What follows belongs to an exercise in optimizing a design on an open flow for small area, a short achievable clock period and few clock cycles per item; a production flow would make more cautious choices.
At most, simulation tests tie the RTL to the original design; equivalence was not proved.
Not every run is shown, and edits may drop behaviour that the tests do not exercise.
Function not checked in runs 2 to 10: the RTL went through the layout flow alone.

Figure 1. Met1 routing (run 1).
(3 px per micron)
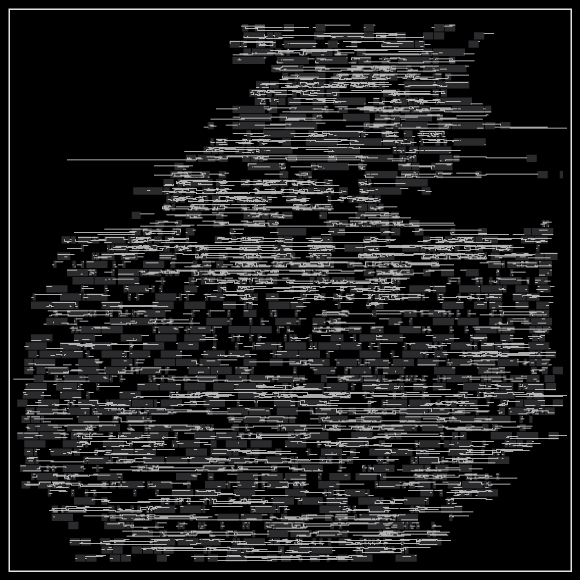
Figure 2. M2 wires (run 1).
(2 px per micron)
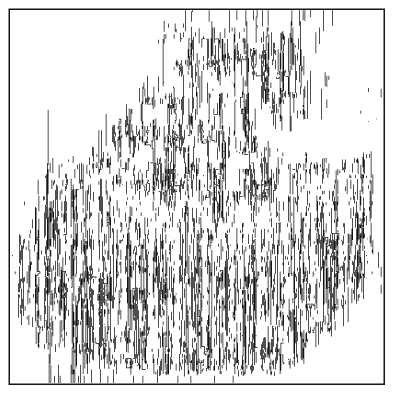
Figure 3. M3 wires (run 1).
(3 px per micron)
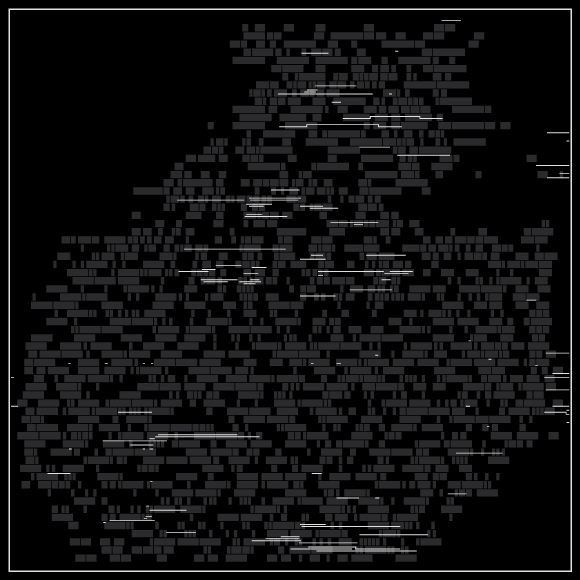
==> design/flow/design.v <==
module mac_neuron(
	input clk,
	input rst,
	input in_valid,
	output in_ready,
	input [15:0] in_x,
	input [15:0] in_w,
	input in_last,
	output reg out_valid,
	output [15:0] out_data
);
reg [15:0] mult;
reg mult_valid, mult_last;
reg first;
reg [15:0] result;
assign in_ready = 1'b1;
assign out_data = result;
always @(posedge clk) begin
	if (rst) begin
		mult_valid <= 1'b0;
		out_valid <= 1'b0;
		first <= 1'b1;
	end
	else begin
		mult_valid <= in_valid;
		if (in_valid) begin
			mult <= multiplication(in_x, in_w);
			mult_last <= in_last;
		end
		out_valid <= mult_valid & mult_last;
		if (mult_valid) begin
			result <= signed_addition(first ? 16'h0000 : result, mult);
			first <= mult_last;
		end
	end
end
function [15:0] signed_addition(input [15:0] a, b);
reg signed [16:0] sum;
begin
	sum = $signed({a[15], a}) + $signed({b[15], b});
	if (sum > 17'sd32767) signed_addition = 16'h7FFF;
	else if (sum < -17'sd32767) signed_addition = 16'h8001;
	else signed_addition = sum[15:0];
end
endfunction
function [15:0] multiplication(input [15:0] a, b);
reg signed [31:0] temp;
reg signed [22:0] q;
reg round_up;
begin
	temp = $signed(a) * $signed(b);
	round_up = temp[8] & (temp[9] | (|temp[7:0]));
	q = $signed(temp[31:9]) + $signed({22'd0, round_up});
	if (q > 23'sd32767) multiplication = 16'h7FFF;
	else if (q < -23'sd32767) multiplication = 16'h8001;
	else multiplication = q[15:0];
end
endfunction
endmodule
==> design/flow/run.sh <==
#!/bin/bash
# synth_recipe.tcl (not shown) runs the flow's synth.tcl, then flattens the netlist and writes it again
# the make line also repeats each setting of config.mk as NAME=value (left out here)
make -C /OpenROAD-flow-scripts/flow DESIGN_CONFIG=/design/flow/config.mk WORK_HOME=/design/flow/orfs CLKGATE_MAP_FILE= SYNTH_SCRIPT=/design/flow/synth_recipe.tcl finish
==> design/flow/config.mk <==
export PLATFORM = sky130hd
export DESIGN_NAME = mac_neuron
export DESIGN_NICKNAME = mac_neuron
export VERILOG_FILES = /design/flow/design.v
export SDC_FILE = /design/flow/constraint.sdc
export NUM_CORES = 4
export LEC_CHECK = 0
export CAP_MARGIN = 20
export CORE_MARGIN = 2
export CORE_UTILIZATION = 40
export PLACE_DENSITY = 0.6
export SLEW_MARGIN = 20
==> design/flow/constraint.sdc <==
create_clock -name core_clock -period 11.0 [get_ports {clk}]
set_input_delay 2.2000 -clock core_clock [delete_from_list [all_inputs] [get_ports {clk}]]
set_output_delay 2.2000 -clock core_clock [all_outputs]
set_load 0.01 [all_outputs]
==> results.txt, run 1 <==
Clock Tree Buf Depth=2; Primary FF master, synth=edfxtp_1; total gr overflow=0; fraction of the mapped netlist area in simple logic gates=17.3%; multiplexer share of the synthesized area=0.300%; CP required=11.03 ns; synth unique cells=91; path type of the worst min-delay path=flip-flop to flip-flop; core area=32700 sq um; Hold Slack=0.477 ns; worst rel slew slack=49.4%; post-synth top area cell=fa_1; RSZ-0062 raised after global routing=no; CP arrival=10.41 ns; DP Wirelength=25400 microns; Final setup viols=0; IO buf count=52; CP max stage delay=0.70 ns; YS warnings=1; area grow syn2layout=8.55%; Post-Place Setup Slack=0.215 ns; Post-synth top cells=inv_1 (325), fa_1 (263), nand2_1 (158); minimum clock period=10.38 ns; H-tree depth=2; Slew Limit Fails=0; Fin. Hold Viols=0; RD Place Congestion=0.860; die area=34900 sq um; DRC viols=0; Final Net Count=1896; routed vias/inst=5.09; Detail Route Antenna Nets=0; asr flop ratio synth=0%; xor/xnor share of the synthesized area=4.33%; top post-synthesis cells by area=fa_1 (39%), ha_1 (9.3%), inv_1 (9.1%); worst skew pair latency=0.28 ns; CP Max Fanout=16; layout cells sized above 1=4.94%; Worst Path Class, Setup=input pin to flip-flop; period utilization=94.3%; most frequent cell on the critical path=fa_1; WL/cell=15.4 microns; crit path launch type=input pin; final worst slack=0.623 ns; status=complete, no violations; most common cell in the synthesized netlist=inv_1; largest net degree at the start of global routing=18; placed inst area=14300 sq um; Post-synth EDFFs=33; TritonCTS Buffers=5; final instance area=14500 sq um; Initial DRC Count=503; post-synthesis sequential area ratio=7.86%; overall global routing resource usage=18.2%; CTS clk-pin slew, worst paths=0.06 ns; Clock Skews=0.00589 ns; Clock Sinks=36; Compound-Gate Fraction of Synth Area=10.2%; n_diodes=0; Syn Inst Count=1474; Worst Setup End Kind=flip-flop; first-pass GRT wire length=52800 microns; area fraction of the dominant cell type after synthesis=39.4%; postcts setup bufs=0; Syn Std Cell Area=13400 sq um; fill count=3273; vias in the first global route=10733; FP Rows=66; first-pass iteration count of the detailed router=5; setup TNS=0 ns; CP delay by family, top=adder cells; WP buf/inv=7; clock root buffer=clkbuf_16; main combinational cell family by area after synthesis=adder cells; Max Cap Violations=0; Initial Utilization=40.9%; Horiz. Die Dim=187 microns; fraction of the mapped netlist area in adder cells=49.2%; initial antenna violation count=0; CP max stage cell=clkdlybuf4s50_1; worst slew pin tran=0.757 ns; Die H=187 microns; TritonCTS clock tree=yes; r2r setup slk=6.02 ns; flops & latches, synth=36; maximum clock rate=96.4 MHz; Top Ports=54; Syn Area/Cell=9.07 sq um
Testbench counts for the RTL of run 1, summed over its fixed seeds: cycles 8,208, items 8,192.
About Figure 1:
share of all routed wire = 44%
nets with wire on the layer = 1710
met1 Use GR: 24.4%
vias post-DR: 9887
WL final: 29900 microns

About Figure 2:
main direction = vertical
longest straight run = 48.3 microns
M2 GR Usage: 33.0%

About Figure 3:
wire length on this layer = 962 microns
nets with wire on the layer = 82
global-route met3 utilization: 1.11%

==> run 1: what timing repair did <==
action,4_1_cts,5_1_grt
resized for setup,0,1
hold buffers,0,0
setup endpoints to repair,0,1
==> run 1: routing by layer <==
layer / GRT usage (%) / share of wire [%]
met1: 24.4 / 44
met5: 0 / 0
met3: 1.11 / 3.2
met2: 33.0 / 52
met4: 2.84 / 1.4
==> run 1: metrics by stage <==
stage / utilization, % / std cells
after detailed placement: 43.8 / 1933
after global placement: 43.8 / 1933
final: 44.4 / 1941
after CTS: 44.3 / 1941
after floorplan: - / 1474
after global routing: 44.4 / 1941
==> run 1: flip-flops by register name, summed over array words and instances (netlist names) <==
register    flops
first           1
out_valid       1
mult           16
mult_valid      1
mult_last       1
result         16
==> run 1: final timing paths <==
path | from | end | cells after the start
worst max-delay path | in_x[15] | mult[0] | 27
worst max register to register | first | result[2] | 15
worst min-delay path | mult_last | first | 1
worst min register to register | mult_last | first | 1
==> run 1: layout by cell type (no fill, tap or decap), types with 6 or more instances in the layout <==
master	netlist	final
nand2b_1	9	9
nand2_1	158	158
a21oi_2	11	11
nor2_1	43	43
xor2_1	19	19
o21ai_0	27	27
and3_1	7	7
maj3_1	7	7
nand3_1	22	22
ha_1	99	99
buf_4	2	16
edfxtp_1	33	33
nor3_1	6	6
xnor2_1	39	39
and2_1	116	116
o21bai_1	6	6
a21oi_1	53	53
clkdlybuf4s50_1	0	52
nand4_1	10	10
nor2b_1	24	24
a21o_1	13	13
fa_1	263	263
or3_1	6	6
inv_1	325	325
==> run 1: final cells by class <==
type / count / area [sq um] / area share [%]
inverters: 326 / 1220 / 8.43
clock inverters: 2 / 35.0 / 0.241
well taps: 442 / 553 / 3.81
repair buffers: 68 / 641 / 4.42
multi-input cells: 1061 / 10900 / 75.0
clock buffers: 6 / 129 / 0.888
flip-flops and latches: 36 / 1050 / 7.24
--- run 2 (changed files replaced; the others as in run 1) ---
==> design/flow/design.v <==
module mac_neuron(
	input clk,
	input rst,
	input in_valid,
	output in_ready,
	input [15:0] in_x,
	input [15:0] in_w,
	input in_last,
	output reg out_valid,
	output [15:0] out_data
);
assign in_ready = 1'b1;
reg [15:0] xr, wr;
reg v0, l0;
always @(posedge clk) begin
	xr <= in_x;
	wr <= in_w;
	l0 <= in_last;
	v0 <= in_valid & ~rst;
end
wire b1_1;
wire b2_2;
wire bn_3;
wire pp4;
wire pp5;
wire pp6;
wire pp7;
wire pp8;
wire pp9;
wire pp10;
wire pp11;
wire pp12;
wire pp13;
wire pp14;
wire pp15;
wire pp16;
wire pp17;
wire pp18;
wire pp19;
wire pp20;
wire pp21;
wire b1_22;
wire b2_23;
wire bn_24;
wire pp25;
wire pp26;
wire pp27;
wire pp28;
wire pp29;
wire pp30;
wire pp31;
wire pp32;
wire pp33;
wire pp34;
wire pp35;
wire pp36;
wire pp37;
wire pp38;
wire pp39;
wire pp40;
wire pp41;
wire pp42;
wire b1_43;
wire b2_44;
wire bn_45;
wire pp46;
wire pp47;
wire pp48;
wire pp49;
wire pp50;
wire pp51;
wire pp52;
wire pp53;
wire pp54;
wire pp55;
wire pp56;
wire pp57;
wire pp58;
wire pp59;
wire pp60;
wire pp61;
wire pp62;
wire pp63;
wire b1_64;
wire b2_65;
wire bn_66;
wire pp67;
wire pp68;
wire pp69;
wire pp70;
wire pp71;
wire pp72;
wire pp73;
wire pp74;
wire pp75;
wire pp76;
wire pp77;
wire pp78;
wire pp79;
wire pp80;
wire pp81;
wire pp82;
wire pp83;
wire pp84;
wire b1_85;
wire b2_86;
wire bn_87;
wire pp88;
wire pp89;
wire pp90;
wire pp91;
wire pp92;
wire pp93;
wire pp94;
wire pp95;
wire pp96;
wire pp97;
wire pp98;
wire pp99;
wire pp100;
wire pp101;
wire pp102;
wire pp103;
wire pp104;
wire pp105;
wire b1_106;
wire b2_107;
wire bn_108;
wire pp109;
wire pp110;
wire pp111;
wire pp112;
wire pp113;
wire pp114;
wire pp115;
wire pp116;
wire pp117;
wire pp118;
wire pp119;
wire pp120;
wire pp121;
wire pp122;
wire pp123;
wire pp124;
wire pp125;
wire pp126;
wire b1_127;
wire b2_128;
wire bn_129;
wire pp130;
wire pp131;
wire pp132;
wire pp133;
wire pp134;
wire pp135;
wire pp136;
wire pp137;
wire pp138;
wire pp139;
wire pp140;
wire pp141;
wire pp142;
wire pp143;
wire pp144;
wire pp145;
wire pp146;
wire pp147;
wire b1_148;
wire b2_149;
wire bn_150;
wire pp151;
wire pp152;
wire pp153;
wire pp154;
wire pp155;
wire pp156;
wire pp157;
wire pp158;
wire pp159;
wire pp160;
wire pp161;
wire pp162;
wire pp163;
wire pp164;
wire pp165;
wire pp166;
wire pp167;
wire pp168;
wire s169;
wire s170;
wire c171;
wire s172;
wire c173;
wire s174;
wire c175;
wire s176;
wire c177;
wire s178;
wire c179;
wire s180;
wire c181;
wire s182;
wire c183;
wire s184;
wire c185;
wire s186;
wire c187;
wire s188;
wire c189;
wire s190;
wire c191;
wire s192;
wire c193;
wire s194;
wire c195;
wire s196;
wire c197;
wire s198;
wire c199;
wire s200;
wire c201;
wire s202;
wire c203;
wire s204;
wire c205;
wire s206;
wire c207;
wire s208;
wire c209;
wire s210;
wire c211;
wire s212;
wire c213;
wire s214;
wire c215;
wire s216;
wire s217;
wire c218;
wire s219;
wire c220;
wire s221;
wire c222;
wire s223;
wire c224;
wire s225;
wire c226;
wire s227;
wire c228;
wire s229;
wire c230;
wire s231;
wire c232;
wire s233;
wire c234;
wire s235;
wire c236;
wire s237;
wire c238;
wire s239;
wire c240;
wire s241;
wire c242;
wire s243;
wire c244;
wire s245;
wire c246;
wire s247;
wire c248;
wire s249;
wire c250;
wire s251;
wire c252;
wire s253;
wire c254;
wire s255;
wire c256;
wire s257;
wire c258;
wire s259;
wire c260;
wire s261;
wire c262;
wire s263;
wire c264;
wire s265;
wire c266;
wire s267;
wire c268;
wire s269;
wire c270;
wire s271;
wire c272;
wire s273;
wire c274;
wire s275;
wire c276;
wire s277;
wire c278;
wire s279;
wire c280;
wire s281;
wire c282;
wire s283;
wire c284;
wire s285;
wire c286;
wire s287;
wire s288;
wire c289;
wire s290;
wire c291;
wire s292;
wire c293;
wire s294;
wire c295;
wire s296;
wire c297;
wire s298;
wire c299;
wire s300;
wire c301;
wire s302;
wire c303;
wire s304;
wire c305;
wire s306;
wire c307;
wire s308;
wire c309;
wire s310;
wire c311;
wire s312;
wire c313;
wire s314;
wire c315;
wire s316;
wire c317;
wire s318;
wire c319;
wire s320;
wire c321;
wire s322;
wire c323;
wire s324;
wire c325;
wire s326;
wire c327;
wire s328;
wire c329;
wire s330;
wire c331;
wire s332;
wire c333;
wire s334;
wire s335;
wire c336;
wire s337;
wire c338;
wire s339;
wire c340;
wire s341;
wire c342;
wire s343;
wire c344;
wire s345;
wire c346;
wire s347;
wire c348;
wire s349;
wire c350;
wire s351;
wire c352;
wire s353;
wire c354;
wire s355;
wire c356;
wire s357;
wire c358;
wire s359;
wire c360;
wire s361;
wire c362;
wire s363;
wire c364;
wire s365;
wire c366;
wire s367;
wire c368;
wire s369;
wire c370;
wire s371;
wire c372;
wire s373;
wire c374;
wire s375;
wire c376;
wire s377;
wire c378;
wire s379;
wire c380;
wire s381;
wire c382;
wire s383;
wire c384;
wire s385;
wire c386;
wire s387;
wire c388;
wire s389;
assign b1_1 = wr[0] ^ 1'b0;
assign b2_2 = (wr[1] & ~wr[0] & ~1'b0) | (~wr[1] & wr[0] & 1'b0);
assign bn_3 = wr[1];
assign pp4 = ((b1_1 & xr[0]) | (b2_2 & 1'b0)) ^ bn_3;
assign pp5 = ((b1_1 & xr[1]) | (b2_2 & xr[0])) ^ bn_3;
assign pp6 = ((b1_1 & xr[2]) | (b2_2 & xr[1])) ^ bn_3;
assign pp7 = ((b1_1 & xr[3]) | (b2_2 & xr[2])) ^ bn_3;
assign pp8 = ((b1_1 & xr[4]) | (b2_2 & xr[3])) ^ bn_3;
assign pp9 = ((b1_1 & xr[5]) | (b2_2 & xr[4])) ^ bn_3;
assign pp10 = ((b1_1 & xr[6]) | (b2_2 & xr[5])) ^ bn_3;
assign pp11 = ((b1_1 & xr[7]) | (b2_2 & xr[6])) ^ bn_3;
assign pp12 = ((b1_1 & xr[8]) | (b2_2 & xr[7])) ^ bn_3;
assign pp13 = ((b1_1 & xr[9]) | (b2_2 & xr[8])) ^ bn_3;
assign pp14 = ((b1_1 & xr[10]) | (b2_2 & xr[9])) ^ bn_3;
assign pp15 = ((b1_1 & xr[11]) | (b2_2 & xr[10])) ^ bn_3;
assign pp16 = ((b1_1 & xr[12]) | (b2_2 & xr[11])) ^ bn_3;
assign pp17 = ((b1_1 & xr[13]) | (b2_2 & xr[12])) ^ bn_3;
assign pp18 = ((b1_1 & xr[14]) | (b2_2 & xr[13])) ^ bn_3;
assign pp19 = ((b1_1 & xr[15]) | (b2_2 & xr[14])) ^ bn_3;
assign pp20 = ((b1_1 & xr[15]) | (b2_2 & xr[15])) ^ bn_3;
assign pp21 = ~pp20;
assign b1_22 = wr[2] ^ wr[1];
assign b2_23 = (wr[3] & ~wr[2] & ~wr[1]) | (~wr[3] & wr[2] & wr[1]);
assign bn_24 = wr[3];
assign pp25 = ((b1_22 & xr[0]) | (b2_23 & 1'b0)) ^ bn_24;
assign pp26 = ((b1_22 & xr[1]) | (b2_23 & xr[0])) ^ bn_24;
assign pp27 = ((b1_22 & xr[2]) | (b2_23 & xr[1])) ^ bn_24;
assign pp28 = ((b1_22 & xr[3]) | (b2_23 & xr[2])) ^ bn_24;
assign pp29 = ((b1_22 & xr[4]) | (b2_23 & xr[3])) ^ bn_24;
assign pp30 = ((b1_22 & xr[5]) | (b2_23 & xr[4])) ^ bn_24;
assign pp31 = ((b1_22 & xr[6]) | (b2_23 & xr[5])) ^ bn_24;
assign pp32 = ((b1_22 & xr[7]) | (b2_23 & xr[6])) ^ bn_24;
assign pp33 = ((b1_22 & xr[8]) | (b2_23 & xr[7])) ^ bn_24;
assign pp34 = ((b1_22 & xr[9]) | (b2_23 & xr[8])) ^ bn_24;
assign pp35 = ((b1_22 & xr[10]) | (b2_23 & xr[9])) ^ bn_24;
assign pp36 = ((b1_22 & xr[11]) | (b2_23 & xr[10])) ^ bn_24;
assign pp37 = ((b1_22 & xr[12]) | (b2_23 & xr[11])) ^ bn_24;
assign pp38 = ((b1_22 & xr[13]) | (b2_23 & xr[12])) ^ bn_24;
assign pp39 = ((b1_22 & xr[14]) | (b2_23 & xr[13])) ^ bn_24;
assign pp40 = ((b1_22 & xr[15]) | (b2_23 & xr[14])) ^ bn_24;
assign pp41 = ((b1_22 & xr[15]) | (b2_23 & xr[15])) ^ bn_24;
assign pp42 = ~pp41;
assign b1_43 = wr[4] ^ wr[3];
assign b2_44 = (wr[5] & ~wr[4] & ~wr[3]) | (~wr[5] & wr[4] & wr[3]);
assign bn_45 = wr[5];
assign pp46 = ((b1_43 & xr[0]) | (b2_44 & 1'b0)) ^ bn_45;
assign pp47 = ((b1_43 & xr[1]) | (b2_44 & xr[0])) ^ bn_45;
assign pp48 = ((b1_43 & xr[2]) | (b2_44 & xr[1])) ^ bn_45;
assign pp49 = ((b1_43 & xr[3]) | (b2_44 & xr[2])) ^ bn_45;
assign pp50 = ((b1_43 & xr[4]) | (b2_44 & xr[3])) ^ bn_45;
assign pp51 = ((b1_43 & xr[5]) | (b2_44 & xr[4])) ^ bn_45;
assign pp52 = ((b1_43 & xr[6]) | (b2_44 & xr[5])) ^ bn_45;
assign pp53 = ((b1_43 & xr[7]) | (b2_44 & xr[6])) ^ bn_45;
assign pp54 = ((b1_43 & xr[8]) | (b2_44 & xr[7])) ^ bn_45;
assign pp55 = ((b1_43 & xr[9]) | (b2_44 & xr[8])) ^ bn_45;
assign pp56 = ((b1_43 & xr[10]) | (b2_44 & xr[9])) ^ bn_45;
assign pp57 = ((b1_43 & xr[11]) | (b2_44 & xr[10])) ^ bn_45;
assign pp58 = ((b1_43 & xr[12]) | (b2_44 & xr[11])) ^ bn_45;
assign pp59 = ((b1_43 & xr[13]) | (b2_44 & xr[12])) ^ bn_45;
assign pp60 = ((b1_43 & xr[14]) | (b2_44 & xr[13])) ^ bn_45;
assign pp61 = ((b1_43 & xr[15]) | (b2_44 & xr[14])) ^ bn_45;
assign pp62 = ((b1_43 & xr[15]) | (b2_44 & xr[15])) ^ bn_45;
assign pp63 = ~pp62;
assign b1_64 = wr[6] ^ wr[5];
assign b2_65 = (wr[7] & ~wr[6] & ~wr[5]) | (~wr[7] & wr[6] & wr[5]);
assign bn_66 = wr[7];
assign pp67 = ((b1_64 & xr[0]) | (b2_65 & 1'b0)) ^ bn_66;
assign pp68 = ((b1_64 & xr[1]) | (b2_65 & xr[0])) ^ bn_66;
assign pp69 = ((b1_64 & xr[2]) | (b2_65 & xr[1])) ^ bn_66;
assign pp70 = ((b1_64 & xr[3]) | (b2_65 & xr[2])) ^ bn_66;
assign pp71 = ((b1_64 & xr[4]) | (b2_65 & xr[3])) ^ bn_66;
assign pp72 = ((b1_64 & xr[5]) | (b2_65 & xr[4])) ^ bn_66;
assign pp73 = ((b1_64 & xr[6]) | (b2_65 & xr[5])) ^ bn_66;
assign pp74 = ((b1_64 & xr[7]) | (b2_65 & xr[6])) ^ bn_66;
assign pp75 = ((b1_64 & xr[8]) | (b2_65 & xr[7])) ^ bn_66;
assign pp76 = ((b1_64 & xr[9]) | (b2_65 & xr[8])) ^ bn_66;
assign pp77 = ((b1_64 & xr[10]) | (b2_65 & xr[9])) ^ bn_66;
assign pp78 = ((b1_64 & xr[11]) | (b2_65 & xr[10])) ^ bn_66;
assign pp79 = ((b1_64 & xr[12]) | (b2_65 & xr[11])) ^ bn_66;
assign pp80 = ((b1_64 & xr[13]) | (b2_65 & xr[12])) ^ bn_66;
assign pp81 = ((b1_64 & xr[14]) | (b2_65 & xr[13])) ^ bn_66;
assign pp82 = ((b1_64 & xr[15]) | (b2_65 & xr[14])) ^ bn_66;
assign pp83 = ((b1_64 & xr[15]) | (b2_65 & xr[15])) ^ bn_66;
assign pp84 = ~pp83;
assign b1_85 = wr[8] ^ wr[7];
assign b2_86 = (wr[9] & ~wr[8] & ~wr[7]) | (~wr[9] & wr[8] & wr[7]);
assign bn_87 = wr[9];
assign pp88 = ((b1_85 & xr[0]) | (b2_86 & 1'b0)) ^ bn_87;
assign pp89 = ((b1_85 & xr[1]) | (b2_86 & xr[0])) ^ bn_87;
assign pp90 = ((b1_85 & xr[2]) | (b2_86 & xr[1])) ^ bn_87;
assign pp91 = ((b1_85 & xr[3]) | (b2_86 & xr[2])) ^ bn_87;
assign pp92 = ((b1_85 & xr[4]) | (b2_86 & xr[3])) ^ bn_87;
assign pp93 = ((b1_85 & xr[5]) | (b2_86 & xr[4])) ^ bn_87;
assign pp94 = ((b1_85 & xr[6]) | (b2_86 & xr[5])) ^ bn_87;
assign pp95 = ((b1_85 & xr[7]) | (b2_86 & xr[6])) ^ bn_87;
assign pp96 = ((b1_85 & xr[8]) | (b2_86 & xr[7])) ^ bn_87;
assign pp97 = ((b1_85 & xr[9]) | (b2_86 & xr[8])) ^ bn_87;
assign pp98 = ((b1_85 & xr[10]) | (b2_86 & xr[9])) ^ bn_87;
assign pp99 = ((b1_85 & xr[11]) | (b2_86 & xr[10])) ^ bn_87;
assign pp100 = ((b1_85 & xr[12]) | (b2_86 & xr[11])) ^ bn_87;
assign pp101 = ((b1_85 & xr[13]) | (b2_86 & xr[12])) ^ bn_87;
assign pp102 = ((b1_85 & xr[14]) | (b2_86 & xr[13])) ^ bn_87;
assign pp103 = ((b1_85 & xr[15]) | (b2_86 & xr[14])) ^ bn_87;
assign pp104 = ((b1_85 & xr[15]) | (b2_86 & xr[15])) ^ bn_87;
assign pp105 = ~pp104;
assign b1_106 = wr[10] ^ wr[9];
assign b2_107 = (wr[11] & ~wr[10] & ~wr[9]) | (~wr[11] & wr[10] & wr[9]);
assign bn_108 = wr[11];
assign pp109 = ((b1_106 & xr[0]) | (b2_107 & 1'b0)) ^ bn_108;
assign pp110 = ((b1_106 & xr[1]) | (b2_107 & xr[0])) ^ bn_108;
assign pp111 = ((b1_106 & xr[2]) | (b2_107 & xr[1])) ^ bn_108;
assign pp112 = ((b1_106 & xr[3]) | (b2_107 & xr[2])) ^ bn_108;
assign pp113 = ((b1_106 & xr[4]) | (b2_107 & xr[3])) ^ bn_108;
assign pp114 = ((b1_106 & xr[5]) | (b2_107 & xr[4])) ^ bn_108;
assign pp115 = ((b1_106 & xr[6]) | (b2_107 & xr[5])) ^ bn_108;
assign pp116 = ((b1_106 & xr[7]) | (b2_107 & xr[6])) ^ bn_108;
assign pp117 = ((b1_106 & xr[8]) | (b2_107 & xr[7])) ^ bn_108;
assign pp118 = ((b1_106 & xr[9]) | (b2_107 & xr[8])) ^ bn_108;
assign pp119 = ((b1_106 & xr[10]) | (b2_107 & xr[9])) ^ bn_108;
assign pp120 = ((b1_106 & xr[11]) | (b2_107 & xr[10])) ^ bn_108;
assign pp121 = ((b1_106 & xr[12]) | (b2_107 & xr[11])) ^ bn_108;
assign pp122 = ((b1_106 & xr[13]) | (b2_107 & xr[12])) ^ bn_108;
assign pp123 = ((b1_106 & xr[14]) | (b2_107 & xr[13])) ^ bn_108;
assign pp124 = ((b1_106 & xr[15]) | (b2_107 & xr[14])) ^ bn_108;
assign pp125 = ((b1_106 & xr[15]) | (b2_107 & xr[15])) ^ bn_108;
assign pp126 = ~pp125;
assign b1_127 = wr[12] ^ wr[11];
assign b2_128 = (wr[13] & ~wr[12] & ~wr[11]) | (~wr[13] & wr[12] & wr[11]);
assign bn_129 = wr[13];
assign pp130 = ((b1_127 & xr[0]) | (b2_128 & 1'b0)) ^ bn_129;
assign pp131 = ((b1_127 & xr[1]) | (b2_128 & xr[0])) ^ bn_129;
assign pp132 = ((b1_127 & xr[2]) | (b2_128 & xr[1])) ^ bn_129;
assign pp133 = ((b1_127 & xr[3]) | (b2_128 & xr[2])) ^ bn_129;
assign pp134 = ((b1_127 & xr[4]) | (b2_128 & xr[3])) ^ bn_129;
assign pp135 = ((b1_127 & xr[5]) | (b2_128 & xr[4])) ^ bn_129;
assign pp136 = ((b1_127 & xr[6]) | (b2_128 & xr[5])) ^ bn_129;
assign pp137 = ((b1_127 & xr[7]) | (b2_128 & xr[6])) ^ bn_129;
assign pp138 = ((b1_127 & xr[8]) | (b2_128 & xr[7])) ^ bn_129;
assign pp139 = ((b1_127 & xr[9]) | (b2_128 & xr[8])) ^ bn_129;
assign pp140 = ((b1_127 & xr[10]) | (b2_128 & xr[9])) ^ bn_129;
assign pp141 = ((b1_127 & xr[11]) | (b2_128 & xr[10])) ^ bn_129;
assign pp142 = ((b1_127 & xr[12]) | (b2_128 & xr[11])) ^ bn_129;
assign pp143 = ((b1_127 & xr[13]) | (b2_128 & xr[12])) ^ bn_129;
assign pp144 = ((b1_127 & xr[14]) | (b2_128 & xr[13])) ^ bn_129;
assign pp145 = ((b1_127 & xr[15]) | (b2_128 & xr[14])) ^ bn_129;
assign pp146 = ((b1_127 & xr[15]) | (b2_128 & xr[15])) ^ bn_129;
assign pp147 = ~pp146;
assign b1_148 = wr[14] ^ wr[13];
assign b2_149 = (wr[15] & ~wr[14] & ~wr[13]) | (~wr[15] & wr[14] & wr[13]);
assign bn_150 = wr[15];
assign pp151 = ((b1_148 & xr[0]) | (b2_149 & 1'b0)) ^ bn_150;
assign pp152 = ((b1_148 & xr[1]) | (b2_149 & xr[0])) ^ bn_150;
assign pp153 = ((b1_148 & xr[2]) | (b2_149 & xr[1])) ^ bn_150;
assign pp154 = ((b1_148 & xr[3]) | (b2_149 & xr[2])) ^ bn_150;
assign pp155 = ((b1_148 & xr[4]) | (b2_149 & xr[3])) ^ bn_150;
assign pp156 = ((b1_148 & xr[5]) | (b2_149 & xr[4])) ^ bn_150;
assign pp157 = ((b1_148 & xr[6]) | (b2_149 & xr[5])) ^ bn_150;
assign pp158 = ((b1_148 & xr[7]) | (b2_149 & xr[6])) ^ bn_150;
assign pp159 = ((b1_148 & xr[8]) | (b2_149 & xr[7])) ^ bn_150;
assign pp160 = ((b1_148 & xr[9]) | (b2_149 & xr[8])) ^ bn_150;
assign pp161 = ((b1_148 & xr[10]) | (b2_149 & xr[9])) ^ bn_150;
assign pp162 = ((b1_148 & xr[11]) | (b2_149 & xr[10])) ^ bn_150;
assign pp163 = ((b1_148 & xr[12]) | (b2_149 & xr[11])) ^ bn_150;
assign pp164 = ((b1_148 & xr[13]) | (b2_149 & xr[12])) ^ bn_150;
assign pp165 = ((b1_148 & xr[14]) | (b2_149 & xr[13])) ^ bn_150;
assign pp166 = ((b1_148 & xr[15]) | (b2_149 & xr[14])) ^ bn_150;
assign pp167 = ((b1_148 & xr[15]) | (b2_149 & xr[15])) ^ bn_150;
assign pp168 = ~pp167;
assign s169 = ~pp12;
assign s170 = pp14 ^ pp33;
assign c171 = pp14 & pp33;
assign s172 = pp15 ^ pp34;
assign c173 = pp15 & pp34;
assign s174 = pp16 ^ pp35 ^ pp54;
assign c175 = (pp16 & pp35) | (pp16 & pp54) | (pp35 & pp54);
assign s176 = pp73 ^ pp92;
assign c177 = pp73 & pp92;
assign s178 = pp17 ^ pp36 ^ pp55;
assign c179 = (pp17 & pp36) | (pp17 & pp55) | (pp36 & pp55);
assign s180 = pp74 ^ pp93;
assign c181 = pp74 & pp93;
assign s182 = pp18 ^ pp37 ^ pp56;
assign c183 = (pp18 & pp37) | (pp18 & pp56) | (pp37 & pp56);
assign s184 = pp75 ^ pp94 ^ pp113;
assign c185 = (pp75 & pp94) | (pp75 & pp113) | (pp94 & pp113);
assign s186 = pp132 ^ pp151;
assign c187 = pp132 & pp151;
assign s188 = pp19 ^ pp38 ^ pp57;
assign c189 = (pp19 & pp38) | (pp19 & pp57) | (pp38 & pp57);
assign s190 = pp76 ^ pp95 ^ pp114;
assign c191 = (pp76 & pp95) | (pp76 & pp114) | (pp95 & pp114);
assign s192 = pp133 ^ pp152;
assign c193 = pp133 & pp152;
assign s194 = ~(pp21 ^ pp39);
assign c195 = pp21 | pp39;
assign s196 = pp58 ^ pp77 ^ pp96;
assign c197 = (pp58 & pp77) | (pp58 & pp96) | (pp77 & pp96);
assign s198 = pp115 ^ pp134 ^ pp153;
assign c199 = (pp115 & pp134) | (pp115 & pp153) | (pp134 & pp153);
assign s200 = ~(pp40 ^ pp59);
assign c201 = pp40 | pp59;
assign s202 = pp78 ^ pp97 ^ pp116;
assign c203 = (pp78 & pp97) | (pp78 & pp116) | (pp97 & pp116);
assign s204 = pp135 ^ pp154;
assign c205 = pp135 & pp154;
assign s206 = pp42 ^ pp60 ^ pp79;
assign c207 = (pp42 & pp60) | (pp42 & pp79) | (pp60 & pp79);
assign s208 = pp98 ^ pp117 ^ pp136;
assign c209 = (pp98 & pp117) | (pp98 & pp136) | (pp117 & pp136);
assign s210 = ~(pp61 ^ pp80);
assign c211 = pp61 | pp80;
assign s212 = pp99 ^ pp118;
assign c213 = pp99 & pp118;
assign s214 = pp63 ^ pp81 ^ pp100;
assign c215 = (pp63 & pp81) | (pp63 & pp100) | (pp81 & pp100);
assign s216 = ~pp82;
assign s217 = pp10 ^ pp29;
assign c218 = pp10 & pp29;
assign s219 = pp11 ^ pp30;
assign c220 = pp11 & pp30;
assign s221 = pp31 ^ pp50 ^ pp69;
assign c222 = (pp31 & pp50) | (pp31 & pp69) | (pp50 & pp69);
assign s223 = pp88 ^ bn_87;
assign c224 = pp88 & bn_87;
assign s225 = pp12 ^ pp13 ^ pp32;
assign c226 = (pp12 & pp13) | (pp12 & pp32) | (pp13 & pp32);
assign s227 = pp51 ^ pp70 ^ pp89;
assign c228 = (pp51 & pp70) | (pp51 & pp89) | (pp70 & pp89);
assign s229 = pp52 ^ pp71 ^ pp90;
assign c230 = (pp52 & pp71) | (pp52 & pp90) | (pp71 & pp90);
assign s231 = pp109 ^ bn_108 ^ s170;
assign c232 = (pp109 & bn_108) | (pp109 & s170) | (bn_108 & s170);
assign s233 = c171 ^ pp53 ^ pp72;
assign c234 = (c171 & pp53) | (c171 & pp72) | (pp53 & pp72);
assign s235 = pp91 ^ pp110 ^ s172;
assign c236 = (pp91 & pp110) | (pp91 & s172) | (pp110 & s172);
assign s237 = c173 ^ pp111 ^ pp130;
assign c238 = (c173 & pp111) | (c173 & pp130) | (pp111 & pp130);
assign s239 = bn_129 ^ s174 ^ s176;
assign c240 = (bn_129 & s174) | (bn_129 & s176) | (s174 & s176);
assign s241 = c175 ^ c177 ^ pp112;
assign c242 = (c175 & c177) | (c175 & pp112) | (c177 & pp112);
assign s243 = pp131 ^ s178 ^ s180;
assign c244 = (pp131 & s178) | (pp131 & s180) | (s178 & s180);
assign s245 = c179 ^ c181 ^ bn_150;
assign c246 = (c179 & c181) | (c179 & bn_150) | (c181 & bn_150);
assign s247 = s182 ^ s184 ^ s186;
assign c248 = (s182 & s184) | (s182 & s186) | (s184 & s186);
assign s249 = c183 ^ c185 ^ c187;
assign c250 = (c183 & c185) | (c183 & c187) | (c185 & c187);
assign s251 = s188 ^ s190 ^ s192;
assign c252 = (s188 & s190) | (s188 & s192) | (s190 & s192);
assign s253 = c189 ^ c191 ^ c193;
assign c254 = (c189 & c191) | (c189 & c193) | (c191 & c193);
assign s255 = s194 ^ s196 ^ s198;
assign c256 = (s194 & s196) | (s194 & s198) | (s196 & s198);
assign s257 = c195 ^ c197 ^ c199;
assign c258 = (c195 & c197) | (c195 & c199) | (c197 & c199);
assign s259 = s200 ^ s202 ^ s204;
assign c260 = (s200 & s202) | (s200 & s204) | (s202 & s204);
assign s261 = c201 ^ c203 ^ c205;
assign c262 = (c201 & c203) | (c201 & c205) | (c203 & c205);
assign s263 = pp155 ^ s206 ^ s208;
assign c264 = (pp155 & s206) | (pp155 & s208) | (s206 & s208);
assign s265 = c207 ^ c209 ^ pp137;
assign c266 = (c207 & c209) | (c207 & pp137) | (c209 & pp137);
assign s267 = pp156 ^ s210 ^ s212;
assign c268 = (pp156 & s210) | (pp156 & s212) | (s210 & s212);
assign s269 = c211 ^ c213 ^ pp119;
assign c270 = (c211 & c213) | (c211 & pp119) | (c213 & pp119);
assign s271 = pp138 ^ pp157 ^ s214;
assign c272 = (pp138 & pp157) | (pp138 & s214) | (pp157 & s214);
assign s273 = c215 ^ pp101 ^ pp120;
assign c274 = (c215 & pp101) | (c215 & pp120) | (pp101 & pp120);
assign s275 = pp139 ^ pp158 ^ s216;
assign c276 = (pp139 & pp158) | (pp139 & s216) | (pp158 & s216);
assign s277 = pp82 ^ pp84 ^ pp102;
assign c278 = (pp82 & pp84) | (pp82 & pp102) | (pp84 & pp102);
assign s279 = pp121 ^ pp140 ^ pp159;
assign c280 = (pp121 & pp140) | (pp121 & pp159) | (pp140 & pp159);
assign s281 = ~(pp103 ^ pp122);
assign c282 = pp103 | pp122;
assign s283 = pp141 ^ pp160;
assign c284 = pp141 & pp160;
assign s285 = pp105 ^ pp123 ^ pp142;
assign c286 = (pp105 & pp123) | (pp105 & pp142) | (pp123 & pp142);
assign s287 = ~pp124;
assign s288 = pp8 ^ pp27;
assign c289 = pp8 & pp27;
assign s290 = pp9 ^ pp28;
assign c291 = pp9 & pp28;
assign s292 = pp48 ^ pp67 ^ bn_66;
assign c293 = (pp48 & pp67) | (pp48 & bn_66) | (pp67 & bn_66);
assign s294 = c218 ^ pp49 ^ pp68;
assign c295 = (c218 & pp49) | (c218 & pp68) | (pp49 & pp68);
assign s296 = c220 ^ s169 ^ s221;
assign c297 = (c220 & s169) | (c220 & s221) | (s169 & s221);
assign s298 = c222 ^ c224 ^ s225;
assign c299 = (c222 & c224) | (c222 & s225) | (c224 & s225);
assign s300 = c226 ^ c228 ^ s229;
assign c301 = (c226 & c228) | (c226 & s229) | (c228 & s229);
assign s302 = c230 ^ c232 ^ s233;
assign c303 = (c230 & c232) | (c230 & s233) | (c232 & s233);
assign s304 = c234 ^ c236 ^ s237;
assign c305 = (c234 & c236) | (c234 & s237) | (c236 & s237);
assign s306 = c238 ^ c240 ^ s241;
assign c307 = (c238 & c240) | (c238 & s241) | (c240 & s241);
assign s308 = c242 ^ c244 ^ s245;
assign c309 = (c242 & c244) | (c242 & s245) | (c244 & s245);
assign s310 = c246 ^ c248 ^ s249;
assign c311 = (c246 & c248) | (c246 & s249) | (c248 & s249);
assign s312 = c250 ^ c252 ^ s253;
assign c313 = (c250 & c252) | (c250 & s253) | (c252 & s253);
assign s314 = c254 ^ c256 ^ s257;
assign c315 = (c254 & c256) | (c254 & s257) | (c256 & s257);
assign s316 = c258 ^ c260 ^ s261;
assign c317 = (c258 & c260) | (c258 & s261) | (c260 & s261);
assign s318 = c262 ^ c264 ^ s265;
assign c319 = (c262 & c264) | (c262 & s265) | (c264 & s265);
assign s320 = c266 ^ c268 ^ s269;
assign c321 = (c266 & c268) | (c266 & s269) | (c268 & s269);
assign s322 = c270 ^ c272 ^ s273;
assign c323 = (c270 & c272) | (c270 & s273) | (c272 & s273);
assign s324 = c274 ^ c276 ^ s277;
assign c325 = (c274 & c276) | (c274 & s277) | (c276 & s277);
assign s326 = c278 ^ c280 ^ s281;
assign c327 = (c278 & c280) | (c278 & s281) | (c280 & s281);
assign s328 = c282 ^ c284 ^ pp161;
assign c329 = (c282 & c284) | (c282 & pp161) | (c284 & pp161);
assign s330 = c286 ^ pp143 ^ pp162;
assign c331 = (c286 & pp143) | (c286 & pp162) | (pp143 & pp162);
assign s332 = pp124 ^ pp126 ^ pp144;
assign c333 = (pp124 & pp126) | (pp124 & pp144) | (pp126 & pp144);
assign s334 = ~pp145;
assign s335 = pp6 ^ pp25;
assign c336 = pp6 & pp25;
assign s337 = pp7 ^ pp26;
assign c338 = pp7 & pp26;
assign s339 = pp46 ^ bn_45 ^ s288;
assign c340 = (pp46 & bn_45) | (pp46 & s288) | (bn_45 & s288);
assign s341 = c289 ^ pp47 ^ s290;
assign c342 = (c289 & pp47) | (c289 & s290) | (pp47 & s290);
assign s343 = c291 ^ s217 ^ s292;
assign c344 = (c291 & s217) | (c291 & s292) | (s217 & s292);
assign s345 = c293 ^ s219 ^ s294;
assign c346 = (c293 & s219) | (c293 & s294) | (s219 & s294);
assign s347 = c295 ^ s223 ^ s296;
assign c348 = (c295 & s223) | (c295 & s296) | (s223 & s296);
assign s349 = c297 ^ s227 ^ s298;
assign c350 = (c297 & s227) | (c297 & s298) | (s227 & s298);
assign s351 = c299 ^ s231 ^ s300;
assign c352 = (c299 & s231) | (c299 & s300) | (s231 & s300);
assign s353 = c301 ^ s235 ^ s302;
assign c354 = (c301 & s235) | (c301 & s302) | (s235 & s302);
assign s355 = c303 ^ s239 ^ s304;
assign c356 = (c303 & s239) | (c303 & s304) | (s239 & s304);
assign s357 = c305 ^ s243 ^ s306;
assign c358 = (c305 & s243) | (c305 & s306) | (s243 & s306);
assign s359 = c307 ^ s247 ^ s308;
assign c360 = (c307 & s247) | (c307 & s308) | (s247 & s308);
assign s361 = c309 ^ s251 ^ s310;
assign c362 = (c309 & s251) | (c309 & s310) | (s251 & s310);
assign s363 = c311 ^ s255 ^ s312;
assign c364 = (c311 & s255) | (c311 & s312) | (s255 & s312);
assign s365 = c313 ^ s259 ^ s314;
assign c366 = (c313 & s259) | (c313 & s314) | (s259 & s314);
assign s367 = c315 ^ s263 ^ s316;
assign c368 = (c315 & s263) | (c315 & s316) | (s263 & s316);
assign s369 = c317 ^ s267 ^ s318;
assign c370 = (c317 & s267) | (c317 & s318) | (s267 & s318);
assign s371 = c319 ^ s271 ^ s320;
assign c372 = (c319 & s271) | (c319 & s320) | (s271 & s320);
assign s373 = c321 ^ s275 ^ s322;
assign c374 = (c321 & s275) | (c321 & s322) | (s275 & s322);
assign s375 = c323 ^ s279 ^ s324;
assign c376 = (c323 & s279) | (c323 & s324) | (s279 & s324);
assign s377 = c325 ^ s283 ^ s326;
assign c378 = (c325 & s283) | (c325 & s326) | (s283 & s326);
assign s379 = c327 ^ s285 ^ s328;
assign c380 = (c327 & s285) | (c327 & s328) | (s285 & s328);
assign s381 = c329 ^ s287 ^ s330;
assign c382 = (c329 & s287) | (c329 & s330) | (s287 & s330);
assign s383 = c331 ^ pp163 ^ s332;
assign c384 = (c331 & pp163) | (c331 & s332) | (pp163 & s332);
assign s385 = c333 ^ pp164 ^ s334;
assign c386 = (c333 & pp164) | (c333 & s334) | (pp164 & s334);
assign s387 = pp145 ^ pp147 ^ pp165;
assign c388 = (pp145 & pp147) | (pp145 & pp165) | (pp147 & pp165);
assign s389 = ~pp166;
wire [8:0] lowsum = {1'b0, c344, c342, c340, c338, c336, bn_24, pp5, pp4} + {1'b0, s345, s343, s341, s339, s337, s335, 1'b0, bn_3};
wire zlow = ~|lowsum[7:0];
wire c_low = lowsum[8];
reg [23:0] ha_r, hb_r;
reg cl_r, zl_r, v1, l1;
always @(posedge clk) begin
	ha_r <= {1'b1, pp166, c388, c386, c384, c382, c380, c378, c376, c374, c372, c370, c368, c366, c364, c362, c360, c358, c356, c354, c352, c350, c348, c346};
	hb_r <= {1'b0, pp168, s389, s387, s385, s383, s381, s379, s377, s375, s373, s371, s369, s367, s365, s363, s361, s359, s357, s355, s353, s351, s349, s347};
	cl_r <= c_low;
	zl_r <= zlow;
	l1 <= l0;
	v1 <= v0 & ~rst;
end
wire [23:0] s_hi = ha_r + hb_r + {23'd0, cl_r};
wire tie = zl_r & ~s_hi[0];
wire [22:0] q = {s_hi[23:2], s_hi[1] & ~tie};
wire q_pos = ~q[22] & (|q[21:15]);
wire q_neg = q[22] & (~&q[21:15] | ~|q[14:0]);
wire [15:0] m = q_pos ? 16'h7FFF : q_neg ? 16'h8001 : q[15:0];
reg [15:0] m_r;
reg v2, l2;
always @(posedge clk) begin
	m_r <= v1 ? m : 16'h0000;
	l2 <= l1;
	v2 <= v1 & ~rst;
end
reg [15:0] acc;
reg first;
wire signed [16:0] sum = $signed({acc[15], acc}) + $signed({m_r[15], m_r});
wire [15:0] acc_sat = (sum > 17'sd32767) ? 16'h7FFF : (sum < -17'sd32767) ? 16'h8001 : sum[15:0];
always @(posedge clk) begin
	acc <= first ? m_r : acc_sat;
	if (rst) begin
		first <= 1'b1;
		out_valid <= 1'b0;
	end else begin
		if (v2) first <= l2;
		out_valid <= v2 & l2;
	end
end
assign out_data = acc;
endmodule
==> design/flow/config.mk <==
export PLATFORM = sky130hd
export DESIGN_NAME = mac_neuron
export DESIGN_NICKNAME = mac_neuron
export VERILOG_FILES = /design/flow/design.v
export SDC_FILE = /design/flow/constraint.sdc
export NUM_CORES = 4
export LEC_CHECK = 0
export ABC_AREA = 1
export CAP_MARGIN = 20
export CORE_MARGIN = 2
export CORE_UTILIZATION = 40
export PLACE_DENSITY = 0.6
export SLEW_MARGIN = 20
==> results.txt, run 2 <==
post-synth top area cell=dfxtp_1; die area=28500 sq um; first-pass iteration count of the detailed router=5; Detail Route Antenna Nets=0; overall global routing resource usage=19.9%; xor/xnor share of the synthesized area=11.2%; minimum clock period=4.89 ns; vias in the first global route=9122; FP Rows=60; worst slew pin tran=1.14 ns; most common cell in the synthesized netlist=nand2_1; path type of the worst min-delay path=flip-flop to flip-flop; CP Max Fanout=15; TritonCTS clock tree=yes; RD Place Congestion=0.901; Top Registers=ha_r (23), hb_r (23); Final Net Count=1646; DP Wirelength=20800 microns; period utilization=44.5%; WL/cell=15.0 microns; fraction of the mapped netlist area in adder cells=23.8%; Clock Tree Buf Depth=2; DRC viols=0; Worst Setup End Kind=flip-flop; CP max stage delay=1.02 ns; Compound-Gate Fraction of Synth Area=11.9%; asr flop ratio synth=0%; synth unique cells=46; CTS resizes=0; area grow syn2layout=12.6%; status=complete, no violations; YS warnings=1; main combinational cell family by area after synthesis=adder cells; Final setup viols=0; commonest non-fill, non-tap cell in the layout=nand2_1; TritonCTS Buffers=17; IO buf count=52; Initial Utilization=40.5%; Die H=169 microns; WP buf/inv=3; Syn Std Cell Area=10900 sq um; final instance area=12200 sq um; Primary FF master, synth=dfxtp_1; CP max stage cell=o21ai_1; postcts setup bufs=0; final worst slack=6.11 ns; crit path launch type=flip-flop; hold buffer count at cts=0; Worst Path Class, Setup=flip-flop to flip-flop; Clock Skews=0.0202 ns; flops & latches, synth=120; most frequent cell on the critical path=fa_1; CP arrival=5.18 ns; maximum clock rate=204 MHz; Slew Limit Fails=0; Syn Inst Count=1437; Top Ports=54; total gr overflow=0; placed inst area=11600 sq um; Max Cap Violations=0; multiplexer share of the synthesized area=0.184%; initial antenna violation count=0; Clock Sinks=120; Horiz. Die Dim=169 microns; commonest non-fill, non-tap cells in the layout=nand2_1 (293), inv_1 (254), xor2_1 (132); area of the multi-input gates=7220 sq um; largest net degree at the start of global routing=19; CTS clk-pin slew, worst paths=0.07 ns; Post-synth top cells=nand2_1 (293), inv_1 (254), xor2_1 (132); CP delay by family, top=adder cells; H-tree depth=4
==> run 2: cell types whose count changed after synthesis, moves of 71 or more <==
cell / before / now
and2_1: 116 / 2
dfxtp_1: 3 / 120
fa_1: 263 / 88
inv_1: 325 / 254
nand2_1: 158 / 293
o22ai_1: 3 / 118
xor2_1: 19 / 132
==> run 2: worst paths after layout <==
check / slack, ns / cells after the start / startpoint / end
max: 6.11 / 10 / wr[5] / hb_r[11]
min reg2reg: 0.32 / 0 / l1 / l2
min: 0.32 / 0 / l1 / l2
max reg2reg: 6.11 / 10 / wr[5] / hb_r[11]
==> run 2: worst register-to-register path, cell delays in order, from the launching register on <==
cell,delay (ns)
dfxtp_1,0.63
clkinv_1,0.63
o21ai_1,1.02
o22ai_1,0.19
xor2_1,0.24
fa_1,0.54
inv_1,0.06
fa_1,0.43
fa_1,0.54
inv_1,0.06
fa_1,0.43
==> run 2: layout make-up <==
| class | count | area share, % |
|---|---|---|
| Clock inverter | 13 | 1.59 |
| Inverter | 265 | 8.14 |
| Sequential cell | 120 | 19.7 |
| Multi-Input combinational cell | 997 | 59.1 |
| Clock buffer | 19 | 3.62 |
| Tap cell | 341 | 3.49 |
| Timing Repair Buffer | 55 | 4.44 |
==> run 2: cells by family (layout without fill, tap and decap cells) <==
kind of cell,count (synthesis),after routing
compound gates,214,214
xor+xnor,139,139
fa+ha+maj,154,154
buf+inv,320,352
flops,120,120
mux,2,2
other cells,1,1
simple gates,487,487
==> run 2: metal layers <==
metal	track usage [%]	vias to the layer above	routed length [microns]	part of all wire (%)
met4	7.23	0	823	3.0
met2	33.4	290	12600	46
met5	0	-	0	0
met3	4.35	54	1660	6.1
li1	-	4565	-	-
met1	25.3	4282	12000	44
==> run 2: metrics by stage <==
step	instances	hold WS (ns)	utilization [%]
3_3_place_gp	1778	0.314	43.2
6_report	1810	0.323	45.6
3_5_place_dp	1778	0.312	43.2
2_1_floorplan	1437	0.310	-
5_1_grt	1810	0.351	45.6
4_1_cts	1810	0.326	45.6
Figure 4. M2 wires (run 2).
(3 px per micron)
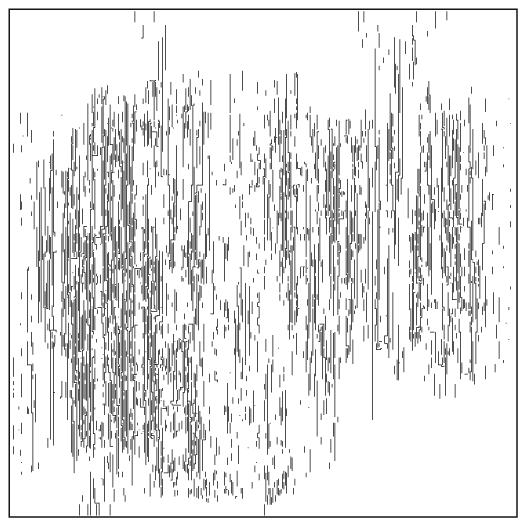
longest straight run = 69.4 microns
nets with wire on the layer = 1286
M2 GR Usage: 33.4%
WL final: 27100 microns
vias post-DR: 9191

Figure 5. Met4 routing (run 2).
(2 px per micron)
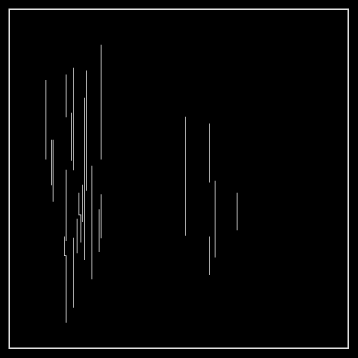
wire length on this layer = 824 microns
main direction = vertical
longest straight run = 80.9 microns

==> run 3: changes to the inputs <==
--- a/design/flow/config.mk
+++ b/design/flow/config.mk
@@ -7,3 +7,2 @@
 export LEC_CHECK = 0
-export ABC_AREA = 1
 export CAP_MARGIN = 20
==> results.txt, run 3 <==
core area=32400 sq um; routed vias/inst=5.68; period utilization=42.5%; TritonCTS clock tree=yes; die area=34200 sq um; first-pass iteration count of the detailed router=5; Top Registers=ha_r (23), hb_r (23); top post-synthesis cells by area=dfxtp_1 (18%), fa_1 (13%), a21oi_1 (6.4%); path type of the worst min-delay path=flip-flop to flip-flop; Hold Slack=0.328 ns; post-synth top area cell=dfxtp_1; RD Place Congestion=0.883; area grow syn2layout=8.84%; postcts setup bufs=0; WL/cell=16.5 microns; Fin. Hold Viols=0; Clock Tree Buf Depth=2; Syn Area/Cell=7.45 sq um; largest net degree at the start of global routing=111; Post-synth EDFFs=0; Max Cap Violations=0; worst rel slew slack=26.2%; CTS resizes=0; synth unique cells=80; Final Net Count=1869; layout cells sized above 1=5.67%; RR Startpoint=wr[2]; register area=2410 sq um; minimum clock period=4.67 ns; crit path launch type=flip-flop; sequential cell area share=16.9%; maximum clock rate=214 MHz; clock root buffer=clkbuf_16; commonest non-fill, non-tap cell in the layout=nand2_1; RSZ-0062 raised after global routing=no; worst skew pair latency=0.44 ns; most common cell in the synthesized netlist=nand2_1; CP required=11.34 ns; nonclk inv count=128; YS warnings=1; Min-Delay Startpoint=l0; CP arrival=5.01 ns; Detail Route Antenna Nets=0; worst slew pin tran=1.10 ns; IO buf count=52; CP Max Fanout=32; Initial DRC Count=1032; status=complete, no violations; Syn Std Cell Area=13100 sq um; Initial Utilization=40.4%; Worst Path Class, Setup=flip-flop to flip-flop; Slew Limit Fails=0; DP Wirelength=24700 microns; Syn Inst Count=1757; flops & latches, synth=120; Top Ports=54; multi-input gates=1331; asr flop ratio synth=0%; fill count=3287; total gr overflow=0; commonest non-fill, non-tap cells in the layout=nand2_1 (192), a21oi_1 (167), nor2_1 (147); Clock Network Area Fraction=3.95%; area fraction of the dominant cell type after synthesis=18.4%; initial antenna violation count=0; n_diodes=0; largest class=multi-input gates; setup TNS=0 ns; Final setup viols=0; Horiz. Die Dim=185 microns; Die H=185 microns; DRC viols=0; Crit. Startpoint=wr[2]; # Taps=442; final-layout clock buffer total=19; CTS clk-pin slew, worst paths=0.06 ns; Post-synth top cells=nand2_1 (192), a21oi_1 (167), nor2_1 (148); Clock Skews=0.0119 ns; final worst slack=6.33 ns; Non-CTS buffers=81; overall global routing resource usage=21.0%; first-pass GRT wire length=57000 microns; Post-Place Setup Slack=6.44 ns; hold buffer count at cts=0; area of the multi-input gates=9500 sq um; post-synthesis sequential area ratio=18.4%; Primary FF master, synth=dfxtp_1; FP Rows=66; NonClk Buf Share=5.18%; Worst Setup End Kind=flip-flop; vias in the first global route=11134; multi-input combinational area share=66.7%
[run 3: changes by cell type after synthesis, moves of 29 or more]
cell,before,now
nand2_1,293,192
nor2b_1,0,35
inv_1,254,128
o21ai_0,14,136
xor2_1,132,15
nor2_1,79,148
a21oi_1,50,167
clkbuf_1,43,136
o22ai_1,118,64
a22oi_1,0,33
a221oi_1,1,30
buf_1,2,33
maj3_1,0,46
[run 3: layer usage]
layer | vias to the layer above | wire, microns | global-route usage, %
met3 | 36 | 2080 | 3.64
met2 | 372 | 16500 | 34.2
met1 | 5732 | 16000 | 28.2
li1 | 5983 | - | -
met4 | 0 | 600 | 6.76
met5 | - | 0 | 0
[run 3: stage by stage]
| step | cell area [sq um] | utilization, % | cells |
|---|---|---|---|
| 2_1_floorplan | 13100 | - | 1757 |
| 3_3_place_gp | 13700 | 42.3 | 2102 |
| 3_5_place_dp | 13700 | 42.3 | 2102 |
| 4_1_cts | 14200 | 44.0 | 2134 |
| 5_1_grt | 14200 | 44.0 | 2134 |
| 6_report | 14200 | 44.0 | 2134 |
[run 3: logic make-up after synthesis]
| kind of cell | share of synthesized area [%] |
|---|---|
| flops | 18.4 |
| xor+xnor | 2.81 |
| mux | 1.58 |
| other cells | 0.0286 |
| buf+inv | 9.07 |
| simple gates | 16.4 |
| fa+ha+maj | 23.3 |
| compound gates | 28.4 |
[run 3: final timing paths]
kind / end / slack (ns) / cells past startpoint
worst min register to register: l1 / 0.33 / 0
worst min-delay path: l1 / 0.33 / 0
worst max-delay path: zl_r / 6.33 / 15
worst max register to register: zl_r / 6.33 / 15
[run 3: worst max-delay path: stages (launching register included)]
cell	delay, ns
dfxtp_1	0.98
nand2_1	0.56
o22ai_1	0.26
nor2_1	0.07
nor2_1	0.10
a221oi_1	0.07
ha_1	0.26
inv_1	0.06
fa_1	0.46
fa_1	0.55
inv_1	0.04
ha_1	0.30
inv_1	0.06
a2111oi_0	0.38
o2111ai_1	0.18
nor4_1	0.27
Figure 6. Clock tree branches (run 3).
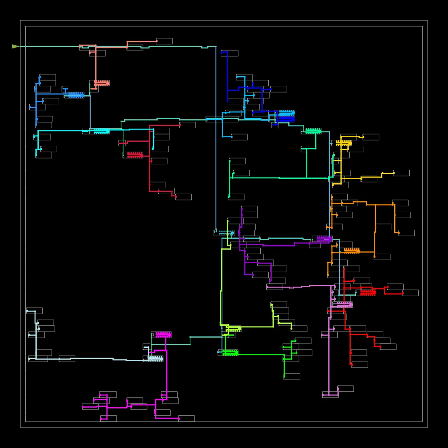
Clock Sinks: 120
H-tree depth: 4
TritonCTS Buffers: 17
FFs & Latches: 120

Figure 7. Met4 routing (run 3).
(2 px per micron)
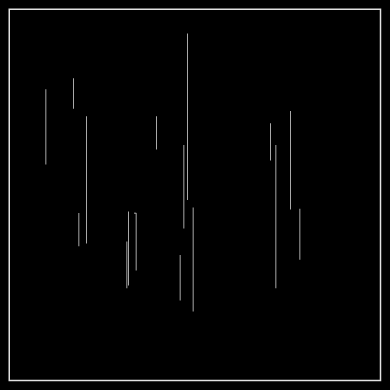
nets with wire on the layer = 13
share of all routed wire = 1.7%
longest straight run = 83.0 microns
wire length on this layer = 600 microns
vias post-DR: 12123
WL final: 35200 microns

==> run 4: changes to the inputs <==
--- a/design/flow/config.mk
+++ b/design/flow/config.mk
@@ -7,2 +7,3 @@
 export LEC_CHECK = 0
+export ABC_AREA = 1
 export CAP_MARGIN = 20
@@ -11,2 +12,3 @@
 export PLACE_DENSITY = 0.6
-export SLEW_MARGIN = 20
+export SETUP_SLACK_MARGIN = 5
+export SLEW_MARGIN = 70
==> results.txt, run 4 <==
status=complete, no violations; placed inst area=11700 sq um; Top Registers=ha_r (23), hb_r (23); DP Wirelength=20800 microns; commonest non-fill, non-tap cell in the layout=nand2_1; routed vias/inst=5.02; Post-synth EDFFs=0; Post-synth top cells=nand2_1 (293), inv_1 (254), xor2_1 (132); Detail Route Antenna Nets=0; postcts setup bufs=0; Post-Place Setup Slack=7.28 ns; Worst Setup End Kind=flip-flop; overall global routing resource usage=19.9%; Syn Std Cell Area=10900 sq um; Final setup viols=0; grt peak-use layer=met2; CTS clk-pin slew, worst paths=0.06 ns; n_diodes=0; path type of the worst min-delay path=flip-flop to flip-flop; post-synthesis sequential area ratio=22.1%; core area=26800 sq um; RSZ-0062 raised after global routing=no; commonest non-fill, non-tap cells in the layout=nand2_1 (284), inv_1 (234), xor2_1 (131); period utilization=36.0%; first-pass iteration count of the detailed router=5; FP Rows=60; total gr overflow=0; layout cells sized above 1=9.50%; Worst Path Class, Setup=flip-flop to flip-flop; Clock Sinks=120; final worst slack=7.04 ns; CP required=11.32 ns; flops & latches, synth=120; TritonCTS Buffers=17; clock root buffer=clkbuf_16; Syn Area/Cell=7.56 sq um; crit path launch type=flip-flop; CTS resizes=0; Syn Inst Count=1437; first-pass GRT wire length=45500 microns; CP Cell Sequence=inv_2 > o21ai_4 > o22ai_1 > xor2_1 > ha_1 > xor2_1 > ha_1 > nand2_1 > inv_1 > a221oi_1 > clkdlybuf4s50_1 > nand2_1 > nand2_1 > nand2_1 > a21oi_1 > nand2_1 > nand3_1 > nor2_1; RD Place Congestion=0.901; global-route met3 utilization=3.20%; area fraction of the dominant cell type after synthesis=22.1%; CP max stage cell=dfxtp_2; initial antenna violation count=0; Final Net Count=1651; Clock Tree Buf Depth=2; setup TNS=0 ns; WL/cell=14.9 microns; Initial Utilization=40.5%; TritonCTS clock tree=yes; Fin. Hold Viols=0; M2 GR Usage=33.1%; Top Ports=54; area grow syn2layout=14.0%; Primary FF master, synth=dfxtp_1; YS warnings=1; DRC viols=0; IO buf count=52; CP Max Fanout=15; H-tree depth=4; hold buffer count at cts=0; top post-synthesis cells by area=dfxtp_1 (22%), fa_1 (16%), xor2_1 (11%); Hold Slack=0.321 ns; vias in the first global route=9198; asr flop ratio synth=0%; Max Cap Violations=0; WP buf/inv=3; synth unique cells=46; final instance area=12400 sq um; Horiz. Die Dim=169 microns; Die H=169 microns; largest net degree at the start of global routing=19; CP max stage delay=0.57 ns; Initial DRC Count=639; CP delay by family, top=compound AO/OA/AOI/OAI gates; die area=28500 sq um; maximum clock rate=252 MHz; CP arrival=4.28 ns; Slew Limit Fails=0; post-synth top area cell=dfxtp_1; most common cell in the synthesized netlist=nand2_1; most frequent cell on the critical path=nand2_1; minimum clock period=3.96 ns
## run 4: cell types whose count changed in the layout (fill, tap and decap cells not counted), moves of 30 or more
cell / change
xor2_1: +116
nand2_1: +92
a22oi_1: -33
o22ai_1: +54
o21ai_0: -127
maj3_1: -46
a21oi_1: -118
nor2b_1: -35
nor2_1: -68
inv_1: +106
nand2_2: +30
## run 4: layout make-up
type	instances	area, sq um
clock buffer	19	443
clock inverter	13	193
fill	2637	14400
inverter	265	997
multi-input combinational	997	7320
sequential	120	2410
tap	341	427
timing repair buffer	60	583
## run 4: final timing paths
check / start / to / slack [ns] / cells after the start
worst max-delay path: wr[3] / zl_r / 7.04 / 18
worst min-delay path: l0 / l1 / 0.32 / 0
worst max register to register: wr[3] / zl_r / 7.04 / 18
worst min register to register: l0 / l1 / 0.32 / 0
## run 4: per-layer routing
layer | up-vias | wire [microns] | part of all wire [%]
li1 | 4595 | - | -
met1 | 4145 | 12200 | 45
met2 | 309 | 12300 | 46
met3 | 66 | 1540 | 5.7
met4 | 0 | 930 | 3.5
met5 | - | 0 | 0
## run 4: cell families (layout without fill, tap and decap cells)
| logic type | Yosys count | after routing | share of synthesized area (%) |
|---|---|---|---|
| compound gates | 214 | 214 | 11.9 |
| xor+xnor | 139 | 139 | 11.2 |
| fa+ha+maj | 154 | 154 | 23.8 |
| buf+inv | 320 | 357 | 11.4 |
| flops | 120 | 120 | 22.1 |
| mux | 2 | 2 | 0.184 |
| other cells | 1 | 1 | 0.0345 |
| simple gates | 487 | 487 | 19.3 |
## run 4: per-stage QoR
step | std cells | util, %
2_1_floorplan | 1437 | -
3_3_place_gp | 1778 | 43.2
3_5_place_dp | 1778 | 43.6
4_1_cts | 1810 | 46.0
5_1_grt | 1815 | 46.2
6_report | 1815 | 46.2
Figure 8. Met1 routing (run 4).
(3 px per micron)
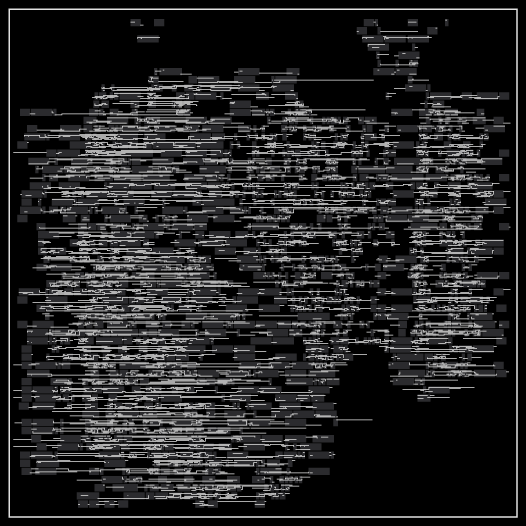
main direction = horizontal
nets with wire on the layer = 1551
wire length on this layer = 12200 microns
share of all routed wire = 45%
longest straight run = 41.4 microns
vias post-DR: 9115
WL final: 27000 microns
met1 Use GR: 25.9%

Figure 9. The clock network (run 4).
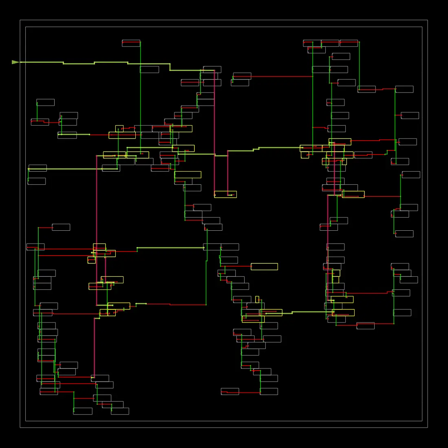
worst skew pair latency: 0.43 ns
Clock Skews: 0.0138 ns

==> run 5: changes to the inputs <==
--- a/design/flow/config.mk
+++ b/design/flow/config.mk
@@ -8,3 +8,3 @@
 export ABC_AREA = 1
-export CAP_MARGIN = 20
+export CAP_MARGIN = 50
 export CORE_MARGIN = 2
@@ -13,2 +13,2 @@
 export SETUP_SLACK_MARGIN = 5
-export SLEW_MARGIN = 70
+export SLEW_MARGIN = 50
==> results.txt, run 5 <==
largest net degree at the start of global routing=19; IO buf count=52; Primary FF master, synth=dfxtp_1; Detail Route Antenna Nets=0; commonest non-fill, non-tap cell in the layout=nand2_1; most frequent cell on the critical path=fa_1; worst skew pair latency=0.43 ns; Slew Limit Fails=0; Final Net Count=1646; die area=28500 sq um; top post-synthesis cells by area=dfxtp_1 (22%), fa_1 (16%), xor2_1 (11%); worst rel slew slack=51.3%; Post-synth EDFFs=0; Fin. Hold Viols=0; TritonCTS Buffers=17; FP Rows=60; asr flop ratio synth=0%; CP max stage cell=o21ai_2; fin cells=1809; Final setup viols=0; Die H=169 microns; CP Max Fanout=15; synth unique cells=46; vias in the first global route=9152; setup TNS=0 ns; post-synth top area cell=dfxtp_1; maximum clock rate=217 MHz; most common cell in the synthesized netlist=nand2_1; CTS clk-pin slew, worst paths=0.06 ns; minimum clock period=4.60 ns; fill count=2653; WL/cell=15.1 microns; status=complete, no violations; overall global routing resource usage=20.0%; layout cells sized above 1=6.61%; Worst Path Class, Setup=flip-flop to flip-flop; CP Cell Sequence=clkinv_1 > o21ai_2 > o22ai_1 > xor2_1 > fa_1 > fa_1 > inv_1 > fa_1 > inv_1 > fa_1; CP max stage delay=0.75 ns; H-tree depth=4; worst slew pin tran=0.730 ns; YS warnings=1; routed vias/inst=5.07; CTS resizes=0; CP required=11.30 ns; RSZ-0062 raised after global routing=no; total gr overflow=0; initial antenna violation count=0; n_diodes=0; Post-Place Cells=1778; Clock Sinks=120; first-pass GRT wire length=45300 microns; CP arrival=4.90 ns; DRC viols=0; Initial Utilization=40.5%; Post-synth top cells=nand2_1 (293), inv_1 (254), xor2_1 (132); first-pass iteration count of the detailed router=5; commonest non-fill, non-tap cells in the layout=nand2_1 (293), inv_1 (254), xor2_1 (132); flops & latches, synth=120; area grow syn2layout=12.4%; CP delay by family, top=adder cells; crit path launch type=flip-flop; Top Ports=54; Horiz. Die Dim=169 microns; Clock Tree Buf Depth=2; postcts setup bufs=0; TritonCTS clock tree=yes; Top Registers=ha_r (23), hb_r (23); Worst Setup End Kind=flip-flop; Max Cap Violations=0; Syn Area/Cell=7.56 sq um; path type of the worst min-delay path=flip-flop to flip-flop; hold buffer count at cts=0; RD Place Congestion=0.901; post-synthesis sequential area ratio=22.1%; r2r setup slk=6.40 ns; DP Wirelength=20900 microns; Initial DRC Count=613; Syn Inst Count=1437; core area=26800 sq um; WP buf/inv=3; period utilization=41.8%; Syn Std Cell Area=10900 sq um; area fraction of the dominant cell type after synthesis=22.1%; clock root buffer=clkbuf_16
[run 5: layout make-up]
cell class | count | area [sq um] | share of cell area, %
clock inverter | 12 | 151 | 1.24
tap | 341 | 427 | 3.49
timing repair buffer | 55 | 543 | 4.45
sequential | 120 | 2410 | 19.7
clock buffer | 19 | 443 | 3.63
inverter | 265 | 995 | 8.15
multi-input combinational | 997 | 7240 | 59.3
[run 5: path summary, 6_finish.rpt]
check             startpoint  endpoint  cells after the start
hold / removal            l1        l2                      0
setup / recovery       wr[5]  hb_r[11]                     10
hold reg to reg           l1        l2                      0
setup reg to reg       wr[5]  hb_r[11]                     10
[run 5: logic make-up (layout without fill, tap and decap cells)]
logic type	after synthesis	in the layout	synth area share, %
compound gates	214	214	11.9
xor+xnor	139	139	11.2
fa+ha+maj	154	154	23.8
buf+inv	320	351	11.4
flops	120	120	22.1
mux	2	2	0.184
other cells	1	1	0.0345
simple gates	487	487	19.3
[run 5: per-layer routing]
layer / routed length (microns) / vias to the layer above / track usage (%)
met5: 0 / - / 0
met4: 805 / 0 / 8.17
met3: 1560 / 51 / 3.67
met2: 12600 / 275 / 33.3
met1: 12400 / 4269 / 25.8
li1: - / 4584 / -
[run 5: through the flow]
step	util [%]	instance area [sq um]	setup WS, ns	hold slack (ns)
CTS	45.5	12200	6.49	0.326
finish	45.6	12200	6.40	0.321
detailed placement	43.3	11600	6.55	0.312
global placement	43.2	11600	6.41	0.314
global route	45.6	12200	6.26	0.351
floorplan	-	10900	7.44	0.310
Figure 10. Met4 routing (run 5).
(2 px per micron)
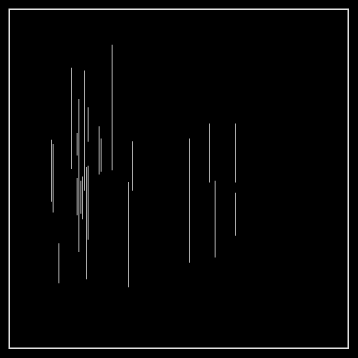
share of all routed wire = 2.9%
wire length on this layer = 806 microns
vias post-DR: 9179
WL final: 27400 microns

Figure 11. The clock network (run 5).
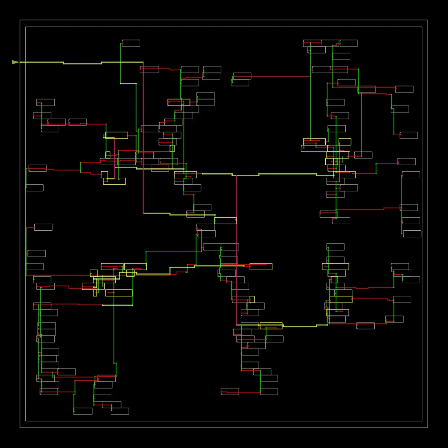
Clock Skews: 0.0133 ns

==> run 6: too many edits to list; what changed since run 5 <==
design/flow/design.v: 840 -> 744 lines; modules unchanged: 0
  mac_neuron: edited, 840 -> 736 lines
  fa_cell: new, 4 lines
  ha_cell: new, 4 lines
==> module ha_cell as of run 6 <==
module ha_cell(input a, input b, output s, output co);
assign s = a ^ b;
assign co = a & b;
endmodule
==> module fa_cell as of run 6 <==
module fa_cell(input a, input b, input c, output s, output co);
assign s = a ^ b ^ c;
assign co = (a & b) | (a & c) | (b & c);
endmodule
==> design/flow/flow/run.sh (new file) <==
#!/bin/bash
set -euo pipefail
MARGIN=$(cat flow/margin.txt)
export SETUP_SLACK_MARGIN=$MARGIN
bash standard.sh > std_flow.log 2>&1
==> design/flow/flow/margin.txt (new file) <==
7.6
==> design/flow/standard.sh (new file) <==
#!/bin/bash
# synth_recipe.tcl (not shown) runs the flow's synth.tcl, then flattens the netlist and writes it again
# the make line also repeats each setting of config.mk as NAME=value (left out here)
make -C /OpenROAD-flow-scripts/flow DESIGN_CONFIG=/design/flow/config.mk WORK_HOME=/design/flow/orfs CLKGATE_MAP_FILE= SYNTH_SCRIPT=/design/flow/synth_recipe.tcl "${@:-finish}"
--- a/design/flow/config.mk
+++ b/design/flow/config.mk
@@ -7,8 +7,8 @@
 export LEC_CHECK = 0
 export ABC_AREA = 1
-export CAP_MARGIN = 50
+export CAP_MARGIN = 20
 export CORE_MARGIN = 2
 export CORE_UTILIZATION = 40
 export PLACE_DENSITY = 0.6
-export SETUP_SLACK_MARGIN = 5
-export SLEW_MARGIN = 50
+export SLEW_MARGIN = 20
+export SYNTH_HIERARCHICAL = 1
removed: design/flow/run.sh
==> results.txt, run 6 <==
Detail Route Antenna Nets=0; area fraction of the dominant cell type after synthesis=22.9%; status=complete, no violations; register area=2430 sq um; Fin. Hold Viols=0; fill count=2491; Max Cap Violations=0; grt peak-use layer=met2; Crit. Startpoint=wr[7]; Syn Area/Cell=7.72 sq um; CP max stage delay=0.53 ns; DRC viols=0; area grow syn2layout=21.9%; Slew Limit Fails=0; placed inst area=11200 sq um; total gr overflow=0; routed vias/inst=5.26; NonClk Buf Share=9.41%; clock root buffer=clkbuf_16; M1 WL=12000 microns; DR top layer=met4; CP max stage cell=fa_1; most common cell in the synthesized netlist=nand2_1; sequential cell area share=19.0%; hold buffer count at cts=0; first-pass iteration count of the detailed router=8; largest net degree at the start of global routing=23; reg2reg end=hb_r[9]; r2r setup slk=7.63 ns; Initial DRC Count=726; Syn Std Cell Area=10500 sq um; CP Max Fanout=8; fraction of the mapped netlist area in adder cells=25.3%; fin cells=1787; initial antenna violation count=0; core area=25900 sq um; overall global routing resource usage=19.5%; largest class=multi-input gates; FFs & Latches=120; fraction of the mapped netlist area in simple logic gates=18.7%; RD Place Congestion=0.871; CP required=11.30 ns; TritonCTS clock tree=yes; area of the multi-input gates=7400 sq um; worst rel slew slack=52.3%; Non-CTS buffers=120; Compound-Gate Fraction of Synth Area=12.8%; Final Net Count=1633; synth unique cells=38; FP Rows=59; Syn Inst Count=1357; path type of the worst min-delay path=flip-flop to flip-flop; crit path launch type=flip-flop; Post-synth top cells=nand2_1 (292), inv_1 (186), xor2_1 (130); main combinational cell family by area after synthesis=adder cells; IO buf count=52; die area=27500 sq um; commonest non-fill, non-tap cells in the layout=nand2_1 (281), inv_1 (177), xor2_1 (129); DP Wirelength=20000 microns; CP arrival=3.67 ns; xor/xnor share of the synthesized area=11.2%; routed wl met3=1680 microns; final-layout clock buffer total=20; RR Startpoint=wr[7]; Clock Tree Buf Depth=2; maximum clock rate=296 MHz; Die H=166 microns; TritonCTS Buffers=17; CTS clk-pin slew, worst paths=0.06 ns; Primary FF master, synth=dfxtp_1; Post-Place Cells=1691; worst setup path endpoint=hb_r[9]; first-pass GRT wire length=43400 microns; YS warnings=7; worst slew pin tran=0.714 ns; commonest non-fill, non-tap cell in the layout=nand2_1; met2 WL post-DR=13600 microns; worst skew pair latency=0.43 ns; multiplexer share of the synthesized area=0%; post-synthesis sequential area ratio=22.9%; layout cells sized above 1=12.7%; top post-synthesis cells by area=dfxtp_1 (23%), fa_1 (17%), xor2_1 (11%); CP Cell Sequence=buf_12 > clkinvlp_4 > nand2_2 > o21ai_4 > buf_12 > o22ai_1 > xor2_1 > fa_2 > fa_2 > fa_1 > fa_1; Top Registers=ha_r (23), hb_r (23); flops & latches, synth=120; Worst Path Class, Setup=flip-flop to flip-flop; r2r worst-path depth=11; WL/cell=15.7 microns; period utilization=30.7%; final instance area=12800 sq um; nonclk inv count=190; multi-input combinational area share=57.9%; Clock Skews=0.0132 ns; Worst Setup End Kind=flip-flop; Hold Slack=0.325 ns; Initial Utilization=40.5%; met1 Use GR=24.6%; vias in the first global route=8872; Horiz. Die Dim=166 microns; RSZ-0062 raised after global routing=yes; Post-synth EDFFs=0; n_diodes=0; H-tree depth=4; asr flop ratio synth=0%; Top Ports=54; minimum clock period=3.37 ns; Clock Network Area Fraction=4.54%; Clock Sinks=120; multi-input gates=991; post-synth top area cell=dfxtp_1; # Taps=335; Final setup viols=0; setup TNS=0 ns
[run 6: changes by cell type in the layout (fill, tap and decap cells not counted), moves of 9 or more]
cell	previous run	this run
inv_1	254	177
buf_4	3	54
a21oi_1	50	67
clkdlybuf4s50_1	52	35
dlygate4sd2_1	0	17
nand2_2	22	7
fa_2	0	13
nand2_1	293	281
fa_1	88	78
nand4_1	10	20
a21oi_2	11	2
nand3_1	45	54
nand3b_1	13	4
[run 6: modules after synthesis (local to each module, per instance)]
module / area, sq um / cells inside
mac_neuron: 8520 / 1253
fa_cell: 20.0 / 1
ha_cell: 12.5 / 1
[run 6: cells by family (layout without fill, tap and decap cells)]
| group | Yosys count | in the layout |
|---|---|---|
| AND/OR/NAND/NOR | 472 | 472 |
| XOR/XNOR | 134 | 134 |
| flip-flops | 120 | 120 |
| AO/OA/AOI/OAI | 227 | 227 |
| other | 1 | 1 |
| buffers and inverters | 246 | 341 |
| adder cells (fa/ha/maj) | 157 | 157 |
[run 6: critical path, delay by kind of cell (launching register included)]
| family | cells | cell delay (ns) |
|---|---|---|
| xor gates and xnor gates | 1 | 0.28 |
| and+or+nand+nor | 1 | 0.12 |
| adders and majority gates | 4 | 1.81 |
| AOI/OAI and AO/OA | 2 | 0.26 |
| DFF | 1 | 0.35 |
| buffers and inverters | 3 | 0.42 |
[run 6: timing repair]
action	CTS	global route
endpoints found under the hold margin	0	0
setup endpoints to repair	60	25
resized for setup	67	47
pin swaps	13	30
cloned	2	3
buffers inserted	19	41
[run 6: worst min path at each step]
| stage | from | to | slack, ns | depth (start not counted) |
|---|---|---|---|---|
| 3_3_place_gp | l0 | l1 | 0.31 | 0 |
| 2_1_floorplan | l0 | l1 | 0.31 | 0 |
| 3_5_place_dp | l0 | l1 | 0.31 | 0 |
| 5_1_grt | l0 | l1 | 0.34 | 0 |
| 4_1_cts | l0 | l1 | 0.33 | 0 |
| 6_report | l0 | l1 | 0.33 | 0 |
[run 6: metrics by stage]
stage	util (%)	setup slack, ns
after floorplan	-	7.58
after CTS	47.1	7.58
after global placement	43.3	6.64
after global routing	49.3	7.55
after detailed placement	43.3	6.57
final	49.3	7.63
Figure 12. M2 wires (run 6).
(3 px per micron)
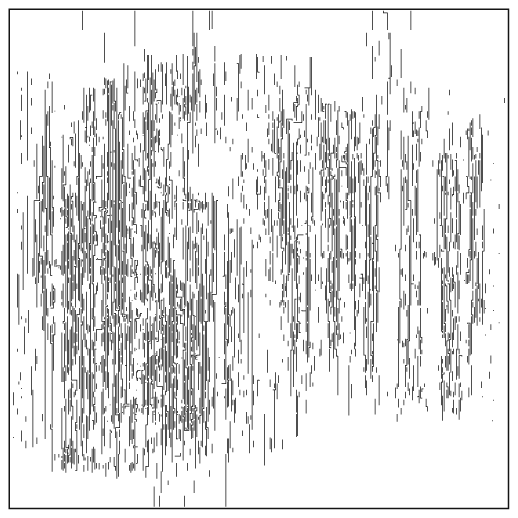
share of all routed wire = 49%
main direction = vertical
WL final: 28100 microns
M2 GR Usage: 33.8%

Figure 13. M3 wires (run 6).
(3 px per micron)
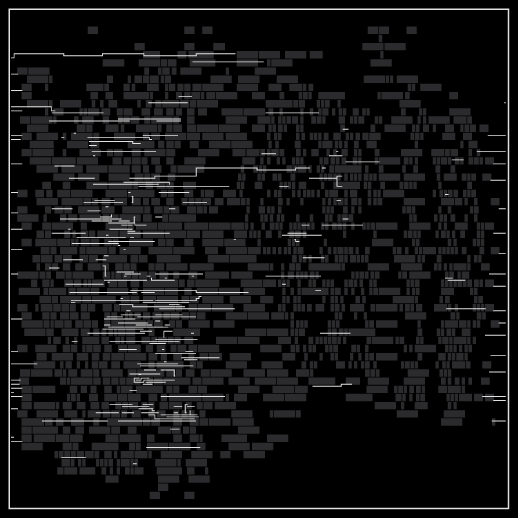
nets with wire on the layer = 154
wire length on this layer = 1680 microns
main direction = horizontal
share of all routed wire = 6.0%
longest straight run = 29.9 microns
vias post-DR: 9397
global-route met3 utilization: 3.07%

==> run 7: too many edits to list; what changed since run 6 <==
design/flow/design.v: 744 -> 1463 lines; modules unchanged: 2
  mac_neuron: edited, 736 -> 1412 lines
  booth_enc: new, 7 lines
  inv_c: new, 3 lines
  nand2_c: new, 3 lines
  nor2_c: new, 3 lines
  or2_c: new, 3 lines
  xor2_c: new, 3 lines
  xnor2_c: new, 3 lines
  a22oi_c: new, 3 lines
  a21oi_c: new, 3 lines
  o21ai_c: new, 3 lines
  o22ai_c: new, 3 lines
  a21o_c: new, 3 lines
  and2_c: new, 3 lines
==> module a21o_c as of run 7 <==
module a21o_c(input a1, input a2, input b1, output y);
assign y = (a1 & a2) | b1;
endmodule
==> module booth_enc as of run 7 <==
module booth_enc(input [2:0] w, output onen, output twon, output neg);
wire t;
xnor2_c u_one (.a(w[1]), .b(w[0]), .y(onen));
xor2_c u_t (.a(w[2]), .b(w[1]), .y(t));
nand2_c u_two (.a(t), .b(onen), .y(twon));
assign neg = w[2];
endmodule
==> module nor2_c as of run 7 <==
module nor2_c(input a, input b, output y);
assign y = ~(a | b);
endmodule
==> module a21oi_c as of run 7 <==
module a21oi_c(input a1, input a2, input b1, output y);
assign y = ~((a1 & a2) | b1);
endmodule
==> module o21ai_c as of run 7 <==
module o21ai_c(input a1, input a2, input b1, output y);
assign y = ~((a1 | a2) & b1);
endmodule
==> module nand2_c as of run 7 <==
module nand2_c(input a, input b, output y);
assign y = ~(a & b);
endmodule
==> module xor2_c as of run 7 <==
module xor2_c(input a, input b, output y);
assign y = a ^ b;
endmodule
==> module a22oi_c as of run 7 <==
module a22oi_c(input a1, input a2, input b1, input b2, output y);
assign y = ~((a1 & a2) | (b1 & b2));
endmodule
==> module o22ai_c as of run 7 <==
module o22ai_c(input a1, input a2, input b1, input b2, output y);
assign y = ~((a1 | a2) & (b1 | b2));
endmodule
==> module xnor2_c as of run 7 <==
module xnor2_c(input a, input b, output y);
assign y = ~(a ^ b);
endmodule
==> module or2_c as of run 7 <==
module or2_c(input a, input b, output y);
assign y = a | b;
endmodule
==> module and2_c as of run 7 <==
module and2_c(input a, input b, output y);
assign y = a & b;
endmodule
==> module inv_c as of run 7 <==
module inv_c(input a, output y);
assign y = ~a;
endmodule
==> design/flow/flow/margin.txt (replaced) <==
7.7
--- a/design/flow/config.mk
+++ b/design/flow/config.mk
@@ -6,8 +6,9 @@
 export NUM_CORES = 4
 export LEC_CHECK = 0
-export ABC_AREA = 1
 export CAP_MARGIN = 20
 export CORE_MARGIN = 2
 export CORE_UTILIZATION = 40
+export CTS_BUF_LIST = sky130_fd_sc_hd__clkbuf_4 sky130_fd_sc_hd__clkbuf_8
+export CTS_CLUSTER_SIZE = 40
 export PLACE_DENSITY = 0.6
 export SLEW_MARGIN = 20
==> results.txt, run 7 <==
Post-synth top cells=xor2_1 (182), o22ai_1 (129), dfxtp_1 (128); Initial Utilization=40.5%; CP arrival=3.64 ns; Syn Area/Cell=10.6 sq um; period utilization=30.0%; CP max stage cell=or4_4; initial antenna violation count=0; die area=24800 sq um; TritonCTS clock tree=yes; worst skew pair latency=0.46 ns; Initial DRC Count=490; Top Ports=54; vias in the first global route=6903; routed vias/inst=5.40; Syn Inst Count=892; CTS clk-pin slew, worst paths=0.08 ns; synth unique cells=35; total gr overflow=0; Clock Tree Buf Depth=2; CP delay by family, top=compound AO/OA/AOI/OAI gates; Clock Skews=0.0241 ns; Final Net Count=1158; flops & latches, synth=128; H-tree depth=4; CP Max Fanout=7; Final setup viols=0; layout cells sized above 1=12.0%; Clock Sinks=128; largest net degree at the start of global routing=31; post-synthesis sequential area ratio=27.2%; Hold Slack=0.333 ns; Die H=157 microns; area fraction of the dominant cell type after synthesis=27.2%; clock root buffer=clkbuf_8; FP Rows=56; Primary FF master, synth=dfxtp_1; Horiz. Die Dim=157 microns; final worst slack=7.70 ns; minimum clock period=3.30 ns; commonest non-fill, non-tap cell in the layout=xor2_1; worst rel slew slack=36.0%; Top Registers=ha_r (23), hb_r (23); YS warnings=7; WP buf/inv=1; CP required=11.34 ns; maximum clock rate=303 MHz; n_diodes=0; fin cells=1301; Syn Std Cell Area=9410 sq um; setup TNS=0 ns; fill count=2224; WL/cell=17.4 microns; CP Cell Sequence=ha_1 > and2_4 > and2_1 > a21o_1 > a21o_1 > a21o_1 > buf_6 > a21o_1 > xor2_2 > or4_4 > o41a_4 > o21a_1; area grow syn2layout=16.9%; Post-Place Cells=1250; overall global routing resource usage=18.6%; post-synth top area cell=dfxtp_1; most frequent cell on the critical path=a21o_1; top post-synthesis cells by area=dfxtp_1 (27%), fa_1 (19%), xor2_1 (17%); area of the multi-input gates=6810 sq um; IO buf count=52; Post-Place Setup Slack=7.30 ns; status=complete, no violations; core area=23300 sq um; register area=2660 sq um; worst slew pin tran=0.959 ns; final instance area=11000 sq um; TritonCTS Buffers=17; Post-synth EDFFs=0; DRC viols=0; Worst Path Class, Setup=flip-flop to flip-flop; Slew Limit Fails=0; RSZ-0062 raised after global routing=yes; Detail Route Antenna Nets=0; CP max stage delay=0.58 ns; crit path launch type=flip-flop; first-pass GRT wire length=35900 microns; placed inst area=10300 sq um; first-pass iteration count of the detailed router=5; Worst Setup End Kind=flip-flop; commonest non-fill, non-tap cells in the layout=xor2_1 (181), o22ai_1 (127), fa_1 (88), dfxtp_1 (88), a21o_1 (75); Fin. Hold Viols=0; path type of the worst min-delay path=flip-flop to flip-flop; most common cell in the synthesized netlist=xor2_1; RD Place Congestion=0.863; Max Cap Violations=0; Final Util=47.3%; DP Wirelength=15400 microns; asr flop ratio synth=0%
[run 7: path summary, 6_finish.rpt]
kind	from	end	slack, ns	cells past startpoint
worst max-delay path	ha_r[6]	m_r[9]	7.70	12
worst max register to register	ha_r[6]	m_r[9]	7.70	12
worst min register to register	l1	l2	0.33	0
worst min-delay path	l1	l2	0.33	0
[run 7: per-module statistics from Yosys (local to each module, per instance), a selection]
| module | flops+latches | area [sq um] | times used | cells |
|---|---|---|---|---|
| fa_cell | 0 | 20.0 | 88 | 1 |
| a21o_c | 0 | 7.51 | 74 | 1 |
| o22ai_c | 0 | 6.26 | 128 | 1 |
| ha_cell | 0 | 12.5 | 64 | 1 |
| or2_c | 0 | 6.26 | 4 | 1 |
| mac_neuron | 128 | 3370 | 1 | 273 |
| inv_c | 0 | 3.75 | 5 | 1 |
| nor2_c | 0 | 3.75 | 8 | 1 |
| booth_enc | 0 | 7.51 | 8 | 1 |
| nand2_c | 0 | 3.75 | 8 | 1 |
| xnor2_c | 0 | 8.76 | 20 | 1 |
| xor2_c | 0 | 8.76 | 182 | 1 |
[run 7: metal layers]
layer  track usage (%)  vias to the layer above  wire (microns)
li1                  -                     3333               -
met1              25.8                     3358           10600
met2              29.4                      296           10200
met3              3.47                       35            1380
met4              6.23                        0             473
met5                 0                        -               0
[run 7: kinds of logic (layout without fill, tap and decap cells)]
group | after synthesis | after routing | synth area share (%)
other cells | 2 | 5 | 0.0798
flops | 128 | 128 | 27.2
fa+ha+maj | 152 | 152 | 27.2
buf+inv | 44 | 130 | 2.19
xor+xnor | 202 | 202 | 18.8
compound gates | 271 | 272 | 19.2
simple gates | 93 | 93 | 5.26
[run 7: final cells by class]
class	instances	share of cell area, %
Sequential cell	128	24.1
Multi-Input combinational cell	724	61.8
Tap cell	319	3.63
Clock buffer	19	2.38
Inverter	24	0.818
Clock inverter	12	1.22
Timing Repair Buffer	75	5.99
[run 7: timing repair]
action,4_1_cts,5_1_grt
gates resized for setup,63,49
cloned,1,0
setup endpoints to repair,67,57
pin swaps,8,7
buffers inserted,7,12
hold buffers,0,0
Figure 14. Met1 routing (run 7).
(4 px per micron)
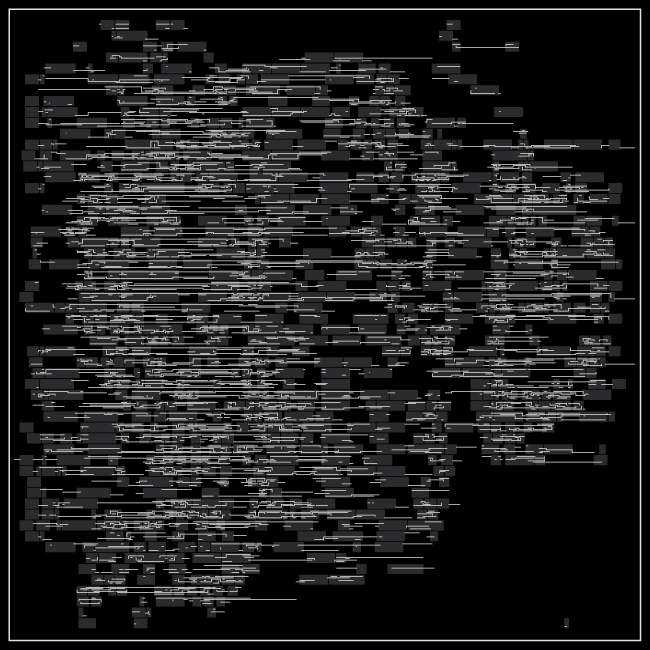
main direction = horizontal
nets with wire on the layer = 1057
WL final: 22600 microns
met1 Use GR: 25.8%
vias post-DR: 7022

Figure 15. M2 wires (run 7).
(3 px per micron)
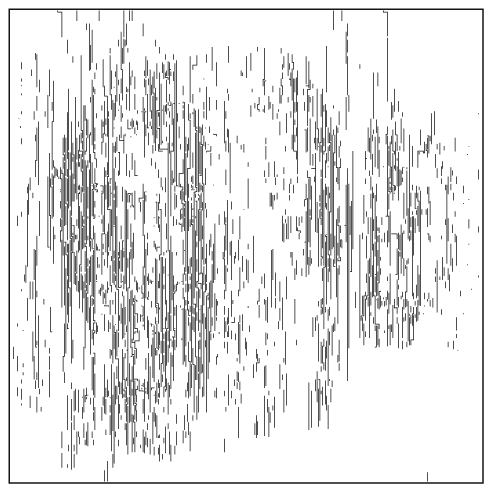
wire length on this layer = 10200 microns
main direction = vertical
longest straight run = 70.7 microns
share of all routed wire = 45%
M2 GR Usage: 29.4%

==> run 8: changes to the inputs <==
--- a/design/flow/config.mk
+++ b/design/flow/config.mk
@@ -10,4 +10,2 @@
 export CORE_UTILIZATION = 40
-export CTS_BUF_LIST = sky130_fd_sc_hd__clkbuf_4 sky130_fd_sc_hd__clkbuf_8
-export CTS_CLUSTER_SIZE = 40
 export PLACE_DENSITY = 0.6
==> results.txt, run 8 <==
status=complete, no violations; commonest non-fill, non-tap cells in the layout=xor2_1 (182), o22ai_1 (127), dfxtp_1 (89); n_diodes=0; minimum clock period=3.32 ns; Die H=157 microns; worst rel slew slack=34.7%; Top Registers=ha_r (23), hb_r (23); layout cells sized above 1=10.0%; flops & latches, synth=128; r2r worst-path depth=9; Post-synth top cells=xor2_1 (182), o22ai_1 (129), dfxtp_1 (128); RR Startpoint=xn[6]; worst slew pin tran=0.980 ns; final instance area=11100 sq um; Slew Limit Fails=0; Horiz. Die Dim=157 microns; Detail Route Antenna Nets=0; asr flop ratio synth=0%; top post-synthesis cells by area=dfxtp_1 (27%), fa_1 (19%), xor2_1 (17%); CP Max Fanout=16; Hold Path Stages=0; die area=24800 sq um; CP arrival=3.66 ns; post-synthesis sequential area ratio=27.2%; area grow syn2layout=17.7%; CTS clk-pin slew, worst paths=0.06 ns; Min-Delay Startpoint=l0; TritonCTS Buffers=17; DRC viols=0; initial antenna violation count=0; WL/cell=17.3 microns; post-synth top area cell=dfxtp_1; Syn Std Cell Area=9410 sq um; Syn Inst Count=892; maximum clock rate=301 MHz; fill count=2222; routed vias/inst=5.35; first-pass GRT wire length=36000 microns; Fin. Hold Viols=0; FP Rows=56; CP Cell Sequence=o22ai_1 > xor2_1 > ha_1 > fa_1 > fa_1 > ha_1 > xor2_1 > or4_1 > nor2_1; placed inst area=10300 sq um; Final Net Count=1153; DP Wirelength=15400 microns; IO buf count=52; Final Util=47.6%; Worst Setup End Kind=flip-flop; hold buffer count at cts=0; Top Ports=54; RSZ-0062 raised after global routing=yes; Worst Path Class, Setup=flip-flop to flip-flop; path type of the worst min-delay path=flip-flop to flip-flop; setup TNS=0 ns; Hold Slack=0.326 ns; YS warnings=7; RD Place Congestion=0.863; CP required=11.34 ns; Post-synth EDFFs=0; Initial DRC Count=472; Clock Tree Buf Depth=2; area fraction of the dominant cell type after synthesis=27.2%; first-pass iteration count of the detailed router=5; Syn Area/Cell=10.6 sq um; largest net degree at the start of global routing=31; Initial Utilization=40.5%; Final setup viols=0; synth unique cells=35; vias in the first global route=6913; overall global routing resource usage=18.7%; commonest non-fill, non-tap cell in the layout=xor2_1; CP max stage delay=0.56 ns; crit path launch type=flip-flop; CP max stage cell=dfxtp_2; Max Cap Violations=0; Crit. Startpoint=xn[6]; total gr overflow=0; WL final=22400 microns; vias post-DR=6937; most common cell in the synthesized netlist=xor2_1; core area=23300 sq um; TritonCTS clock tree=yes; Primary FF master, synth=dfxtp_1; period utilization=30.2%; H-tree depth=4
run 8: cell counts after synthesis:
Identical to the previous run, type by type.
run 8: final cells by class:
class	instances	area, sq um	share of cell area [%]
Clock buffer	19	453	4.09
Clock inverter	12	134	1.21
Inverter	24	90.1	0.813
Multi-Input combinational cell	724	6730	60.7
Sequential cell	128	2650	23.9
Tap cell	319	399	3.60
Timing Repair Buffer	70	632	5.70
run 8: kinds of logic after synthesis:
logic type / Yosys count / synth area share [%]
flops: 128 / 27.2
fa+ha+maj: 152 / 27.2
xor+xnor: 202 / 18.8
compound gates: 271 / 19.2
buf+inv: 44 / 2.19
simple gates: 93 / 5.26
other cells: 2 / 0.0798
run 8: path summary, 6_finish.rpt:
path | end | slack (ns)
worst min-delay path | l1 | 0.33
worst min register to register | l1 | 0.33
worst max register to register | zl_r | 7.68
worst max-delay path | zl_r | 7.68
run 8: routing by layer:
layer	share of wire (%)	wire [microns]	GRT usage (%)	up-vias
li1	-	-	-	3330
met1	47	10500	25.7	3318
met2	46	10300	29.7	265
met3	5.7	1280	2.97	24
met4	1.7	382	6.84	0
met5	0	0	0	-
run 8: per-stage QoR:
stage / setup slack (ns) / instances
after floorplan: 7.70 / 895
after global placement: 7.43 / 1250
after detailed placement: 7.30 / 1250
after CTS: 7.48 / 1289
after global routing: 7.57 / 1296
final: 7.68 / 1296
run 8: Yosys stat by module, one instance, submodules excluded, a selection:
module / flip-flops and latches / cells inside
booth_enc: 0 / 1
xnor2_c: 0 / 1
xor2_c: 0 / 1
a21o_c: 0 / 1
nor2_c: 0 / 1
or2_c: 0 / 1
nand2_c: 0 / 1
run 8: what timing repair did:
action                     4_1_cts  5_1_grt
pin swaps                        4        0
hold endpoints to repair         0        0
cloned                           1        0
setup endpoints to repair       67       39
setup buffers                    7        7
resized for setup               56       24
run 8: critical path: cells and delay by family (launching register included):
kind | cells | cell delay, ns
AO/OA/AOI/OAI | 1 | 0.16
XOR/XNOR | 2 | 0.32
AND/OR/NAND/NOR | 2 | 0.61
flip-flops | 1 | 0.56
adder cells (fa/ha/maj) | 4 | 1.60
Figure 16. Clock tree branches (run 8).
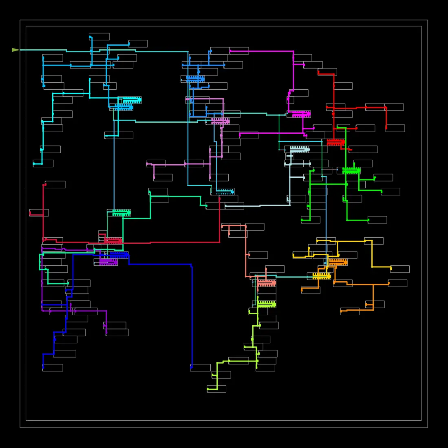
clock root buffer: clkbuf_16
FFs & Latches: 128
Clock Sinks: 128

Figure 17. The clock network (run 8).
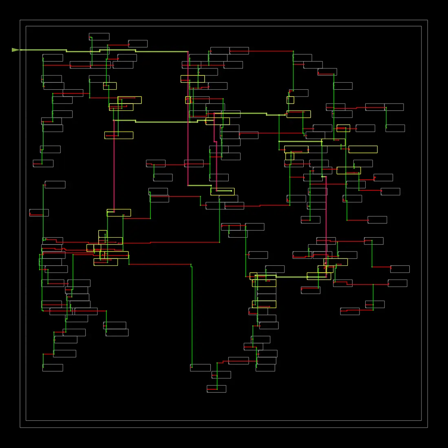
Clock Skews: 0.0127 ns
worst skew pair latency: 0.42 ns
final-layout clock buffer total: 19

==> run 9: too many edits to list; what changed since run 8 <==
design/flow/design.v: 1463 -> 1460 lines; modules unchanged: 15
  mac_neuron: edited, 1412 -> 1409 lines
==> design/flow/flow/run.sh (replaced) <==
#!/bin/bash
set -euo pipefail
source flow/env.sh
bash standard.sh > std_flow.log 2>&1
==> design/flow/flow/env.sh (new file) <==
export SETUP_SLACK_MARGIN=7.7
--- a/design/flow/config.mk
+++ b/design/flow/config.mk
@@ -9,4 +9,6 @@
 export CORE_MARGIN = 2
 export CORE_UTILIZATION = 40
+export CTS_BUF_LIST = sky130_fd_sc_hd__clkbuf_4 sky130_fd_sc_hd__clkbuf_8
+export CTS_CLUSTER_SIZE = 40
 export PLACE_DENSITY = 0.6
 export SLEW_MARGIN = 20
removed: design/flow/flow/margin.txt
==> results.txt, run 9 <==
TritonCTS Buffers=17; asr flop ratio synth=0%; worst skew pair latency=0.45 ns; setup TNS=0 ns; routed vias/inst=5.50; Final setup viols=0; worst slew pin tran=0.652 ns; synth unique cells=37; CP delay by family, top=compound AO/OA/AOI/OAI gates; most common cell in the synthesized netlist=xor2_1; Slew Limit Fails=0; crit path launch type=flip-flop; first-pass GRT wire length=35200 microns; Syn Area/Cell=10.8 sq um; CP Cell Sequence=ha_1 > a21o_1 > a21o_1 > a21o_1 > a21o_1 > a21o_1 > a21o_1 > a21o_1 > xor2_1 > or4_4 > o41a_4 > o21a_1; commonest non-fill, non-tap cells in the layout=xor2_1 (175), o22ai_1 (129), dfxtp_1 (91); period utilization=29.7%; reg2reg end=m_r[9]; vias in the first global route=6672; post-synth top area cell=dfxtp_1; maximum clock rate=306 MHz; Clock Tree Buf Depth=2; Final Util=47.3%; die area=24500 sq um; commonest non-fill, non-tap cell in the layout=xor2_1; area fraction of the dominant cell type after synthesis=27.8%; multiplexer share of the synthesized area=0%; Top Registers=ha_r (23), hb_r (23); worst rel slew slack=56.5%; final worst slack=7.73 ns; initial antenna violation count=0; Primary FF master, synth=dfxtp_1; DRC viols=0; flops & latches, synth=129; YS warnings=7; post-synthesis sequential area ratio=27.8%; IO buf count=52; CP max stage cell=or4_4; layout cells sized above 1=10.2%; FP Rows=55; Hold Path Sink=l2; path type of the worst min-delay path=flip-flop to flip-flop; Post-synth top cells=xor2_1 (175), o22ai_1 (130), dfxtp_1 (129); fraction of the mapped netlist area in adder cells=27.5%; most frequent cell on the critical path=a21o_1; TritonCTS clock tree=yes; Max Cap Violations=0; Compound-Gate Fraction of Synth Area=18.4%; Initial Utilization=41.0%; r2r setup slk=7.73 ns; WL/cell=17.7 microns; top post-synthesis cells by area=dfxtp_1 (28%), fa_1 (19%), xor2_1 (16%); r2r worst-path depth=12; largest net degree at the start of global routing=25; area grow syn2layout=15.4%; core area=22700 sq um; Crit. Startpoint=ha_r[0]; RSZ-0062 raised after global routing=yes; CP Max Fanout=7; Clock Skews=0.0146 ns; Die H=157 microns; first-pass iteration count of the detailed router=5; Final Net Count=1120; RD Place Congestion=0.841; CP arrival=3.61 ns; Top Ports=54; Post-Place Setup Slack=7.44 ns; main combinational cell family by area after synthesis=adder cells; CP required=11.34 ns; Horiz. Die Dim=157 microns; WP buf/inv=0; DP Wirelength=15000 microns; Detail Route Antenna Nets=0; n_diodes=0; Min-Delay Startpoint=l1; RR Startpoint=ha_r[0]; fraction of the mapped netlist area in simple logic gates=5.80%; xor/xnor share of the synthesized area=18.4%; Hold Path Stages=0; Syn Inst Count=860; total gr overflow=0; status=complete, no violations; Fin. Hold Viols=0; Post-synth EDFFs=0; Worst Path Class, Setup=flip-flop to flip-flop; overall global routing resource usage=18.3%; Worst Setup End Kind=flip-flop; Syn Std Cell Area=9310 sq um; Initial DRC Count=524; H-tree depth=4; CP max stage delay=0.47 ns; CTS clk-pin slew, worst paths=0.08 ns; minimum clock period=3.27 ns
-- run 9: cell count changes after synthesis, sizes merged, moves of 3 or more --
cell,before,now
o21ai,31,5
o211ai,14,0
nand2,25,10
a21o,75,70
nor3,1,4
xor2,182,175
or3,0,14
o211a,0,14
clkbuf,10,5
-- run 9: through the flow --
step	instances	hold WS (ns)	instance area [sq um]
finish	1230	0.330	10700
global route	1230	0.337	10700
CTS	1226	0.334	10600
detailed placement	1188	0.315	10100
global placement	1188	0.314	10100
floorplan	863	0.310	9320
-- run 9: cell type report --
| class | instances | area (sq um) |
|---|---|---|
| clock buffers | 20 | 263 |
| well taps | 285 | 357 |
| fillers | 2136 | 12000 |
| inverters | 26 | 97.6 |
| multi-input cells | 694 | 6640 |
| repair buffers | 64 | 589 |
| clock inverters | 12 | 159 |
| flip-flops and latches | 129 | 2630 |
-- run 9: cell families (layout without fill, tap and decap cells) --
| logic type | Yosys count | count (layout) |
|---|---|---|
| AOI/OAI and AO/OA | 245 | 246 |
| xor gates and xnor gates | 196 | 196 |
| adders and majority gates | 152 | 152 |
| buffers and inverters | 41 | 122 |
| DFF | 129 | 129 |
| other | 2 | 5 |
| and+or+nand+nor | 95 | 95 |
-- run 9: worst max path at each step --
stage,slack [ns],endpoint,cells after the start
3_3_place_gp,7.48,m_r[3],12
4_1_cts,7.66,out_data[15],1
3_5_place_dp,7.44,m_r[10],12
2_1_floorplan,7.71,m_r[10],13
6_report,7.73,m_r[9],12
5_1_grt,7.61,m_r[9],12
-- run 9: per-layer routing --
layer / global-route usage, % / up-vias / part of all wire [%]
li1: - / 3221 / -
met1: 25.5 / 3252 / 47
met2: 29.1 / 264 / 46
met3: 3.79 / 23 / 6.7
met4: 4.67 / 0 / 1.0
met5: 0 / - / 0
-- run 9: repair_timing --
action | in CTS | in global routing
resized for setup | 53 | 26
endpoints found under the hold margin | 0 | 0
endpoints found under the setup margin | 52 | 52
buffers inserted | 5 | 4
hold buffers | 0 | 0
cloned | 1 | 0
Figure 18. Met4 routing (run 9).
(2 px per micron)
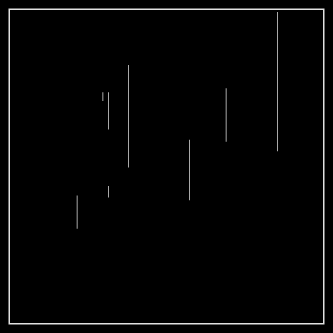
longest straight run = 69.4 microns
nets with wire on the layer = 5
share of all routed wire = 1.0%
WL final: 21800 microns
vias post-DR: 6760

Figure 19. Clock tree branches (run 9).
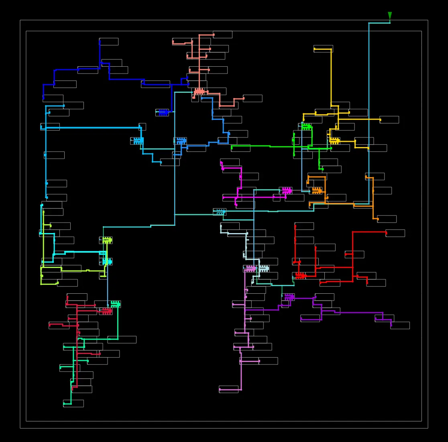
Clock Sinks: 129
FFs & Latches: 129
clock root buffer: clkbuf_8

==> run 10: changes to the inputs <==
==> design/flow/flow/env.sh (replaced) <==
export SETUP_SLACK_MARGIN=7.7
export BUFFER_PORTS_ARGS="-buffer_cell sky130_fd_sc_hd__buf_1"
==> results.txt, run 10 <==
commonest non-fill, non-tap cell in the layout=xor2_1; Syn Area/Cell=10.8 sq um; Post-synth top cells=xor2_1 (175), o22ai_1 (130), dfxtp_1 (129); vias in the first global route=6755; most frequent cell on the critical path=a21o_1; worst setup path endpoint=m_r[13]; register area=2630 sq um; Initial DRC Count=349; area of the multi-input gates=6650 sq um; IO buf count=52; FP Rows=55; Top Ports=54; synth unique cells=37; die area=24500 sq um; Max Cap Violations=0; Syn Std Cell Area=9310 sq um; setup TNS=0 ns; n_diodes=0; post-synth top area cell=dfxtp_1; Initial Utilization=41.0%; largest net degree at the start of global routing=25; minimum clock period=3.28 ns; layout cells sized above 1=10.0%; RSZ-0062 raised after global routing=yes; crit path launch type=flip-flop; area grow syn2layout=12.5%; worst slew pin tran=0.677 ns; routed wl met3=1280 microns; Horiz. Die Dim=157 microns; global-route met3 utilization=4.87%; core area=22700 sq um; TritonCTS Buffers=17; CP max stage delay=0.46 ns; DR top layer=met4; commonest non-fill, non-tap cells in the layout=xor2_1 (175), o22ai_1 (129), dfxtp_1 (92); most common cell in the synthesized netlist=xor2_1; reg2reg end=m_r[13]; Primary FF master, synth=dfxtp_1; Detail Route Antenna Nets=0; Hold Slack=0.331 ns; Worst Path Class, Setup=flip-flop to flip-flop; Final setup viols=0; initial antenna violation count=0; met1 Use GR=25.1%; routed vias/inst=5.47; top post-synthesis cells by area=dfxtp_1 (28%), fa_1 (19%), xor2_1 (16%); DRC viols=0; placed inst area=9810 sq um; total gr overflow=0; M1 WL=10300 microns; r2r worst-path depth=12; Final Net Count=1123; Slew Limit Fails=0; overall global routing resource usage=18.4%; grt peak-use layer=met2; H-tree depth=4; CTS clk-pin slew, worst paths=0.09 ns; RR Startpoint=ha_r[0]; Clock Tree Buf Depth=2; RD Place Congestion=0.845; fill count=2190; met2 WL post-DR=9730 microns; clock root buffer=clkbuf_8; path type of the worst min-delay path=flip-flop to flip-flop; Crit. Startpoint=ha_r[0]; Clock Skews=0.0208 ns; status=complete, no violations; CP arrival=3.62 ns; first-pass iteration count of the detailed router=5; Syn Inst Count=860; WL/cell=17.6 microns; DP Wirelength=14900 microns; CP required=11.34 ns; Clock Sinks=129; first-pass GRT wire length=35400 microns; r2r setup slk=7.72 ns; worst skew pair latency=0.45 ns; CP max stage cell=or4_4; post-synthesis sequential area ratio=27.8%; period utilization=29.8%; final instance area=10500 sq um
run 10: how the worst min path moves through the flow:
| stage | startpoint | endpoint | depth (start not counted) |
|---|---|---|---|
| after floorplan | l0 | l1 | 0 |
| after global placement | l1 | l2 | 0 |
| after detailed placement | l1 | l2 | 0 |
| after CTS | l1 | l2 | 0 |
| after global routing | l0 | l1 | 0 |
| final | l1 | l2 | 0 |
run 10: through the flow:
| stage | setup slack (ns) | std cells | util [%] |
|---|---|---|---|
| floorplan | 7.71 | 863 | - |
| global placement | 7.46 | 1190 | 43.2 |
| detailed placement | 7.45 | 1190 | 43.2 |
| CTS | 7.65 | 1228 | 45.5 |
| global route | 7.61 | 1232 | 46.1 |
| finish | 7.72 | 1232 | 46.1 |
run 10: area by class of cell:
type	instances	share of cell area, %
Clock buffer	21	2.70
Clock inverter	10	1.28
Inverter	26	0.933
Multi-Input combinational cell	694	63.6
Sequential cell	129	25.1
Tap cell	285	3.41
Timing Repair Buffer	67	2.94
run 10: cells by family (layout without fill, tap and decap cells):
kind of cell             count (synthesis)  after routing  share of synthesized area, %
AO/OA/AOI/OAI                          245            246                          18.4
XOR/XNOR                               196            196                          18.4
adder cells (fa/ha/maj)                152            152                          27.5
buffers and inverters                   41            124                          2.10
flip-flops                             129            129                          27.8
other                                    2              5                        0.0807
AND/OR/NAND/NOR                         95             95                          5.80
run 10: per-module statistics from Yosys, one instance, submodules excluded, a selection:
module	flip-flops and latches	cell area [sq um]	times used
inv_c	0	3.75	4
or2_c	0	6.26	5
booth_enc	0	7.51	8
a21o_c	0	7.51	70
xnor2_c	0	8.76	21
nor2_c	0	3.75	8
fa_cell	0	20.0	87
xor2_c	0	8.76	175
ha_cell	0	12.5	65
and2_c	0	6.26	30
nand2_c	0	3.75	8
o22ai_c	0	6.26	128
run 10: what timing repair did:
item,CTS,global route
hold buffers,0,0
pin swaps,0,1
gates cloned,1,0
gates resized for setup,26,21
setup buffers,6,4
endpoints found under the setup margin,37,38
run 10: worst max-delay path: cells and delay by family, from the launching register on:
family                     cells  cell delay [ns]
adders and majority gates      1             0.23
AOI/OAI and AO/OA              9             1.95
DFF                            1             0.34
xor gates and xnor gates       1             0.17
and+or+nand+nor                1             0.46
Figure 20. Met4 routing (run 10).
(2 px per micron)
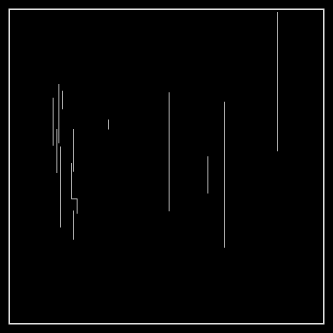
longest straight run = 72.8 microns
nets with wire on the layer = 11
wire length on this layer = 411 microns
main direction = vertical
share of all routed wire = 1.9%
WL final: 21700 microns
vias post-DR: 6734

Figure 21. M2 wires (run 10).
(3 px per micron)
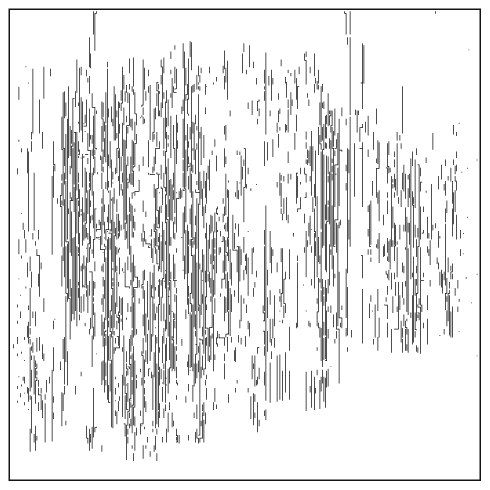
share of all routed wire = 45%
nets with wire on the layer = 906
wire length on this layer = 9730 microns
main direction = vertical
longest straight run = 64.9 microns
M2 GR Usage: 29.1%

==> run 11: changes to the inputs <==
--- a/design/flow/design.v
+++ b/design/flow/design.v
@@ -17,3 +17,3 @@
 reg cl_r, zl_r, v1, l1;
-reg zl0;
+reg zl0, sg0, sg1;
 reg [15:0] m_r;
@@ -780,4 +780,5 @@
 	b_neg <= e_neg;
-	xn <= ~in_x;
+	xn <= ~(in_x & {16{in_valid & ~rst}});
 	zl0 <= zlow;
+	sg0 <= in_x[15] ^ in_w[15];
 	l0 <= in_last;
@@ -1381,2 +1382,3 @@
 	zl_r <= zl0;
+	sg1 <= sg0;
 	l1 <= l0;
@@ -1386,7 +1388,15 @@
 wire [22:0] q = {s_hi[23:2], s_hi[1] & ~tie};
-wire q_pos = ~q[22] & (|q[21:15]);
-wire q_neg = q[22] & (~&q[21:15] | ~|q[14:0]);
+wire [23:0] hp = {s572, s570, s568, s566, s564, s562, s560, s558, s556, s554, s552, s550, s548, s546, s544, s542, s540, s538, s536, s534, s532, s530, s528, s526};
+wire [23:0] hg = {c573, c571, c569, c567, c565, c563, c561, c559, c557, c555, c553, c551, c549, c547, c545, c543, c541, c539, c537, c535, c533, c531, c529, c527};
+wire [23:0] hor = ha_r | hb_r;
+wire z15 = (hp[2] == g622) & (hp[15:3] == hor[14:2]) & ~q[0];
+wire top_z = (hp[23:17] == hor[22:16]);
+wire top_o = (hp[23:17] == ~hg[22:16]);
+wire t16 = s_hi[16];
+wire top_eq = t16 ? top_o : top_z;
+wire q_pos = ~top_eq & ~sg1;
+wire q_neg = (~top_eq & sg1) | (t16 & top_o & z15);
 wire [15:0] m = q_pos ? 16'h7FFF : q_neg ? 16'h8001 : q[15:0];
 always @(posedge clk) begin
-	m_r <= v1 ? m : 16'h0000;
+	m_r <= m;
 	l2 <= l1;
==> design/flow/flow/env.sh (replaced) <==
export SETUP_SLACK_MARGIN=8.1
export BUFFER_PORTS_ARGS="-buffer_cell sky130_fd_sc_hd__buf_1"
==> results.txt, run 11 <==
status=complete, no violations; r2r setup slk=7.94 ns; placed inst area=10100 sq um; CP max stage delay=0.35 ns; Final setup viols=0; r2r worst-path depth=7; initial antenna violation count=0; worst slew pin tran=1.04 ns; Die H=159 microns; Clock Tree Buf Depth=2; commonest non-fill, non-tap cell in the layout=xor2_1; n_diodes=0; minimum clock period=3.11 ns; total gr overflow=0; CP max stage cell=dfxtp_2; Max Cap Violations=0; Detail Route Antenna Nets=0; DP Wirelength=15800 microns; post-synth top area cell=dfxtp_1; synth unique cells=39; first-pass GRT wire length=41400 microns; Primary FF master, synth=dfxtp_1; area fraction of the dominant cell type after synthesis=27.3%; Initial Utilization=40.8%; H-tree depth=4; commonest non-fill, non-tap cells in the layout=xor2_1 (160), buf_4 (135), o22ai_1 (101); worst skew pair latency=0.46 ns; layout cells sized above 1=32.2%; Syn Area/Cell=10.3 sq um; flops & latches, synth=131; area grow syn2layout=33.8%; Syn Std Cell Area=9600 sq um; setup TNS=0 ns; Clock Sinks=131; post-synthesis sequential area ratio=27.3%; largest net degree at the start of global routing=20; Clock Skews=0.0184 ns; Post-synth top cells=xor2_1 (174), o22ai_1 (136), dfxtp_1 (131); maximum clock rate=322 MHz; CP delay by family, top=flip-flops; Slew Limit Fails=0; Top Registers=ha_r (23), hb_r (23); RD Place Congestion=0.861; WL/cell=18.9 microns; top post-synthesis cells by area=dfxtp_1 (27%), fa_1 (18%), xor2_1 (16%); CP Cell Sequence=buf_6; YS warnings=7; vias in the first global route=8011; hold buffer count at cts=0; FP Rows=56; Horiz. Die Dim=159 microns; Fin. Hold Viols=0; routed vias/inst=5.50; CP required=8.80 ns; crit path launch type=flip-flop; RSZ-0062 raised after global routing=yes; Hold Path Stages=0; Syn Inst Count=932; Post-synth EDFFs=0; asr flop ratio synth=0%; final instance area=12800 sq um; Final Util=54.6%; RR Startpoint=xn[12]; core area=23500 sq um; first-pass iteration count of the detailed router=5; TritonCTS clock tree=yes; Min-Delay Startpoint=l0; CP arrival=0.91 ns; CTS clk-pin slew, worst paths=0.09 ns; most common cell in the synthesized netlist=xor2_1; die area=25300 sq um; clock root buffer=clkbuf_8; CP Max Fanout=2; path type of the worst min-delay path=flip-flop to flip-flop; Worst Path Class, Setup=flip-flop to output port; period utilization=28.2%; Hold Path Sink=l1; Worst Setup End Kind=output port
Testbench counts for the RTL of run 11, summed over its fixed seeds: cycles 8,224, items 8,192.
==> run 11: logic make-up (layout without fill, tap and decap cells) <==
family / count (synthesis) / after routing / synth area share, %
AO/OA/AOI/OAI: 265 / 267 / 18.1
adder cells (fa/ha/maj): 152 / 152 / 26.6
AND/OR/NAND/NOR: 127 / 128 / 6.89
XOR/XNOR: 203 / 203 / 18.5
flip-flops: 131 / 131 / 27.3
other: 2 / 5 / 0.0782
buffers and inverters: 52 / 269 / 2.53
==> run 11: worst max path at each step <==
stage	startpoint	to	slack [ns]	cells after the start
finish	acc[15]	out_data[15]	7.89	1
global route	acc[15]	out_data[15]	7.86	1
CTS	acc[6]	out_data[6]	7.88	1
detailed placement	rst	xn[3]	7.54	3
global placement	rst	xn[13]	7.57	3
floorplan	in_w[1]	zl0	7.96	4
==> run 11: metrics by stage <==
| stage | hold slack (ns) | std cells | setup slack (ns) |
|---|---|---|---|
| final | 0.335 | 1474 | 7.89 |
| after global routing | 0.346 | 1474 | 7.86 |
| after CTS | 0.339 | 1434 | 7.88 |
| after detailed placement | 0.317 | 1288 | 7.54 |
| after global placement | 0.313 | 1288 | 7.57 |
| after floorplan | 0.310 | 935 | 7.96 |
==> run 11: final cells by class <==
type                       instances  area, sq um
fill                            2043        10700
multi-input combinational        755         7550
sequential                       131         2790
timing repair buffer             205         1570
tap                              319          399
clock buffer                      19          262
clock inverter                    12          155
inverter                          33          124
==> run 11: timing repair <==
action                     4_1_cts  5_1_grt
setup buffers                  113       39
gates cloned                     2        1
gates resized for setup        135      102
setup endpoints to repair       85       73
pin swaps                       53       69
==> run 11: layer usage <==
layer	global-route usage [%]	wire, microns	vias up
met5	0	0	-
met3	5.03	2250	109
met2	32.7	12800	449
li1	-	-	3748
met1	26.5	11600	3805
met4	8.39	1240	0
Figure 22. Met1 routing (run 11).
(4 px per micron)
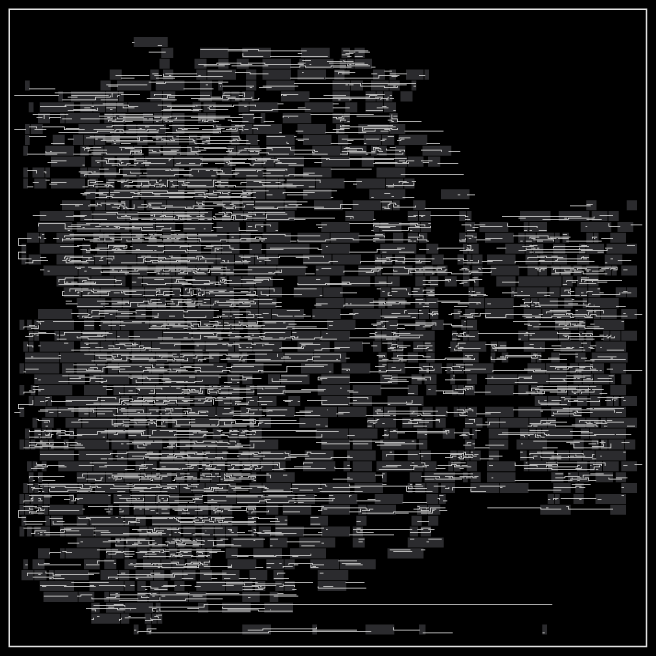
longest straight run = 86.9 microns
main direction = horizontal
nets with wire on the layer = 1215
share of all routed wire = 42%
met1 Use GR: 26.5%
WL final: 27900 microns
vias post-DR: 8111

Figure 23. M3 wires (run 11).
(4 px per micron)
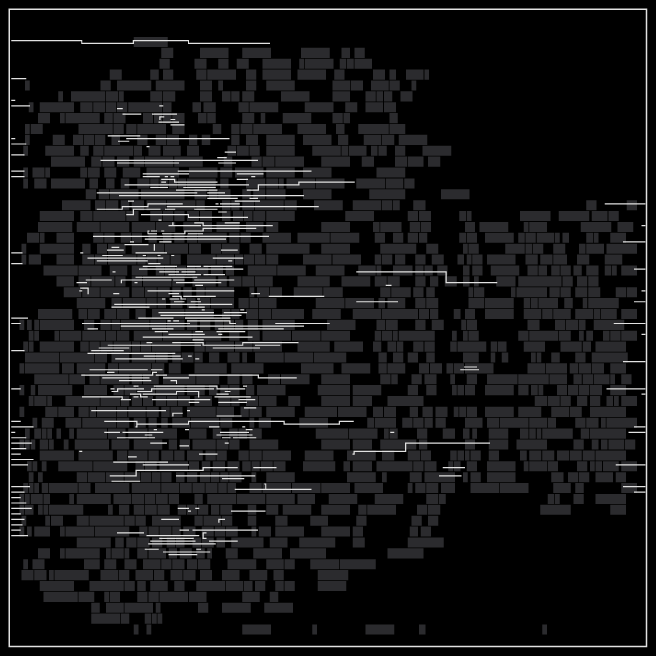
share of all routed wire = 8.1%
main direction = horizontal
nets with wire on the layer = 176
global-route met3 utilization: 5.03%

==> run 12: changes to the inputs <==
==> design/flow/flow/env.sh (replaced) <==
export SETUP_SLACK_MARGIN=7.5
export BUFFER_PORTS_ARGS="-buffer_cell sky130_fd_sc_hd__buf_1"
==> results.txt, run 12 <==
Fin. Hold Viols=0; worst rel slew slack=33.6%; Final setup viols=0; Post-Place Setup Slack=7.56 ns; status=complete, no violations; commonest non-fill, non-tap cells in the layout=xor2_1 (174), o22ai_1 (136), dfxtp_1 (121); DP Wirelength=15900 microns; post-synth top area cell=dfxtp_1; M2 GR Usage=27.6%; Die H=159 microns; fill count=2296; register area=2640 sq um; CP Cell Sequence=o22ai_1 > xor2_1 > fa_1 > fa_1 > fa_1 > fa_1; RR Startpoint=xn[9]; clock root buffer=clkbuf_8; largest net degree at the start of global routing=25; routed vias/inst=5.33; Hold Slack=0.334 ns; synth unique cells=39; CTS clk-pin slew, worst paths=0.08 ns; top post-synthesis cells by area=dfxtp_1 (27%), fa_1 (18%), xor2_1 (16%); Initial Utilization=40.8%; minimum clock period=3.39 ns; Max Cap Violations=0; H-tree depth=4; Hold Path Sink=l1; RSZ-0062 raised after global routing=no; CP Max Fanout=16; Initial DRC Count=502; TritonCTS clock tree=yes; overall global routing resource usage=17.8%; Final Net Count=1179; Worst Setup End Kind=flip-flop; WL/cell=16.6 microns; most frequent cell on the critical path=fa_1; setup TNS=0 ns; Final Util=44.7%; Min-Delay Startpoint=l0; FP Rows=56; CP delay by family, top=adder cells; Clock Tree Buf Depth=2; asr flop ratio synth=0%; area of the multi-input gates=6750 sq um; die area=25300 sq um; first-pass iteration count of the detailed router=5; Syn Area/Cell=10.3 sq um; crit path launch type=flip-flop; Detail Route Antenna Nets=0; placed inst area=10100 sq um; first-pass GRT wire length=36300 microns; final instance area=10500 sq um; r2r setup slk=7.61 ns; IO buf count=52; TritonCTS Buffers=17; core area=23500 sq um; WP buf/inv=0; CP max stage delay=0.80 ns; maximum clock rate=295 MHz; Primary FF master, synth=dfxtp_1; Syn Std Cell Area=9600 sq um; global-route met3 utilization=4.35%; vias in the first global route=6996; Post-synth EDFFs=0; Top Ports=54; total gr overflow=0; CP max stage cell=dfxtp_1; period utilization=30.8%; Syn Inst Count=932; Post-synth top cells=xor2_1 (174), o22ai_1 (136), dfxtp_1 (131); worst slew pin tran=0.995 ns; Hold Path Stages=0; Top Registers=ha_r (23), hb_r (23); Worst Path Class, Setup=flip-flop to flip-flop; post-synthesis sequential area ratio=27.3%; YS warnings=7; RD Place Congestion=0.884; area grow syn2layout=9.69%; DRC viols=0; Slew Limit Fails=0; final worst slack=7.61 ns; grt peak-use layer=met2; reg2reg end=ha_r[4]; n_diodes=0; most common cell in the synthesized netlist=xor2_1; flops & latches, synth=131; Horiz. Die Dim=159 microns; CP arrival=3.71 ns; r2r worst-path depth=6; commonest non-fill, non-tap cell in the layout=xor2_1; CP required=11.32 ns; WP depth=6; layout cells sized above 1=4.89%; postcts setup bufs=0; hold buffer count at cts=0; area fraction of the dominant cell type after synthesis=27.3%; path type of the worst min-delay path=flip-flop to flip-flop; initial antenna violation count=0
[run 12: cell families after synthesis]
logic type / count (synthesis) / share of synthesized area [%]
AOI/OAI and AO/OA: 265 / 18.1
xor gates and xnor gates: 203 / 18.5
adders and majority gates: 152 / 26.6
buffers and inverters: 52 / 2.53
DFF: 131 / 27.3
other: 2 / 0.0782
and+or+nand+nor: 127 / 6.89
[run 12: metrics by stage]
| stage | instances |
|---|---|
| finish | 1321 |
| global placement | 1291 |
| CTS | 1321 |
| global route | 1321 |
| floorplan | 935 |
| detailed placement | 1291 |
[run 12: final cells by class]
class | count | share of cell area (%)
clock buffer | 18 | 2.29
inverter | 33 | 1.18
tap | 319 | 3.79
multi-input combinational | 752 | 64.1
sequential | 131 | 25.0
clock inverter | 12 | 1.52
timing repair buffer | 56 | 2.14
[run 12: timing repair]
item                       4_1_cts  5_1_grt
resized for setup                0       10
hold endpoints to repair         0        0
setup endpoints to repair        0       14
[run 12: per-module statistics from Yosys, one instance, submodules excluded, a selection]
| module | cell area [sq um] | times used |
|---|---|---|
| and2_c | 6.26 | 23 |
| xor2_c | 8.76 | 168 |
| a21o_c | 7.51 | 56 |
| booth_enc | 7.51 | 8 |
| mac_neuron | 3860 | 1 |
| or2_c | 6.26 | 5 |
| o22ai_c | 6.26 | 128 |
| nand2_c | 3.75 | 8 |
| inv_c | 3.75 | 4 |
| ha_cell | 12.5 | 65 |
[run 12: routing by layer]
metal  part of all wire [%]  up-vias  wire length (microns)
li1                       -     3442                      -
met3                    6.9       34                   1520
met1                     46     3294                  10200
met2                     45      271                   9810
met5                      0        -                      0
met4                    2.2        0                    486
[run 12: worst max path at each step]
stage	start	end	slack [ns]
final	xn[9]	ha_r[4]	7.61
after global routing	b_neg[3]	ha_r[7]	7.50
after CTS	xn[15]	ha_r[10]	7.53
after detailed placement	xn[15]	ha_r[7]	7.56
after global placement	xn[15]	ha_r[7]	7.57
after floorplan	xn[15]	ha_r[7]	7.85
Figure 24. Met1 routing (run 12).
(4 px per micron)
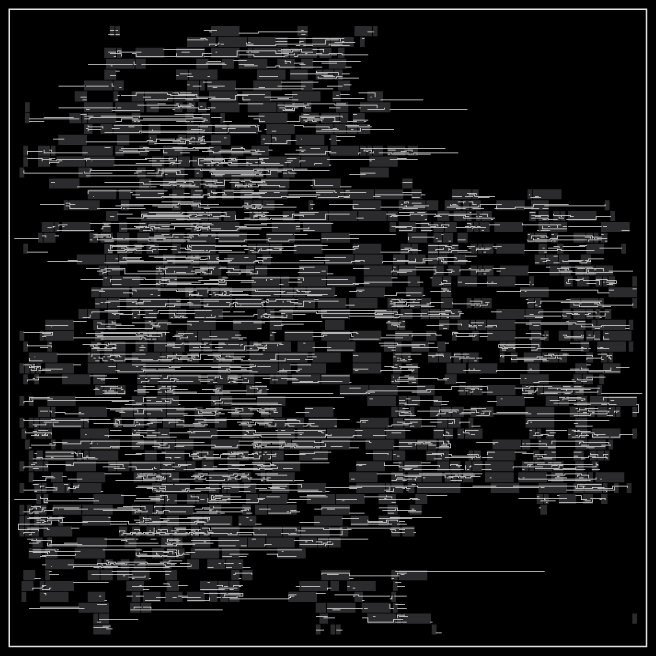
share of all routed wire = 46%
main direction = horizontal
met1 Use GR: 24.2%
vias post-DR: 7041
WL final: 22000 microns

Figure 25. The clock network (run 12).
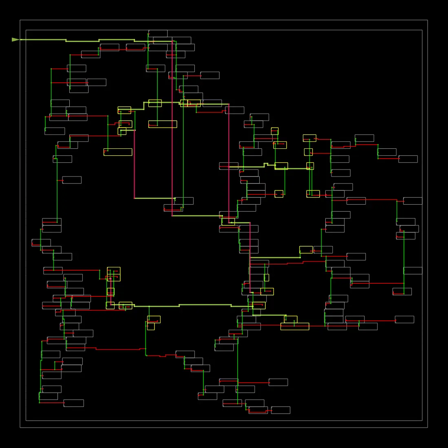
Clock Skews: 0.0196 ns
worst skew pair latency: 0.45 ns
Clock Sinks: 131

[afterwards: timing with drivers on the ports]
The results above use ideal ports. As a check the final layouts listed here were re-extracted and re-timed, cells and wires unchanged. Step 1, drivers: a clkbuf_16 drives clk and a buf_2 each remaining input, both assumed. Step 2 adds t to the input delays and takes it off the output delays; t is the mean of the earliest and latest rising clock arrival at the registers after step 1. Input paths then give back, and output paths get back, about the clock's delay inside the block. Slacks: ideal / step 1 / step 2; pairs: ideal / step 1.
run	shift t [ns]	slack for setup (ns)	worst hold slack (ns)
run 1	0.308	0.623 / 0.635 / 0.326	0.477 / 0.477 / 0.477
run 2	0.466	6.107 / 6.107 / 6.107	0.323 / 0.323 / 0.323
run 3	0.482	6.327 / 6.327 / 6.327	0.328 / 0.328 / 0.328
run 4	0.465	7.039 / 7.039 / 7.039	0.321 / 0.321 / 0.321
run 5	0.468	6.397 / 6.397 / 6.397	0.321 / 0.321 / 0.321
run 6	0.472	7.625 / 7.625 / 7.625	0.325 / 0.325 / 0.325
run 7	0.483	7.703 / 7.703 / 7.703	0.333 / 0.333 / 0.333
run 8	0.460	7.683 / 7.683 / 7.683	0.326 / 0.326 / 0.326
run 9	0.481	7.731 / 7.711 / 7.495	0.330 / 0.330 / 0.330
run 10	0.485	7.723 / 7.723 / 7.723	0.331 / 0.331 / 0.331
run 11	0.487	7.894 / 7.854 / 7.732	0.335 / 0.335 / 0.335
run 12	0.486	7.615 / 7.615 / 7.615	0.334 / 0.334 / 0.334
After both steps setup and hold are still met in every run listed. The setup slack of run 1, which loses most, moves by +0.012 ns with the drivers and by -0.297 ns with both steps.
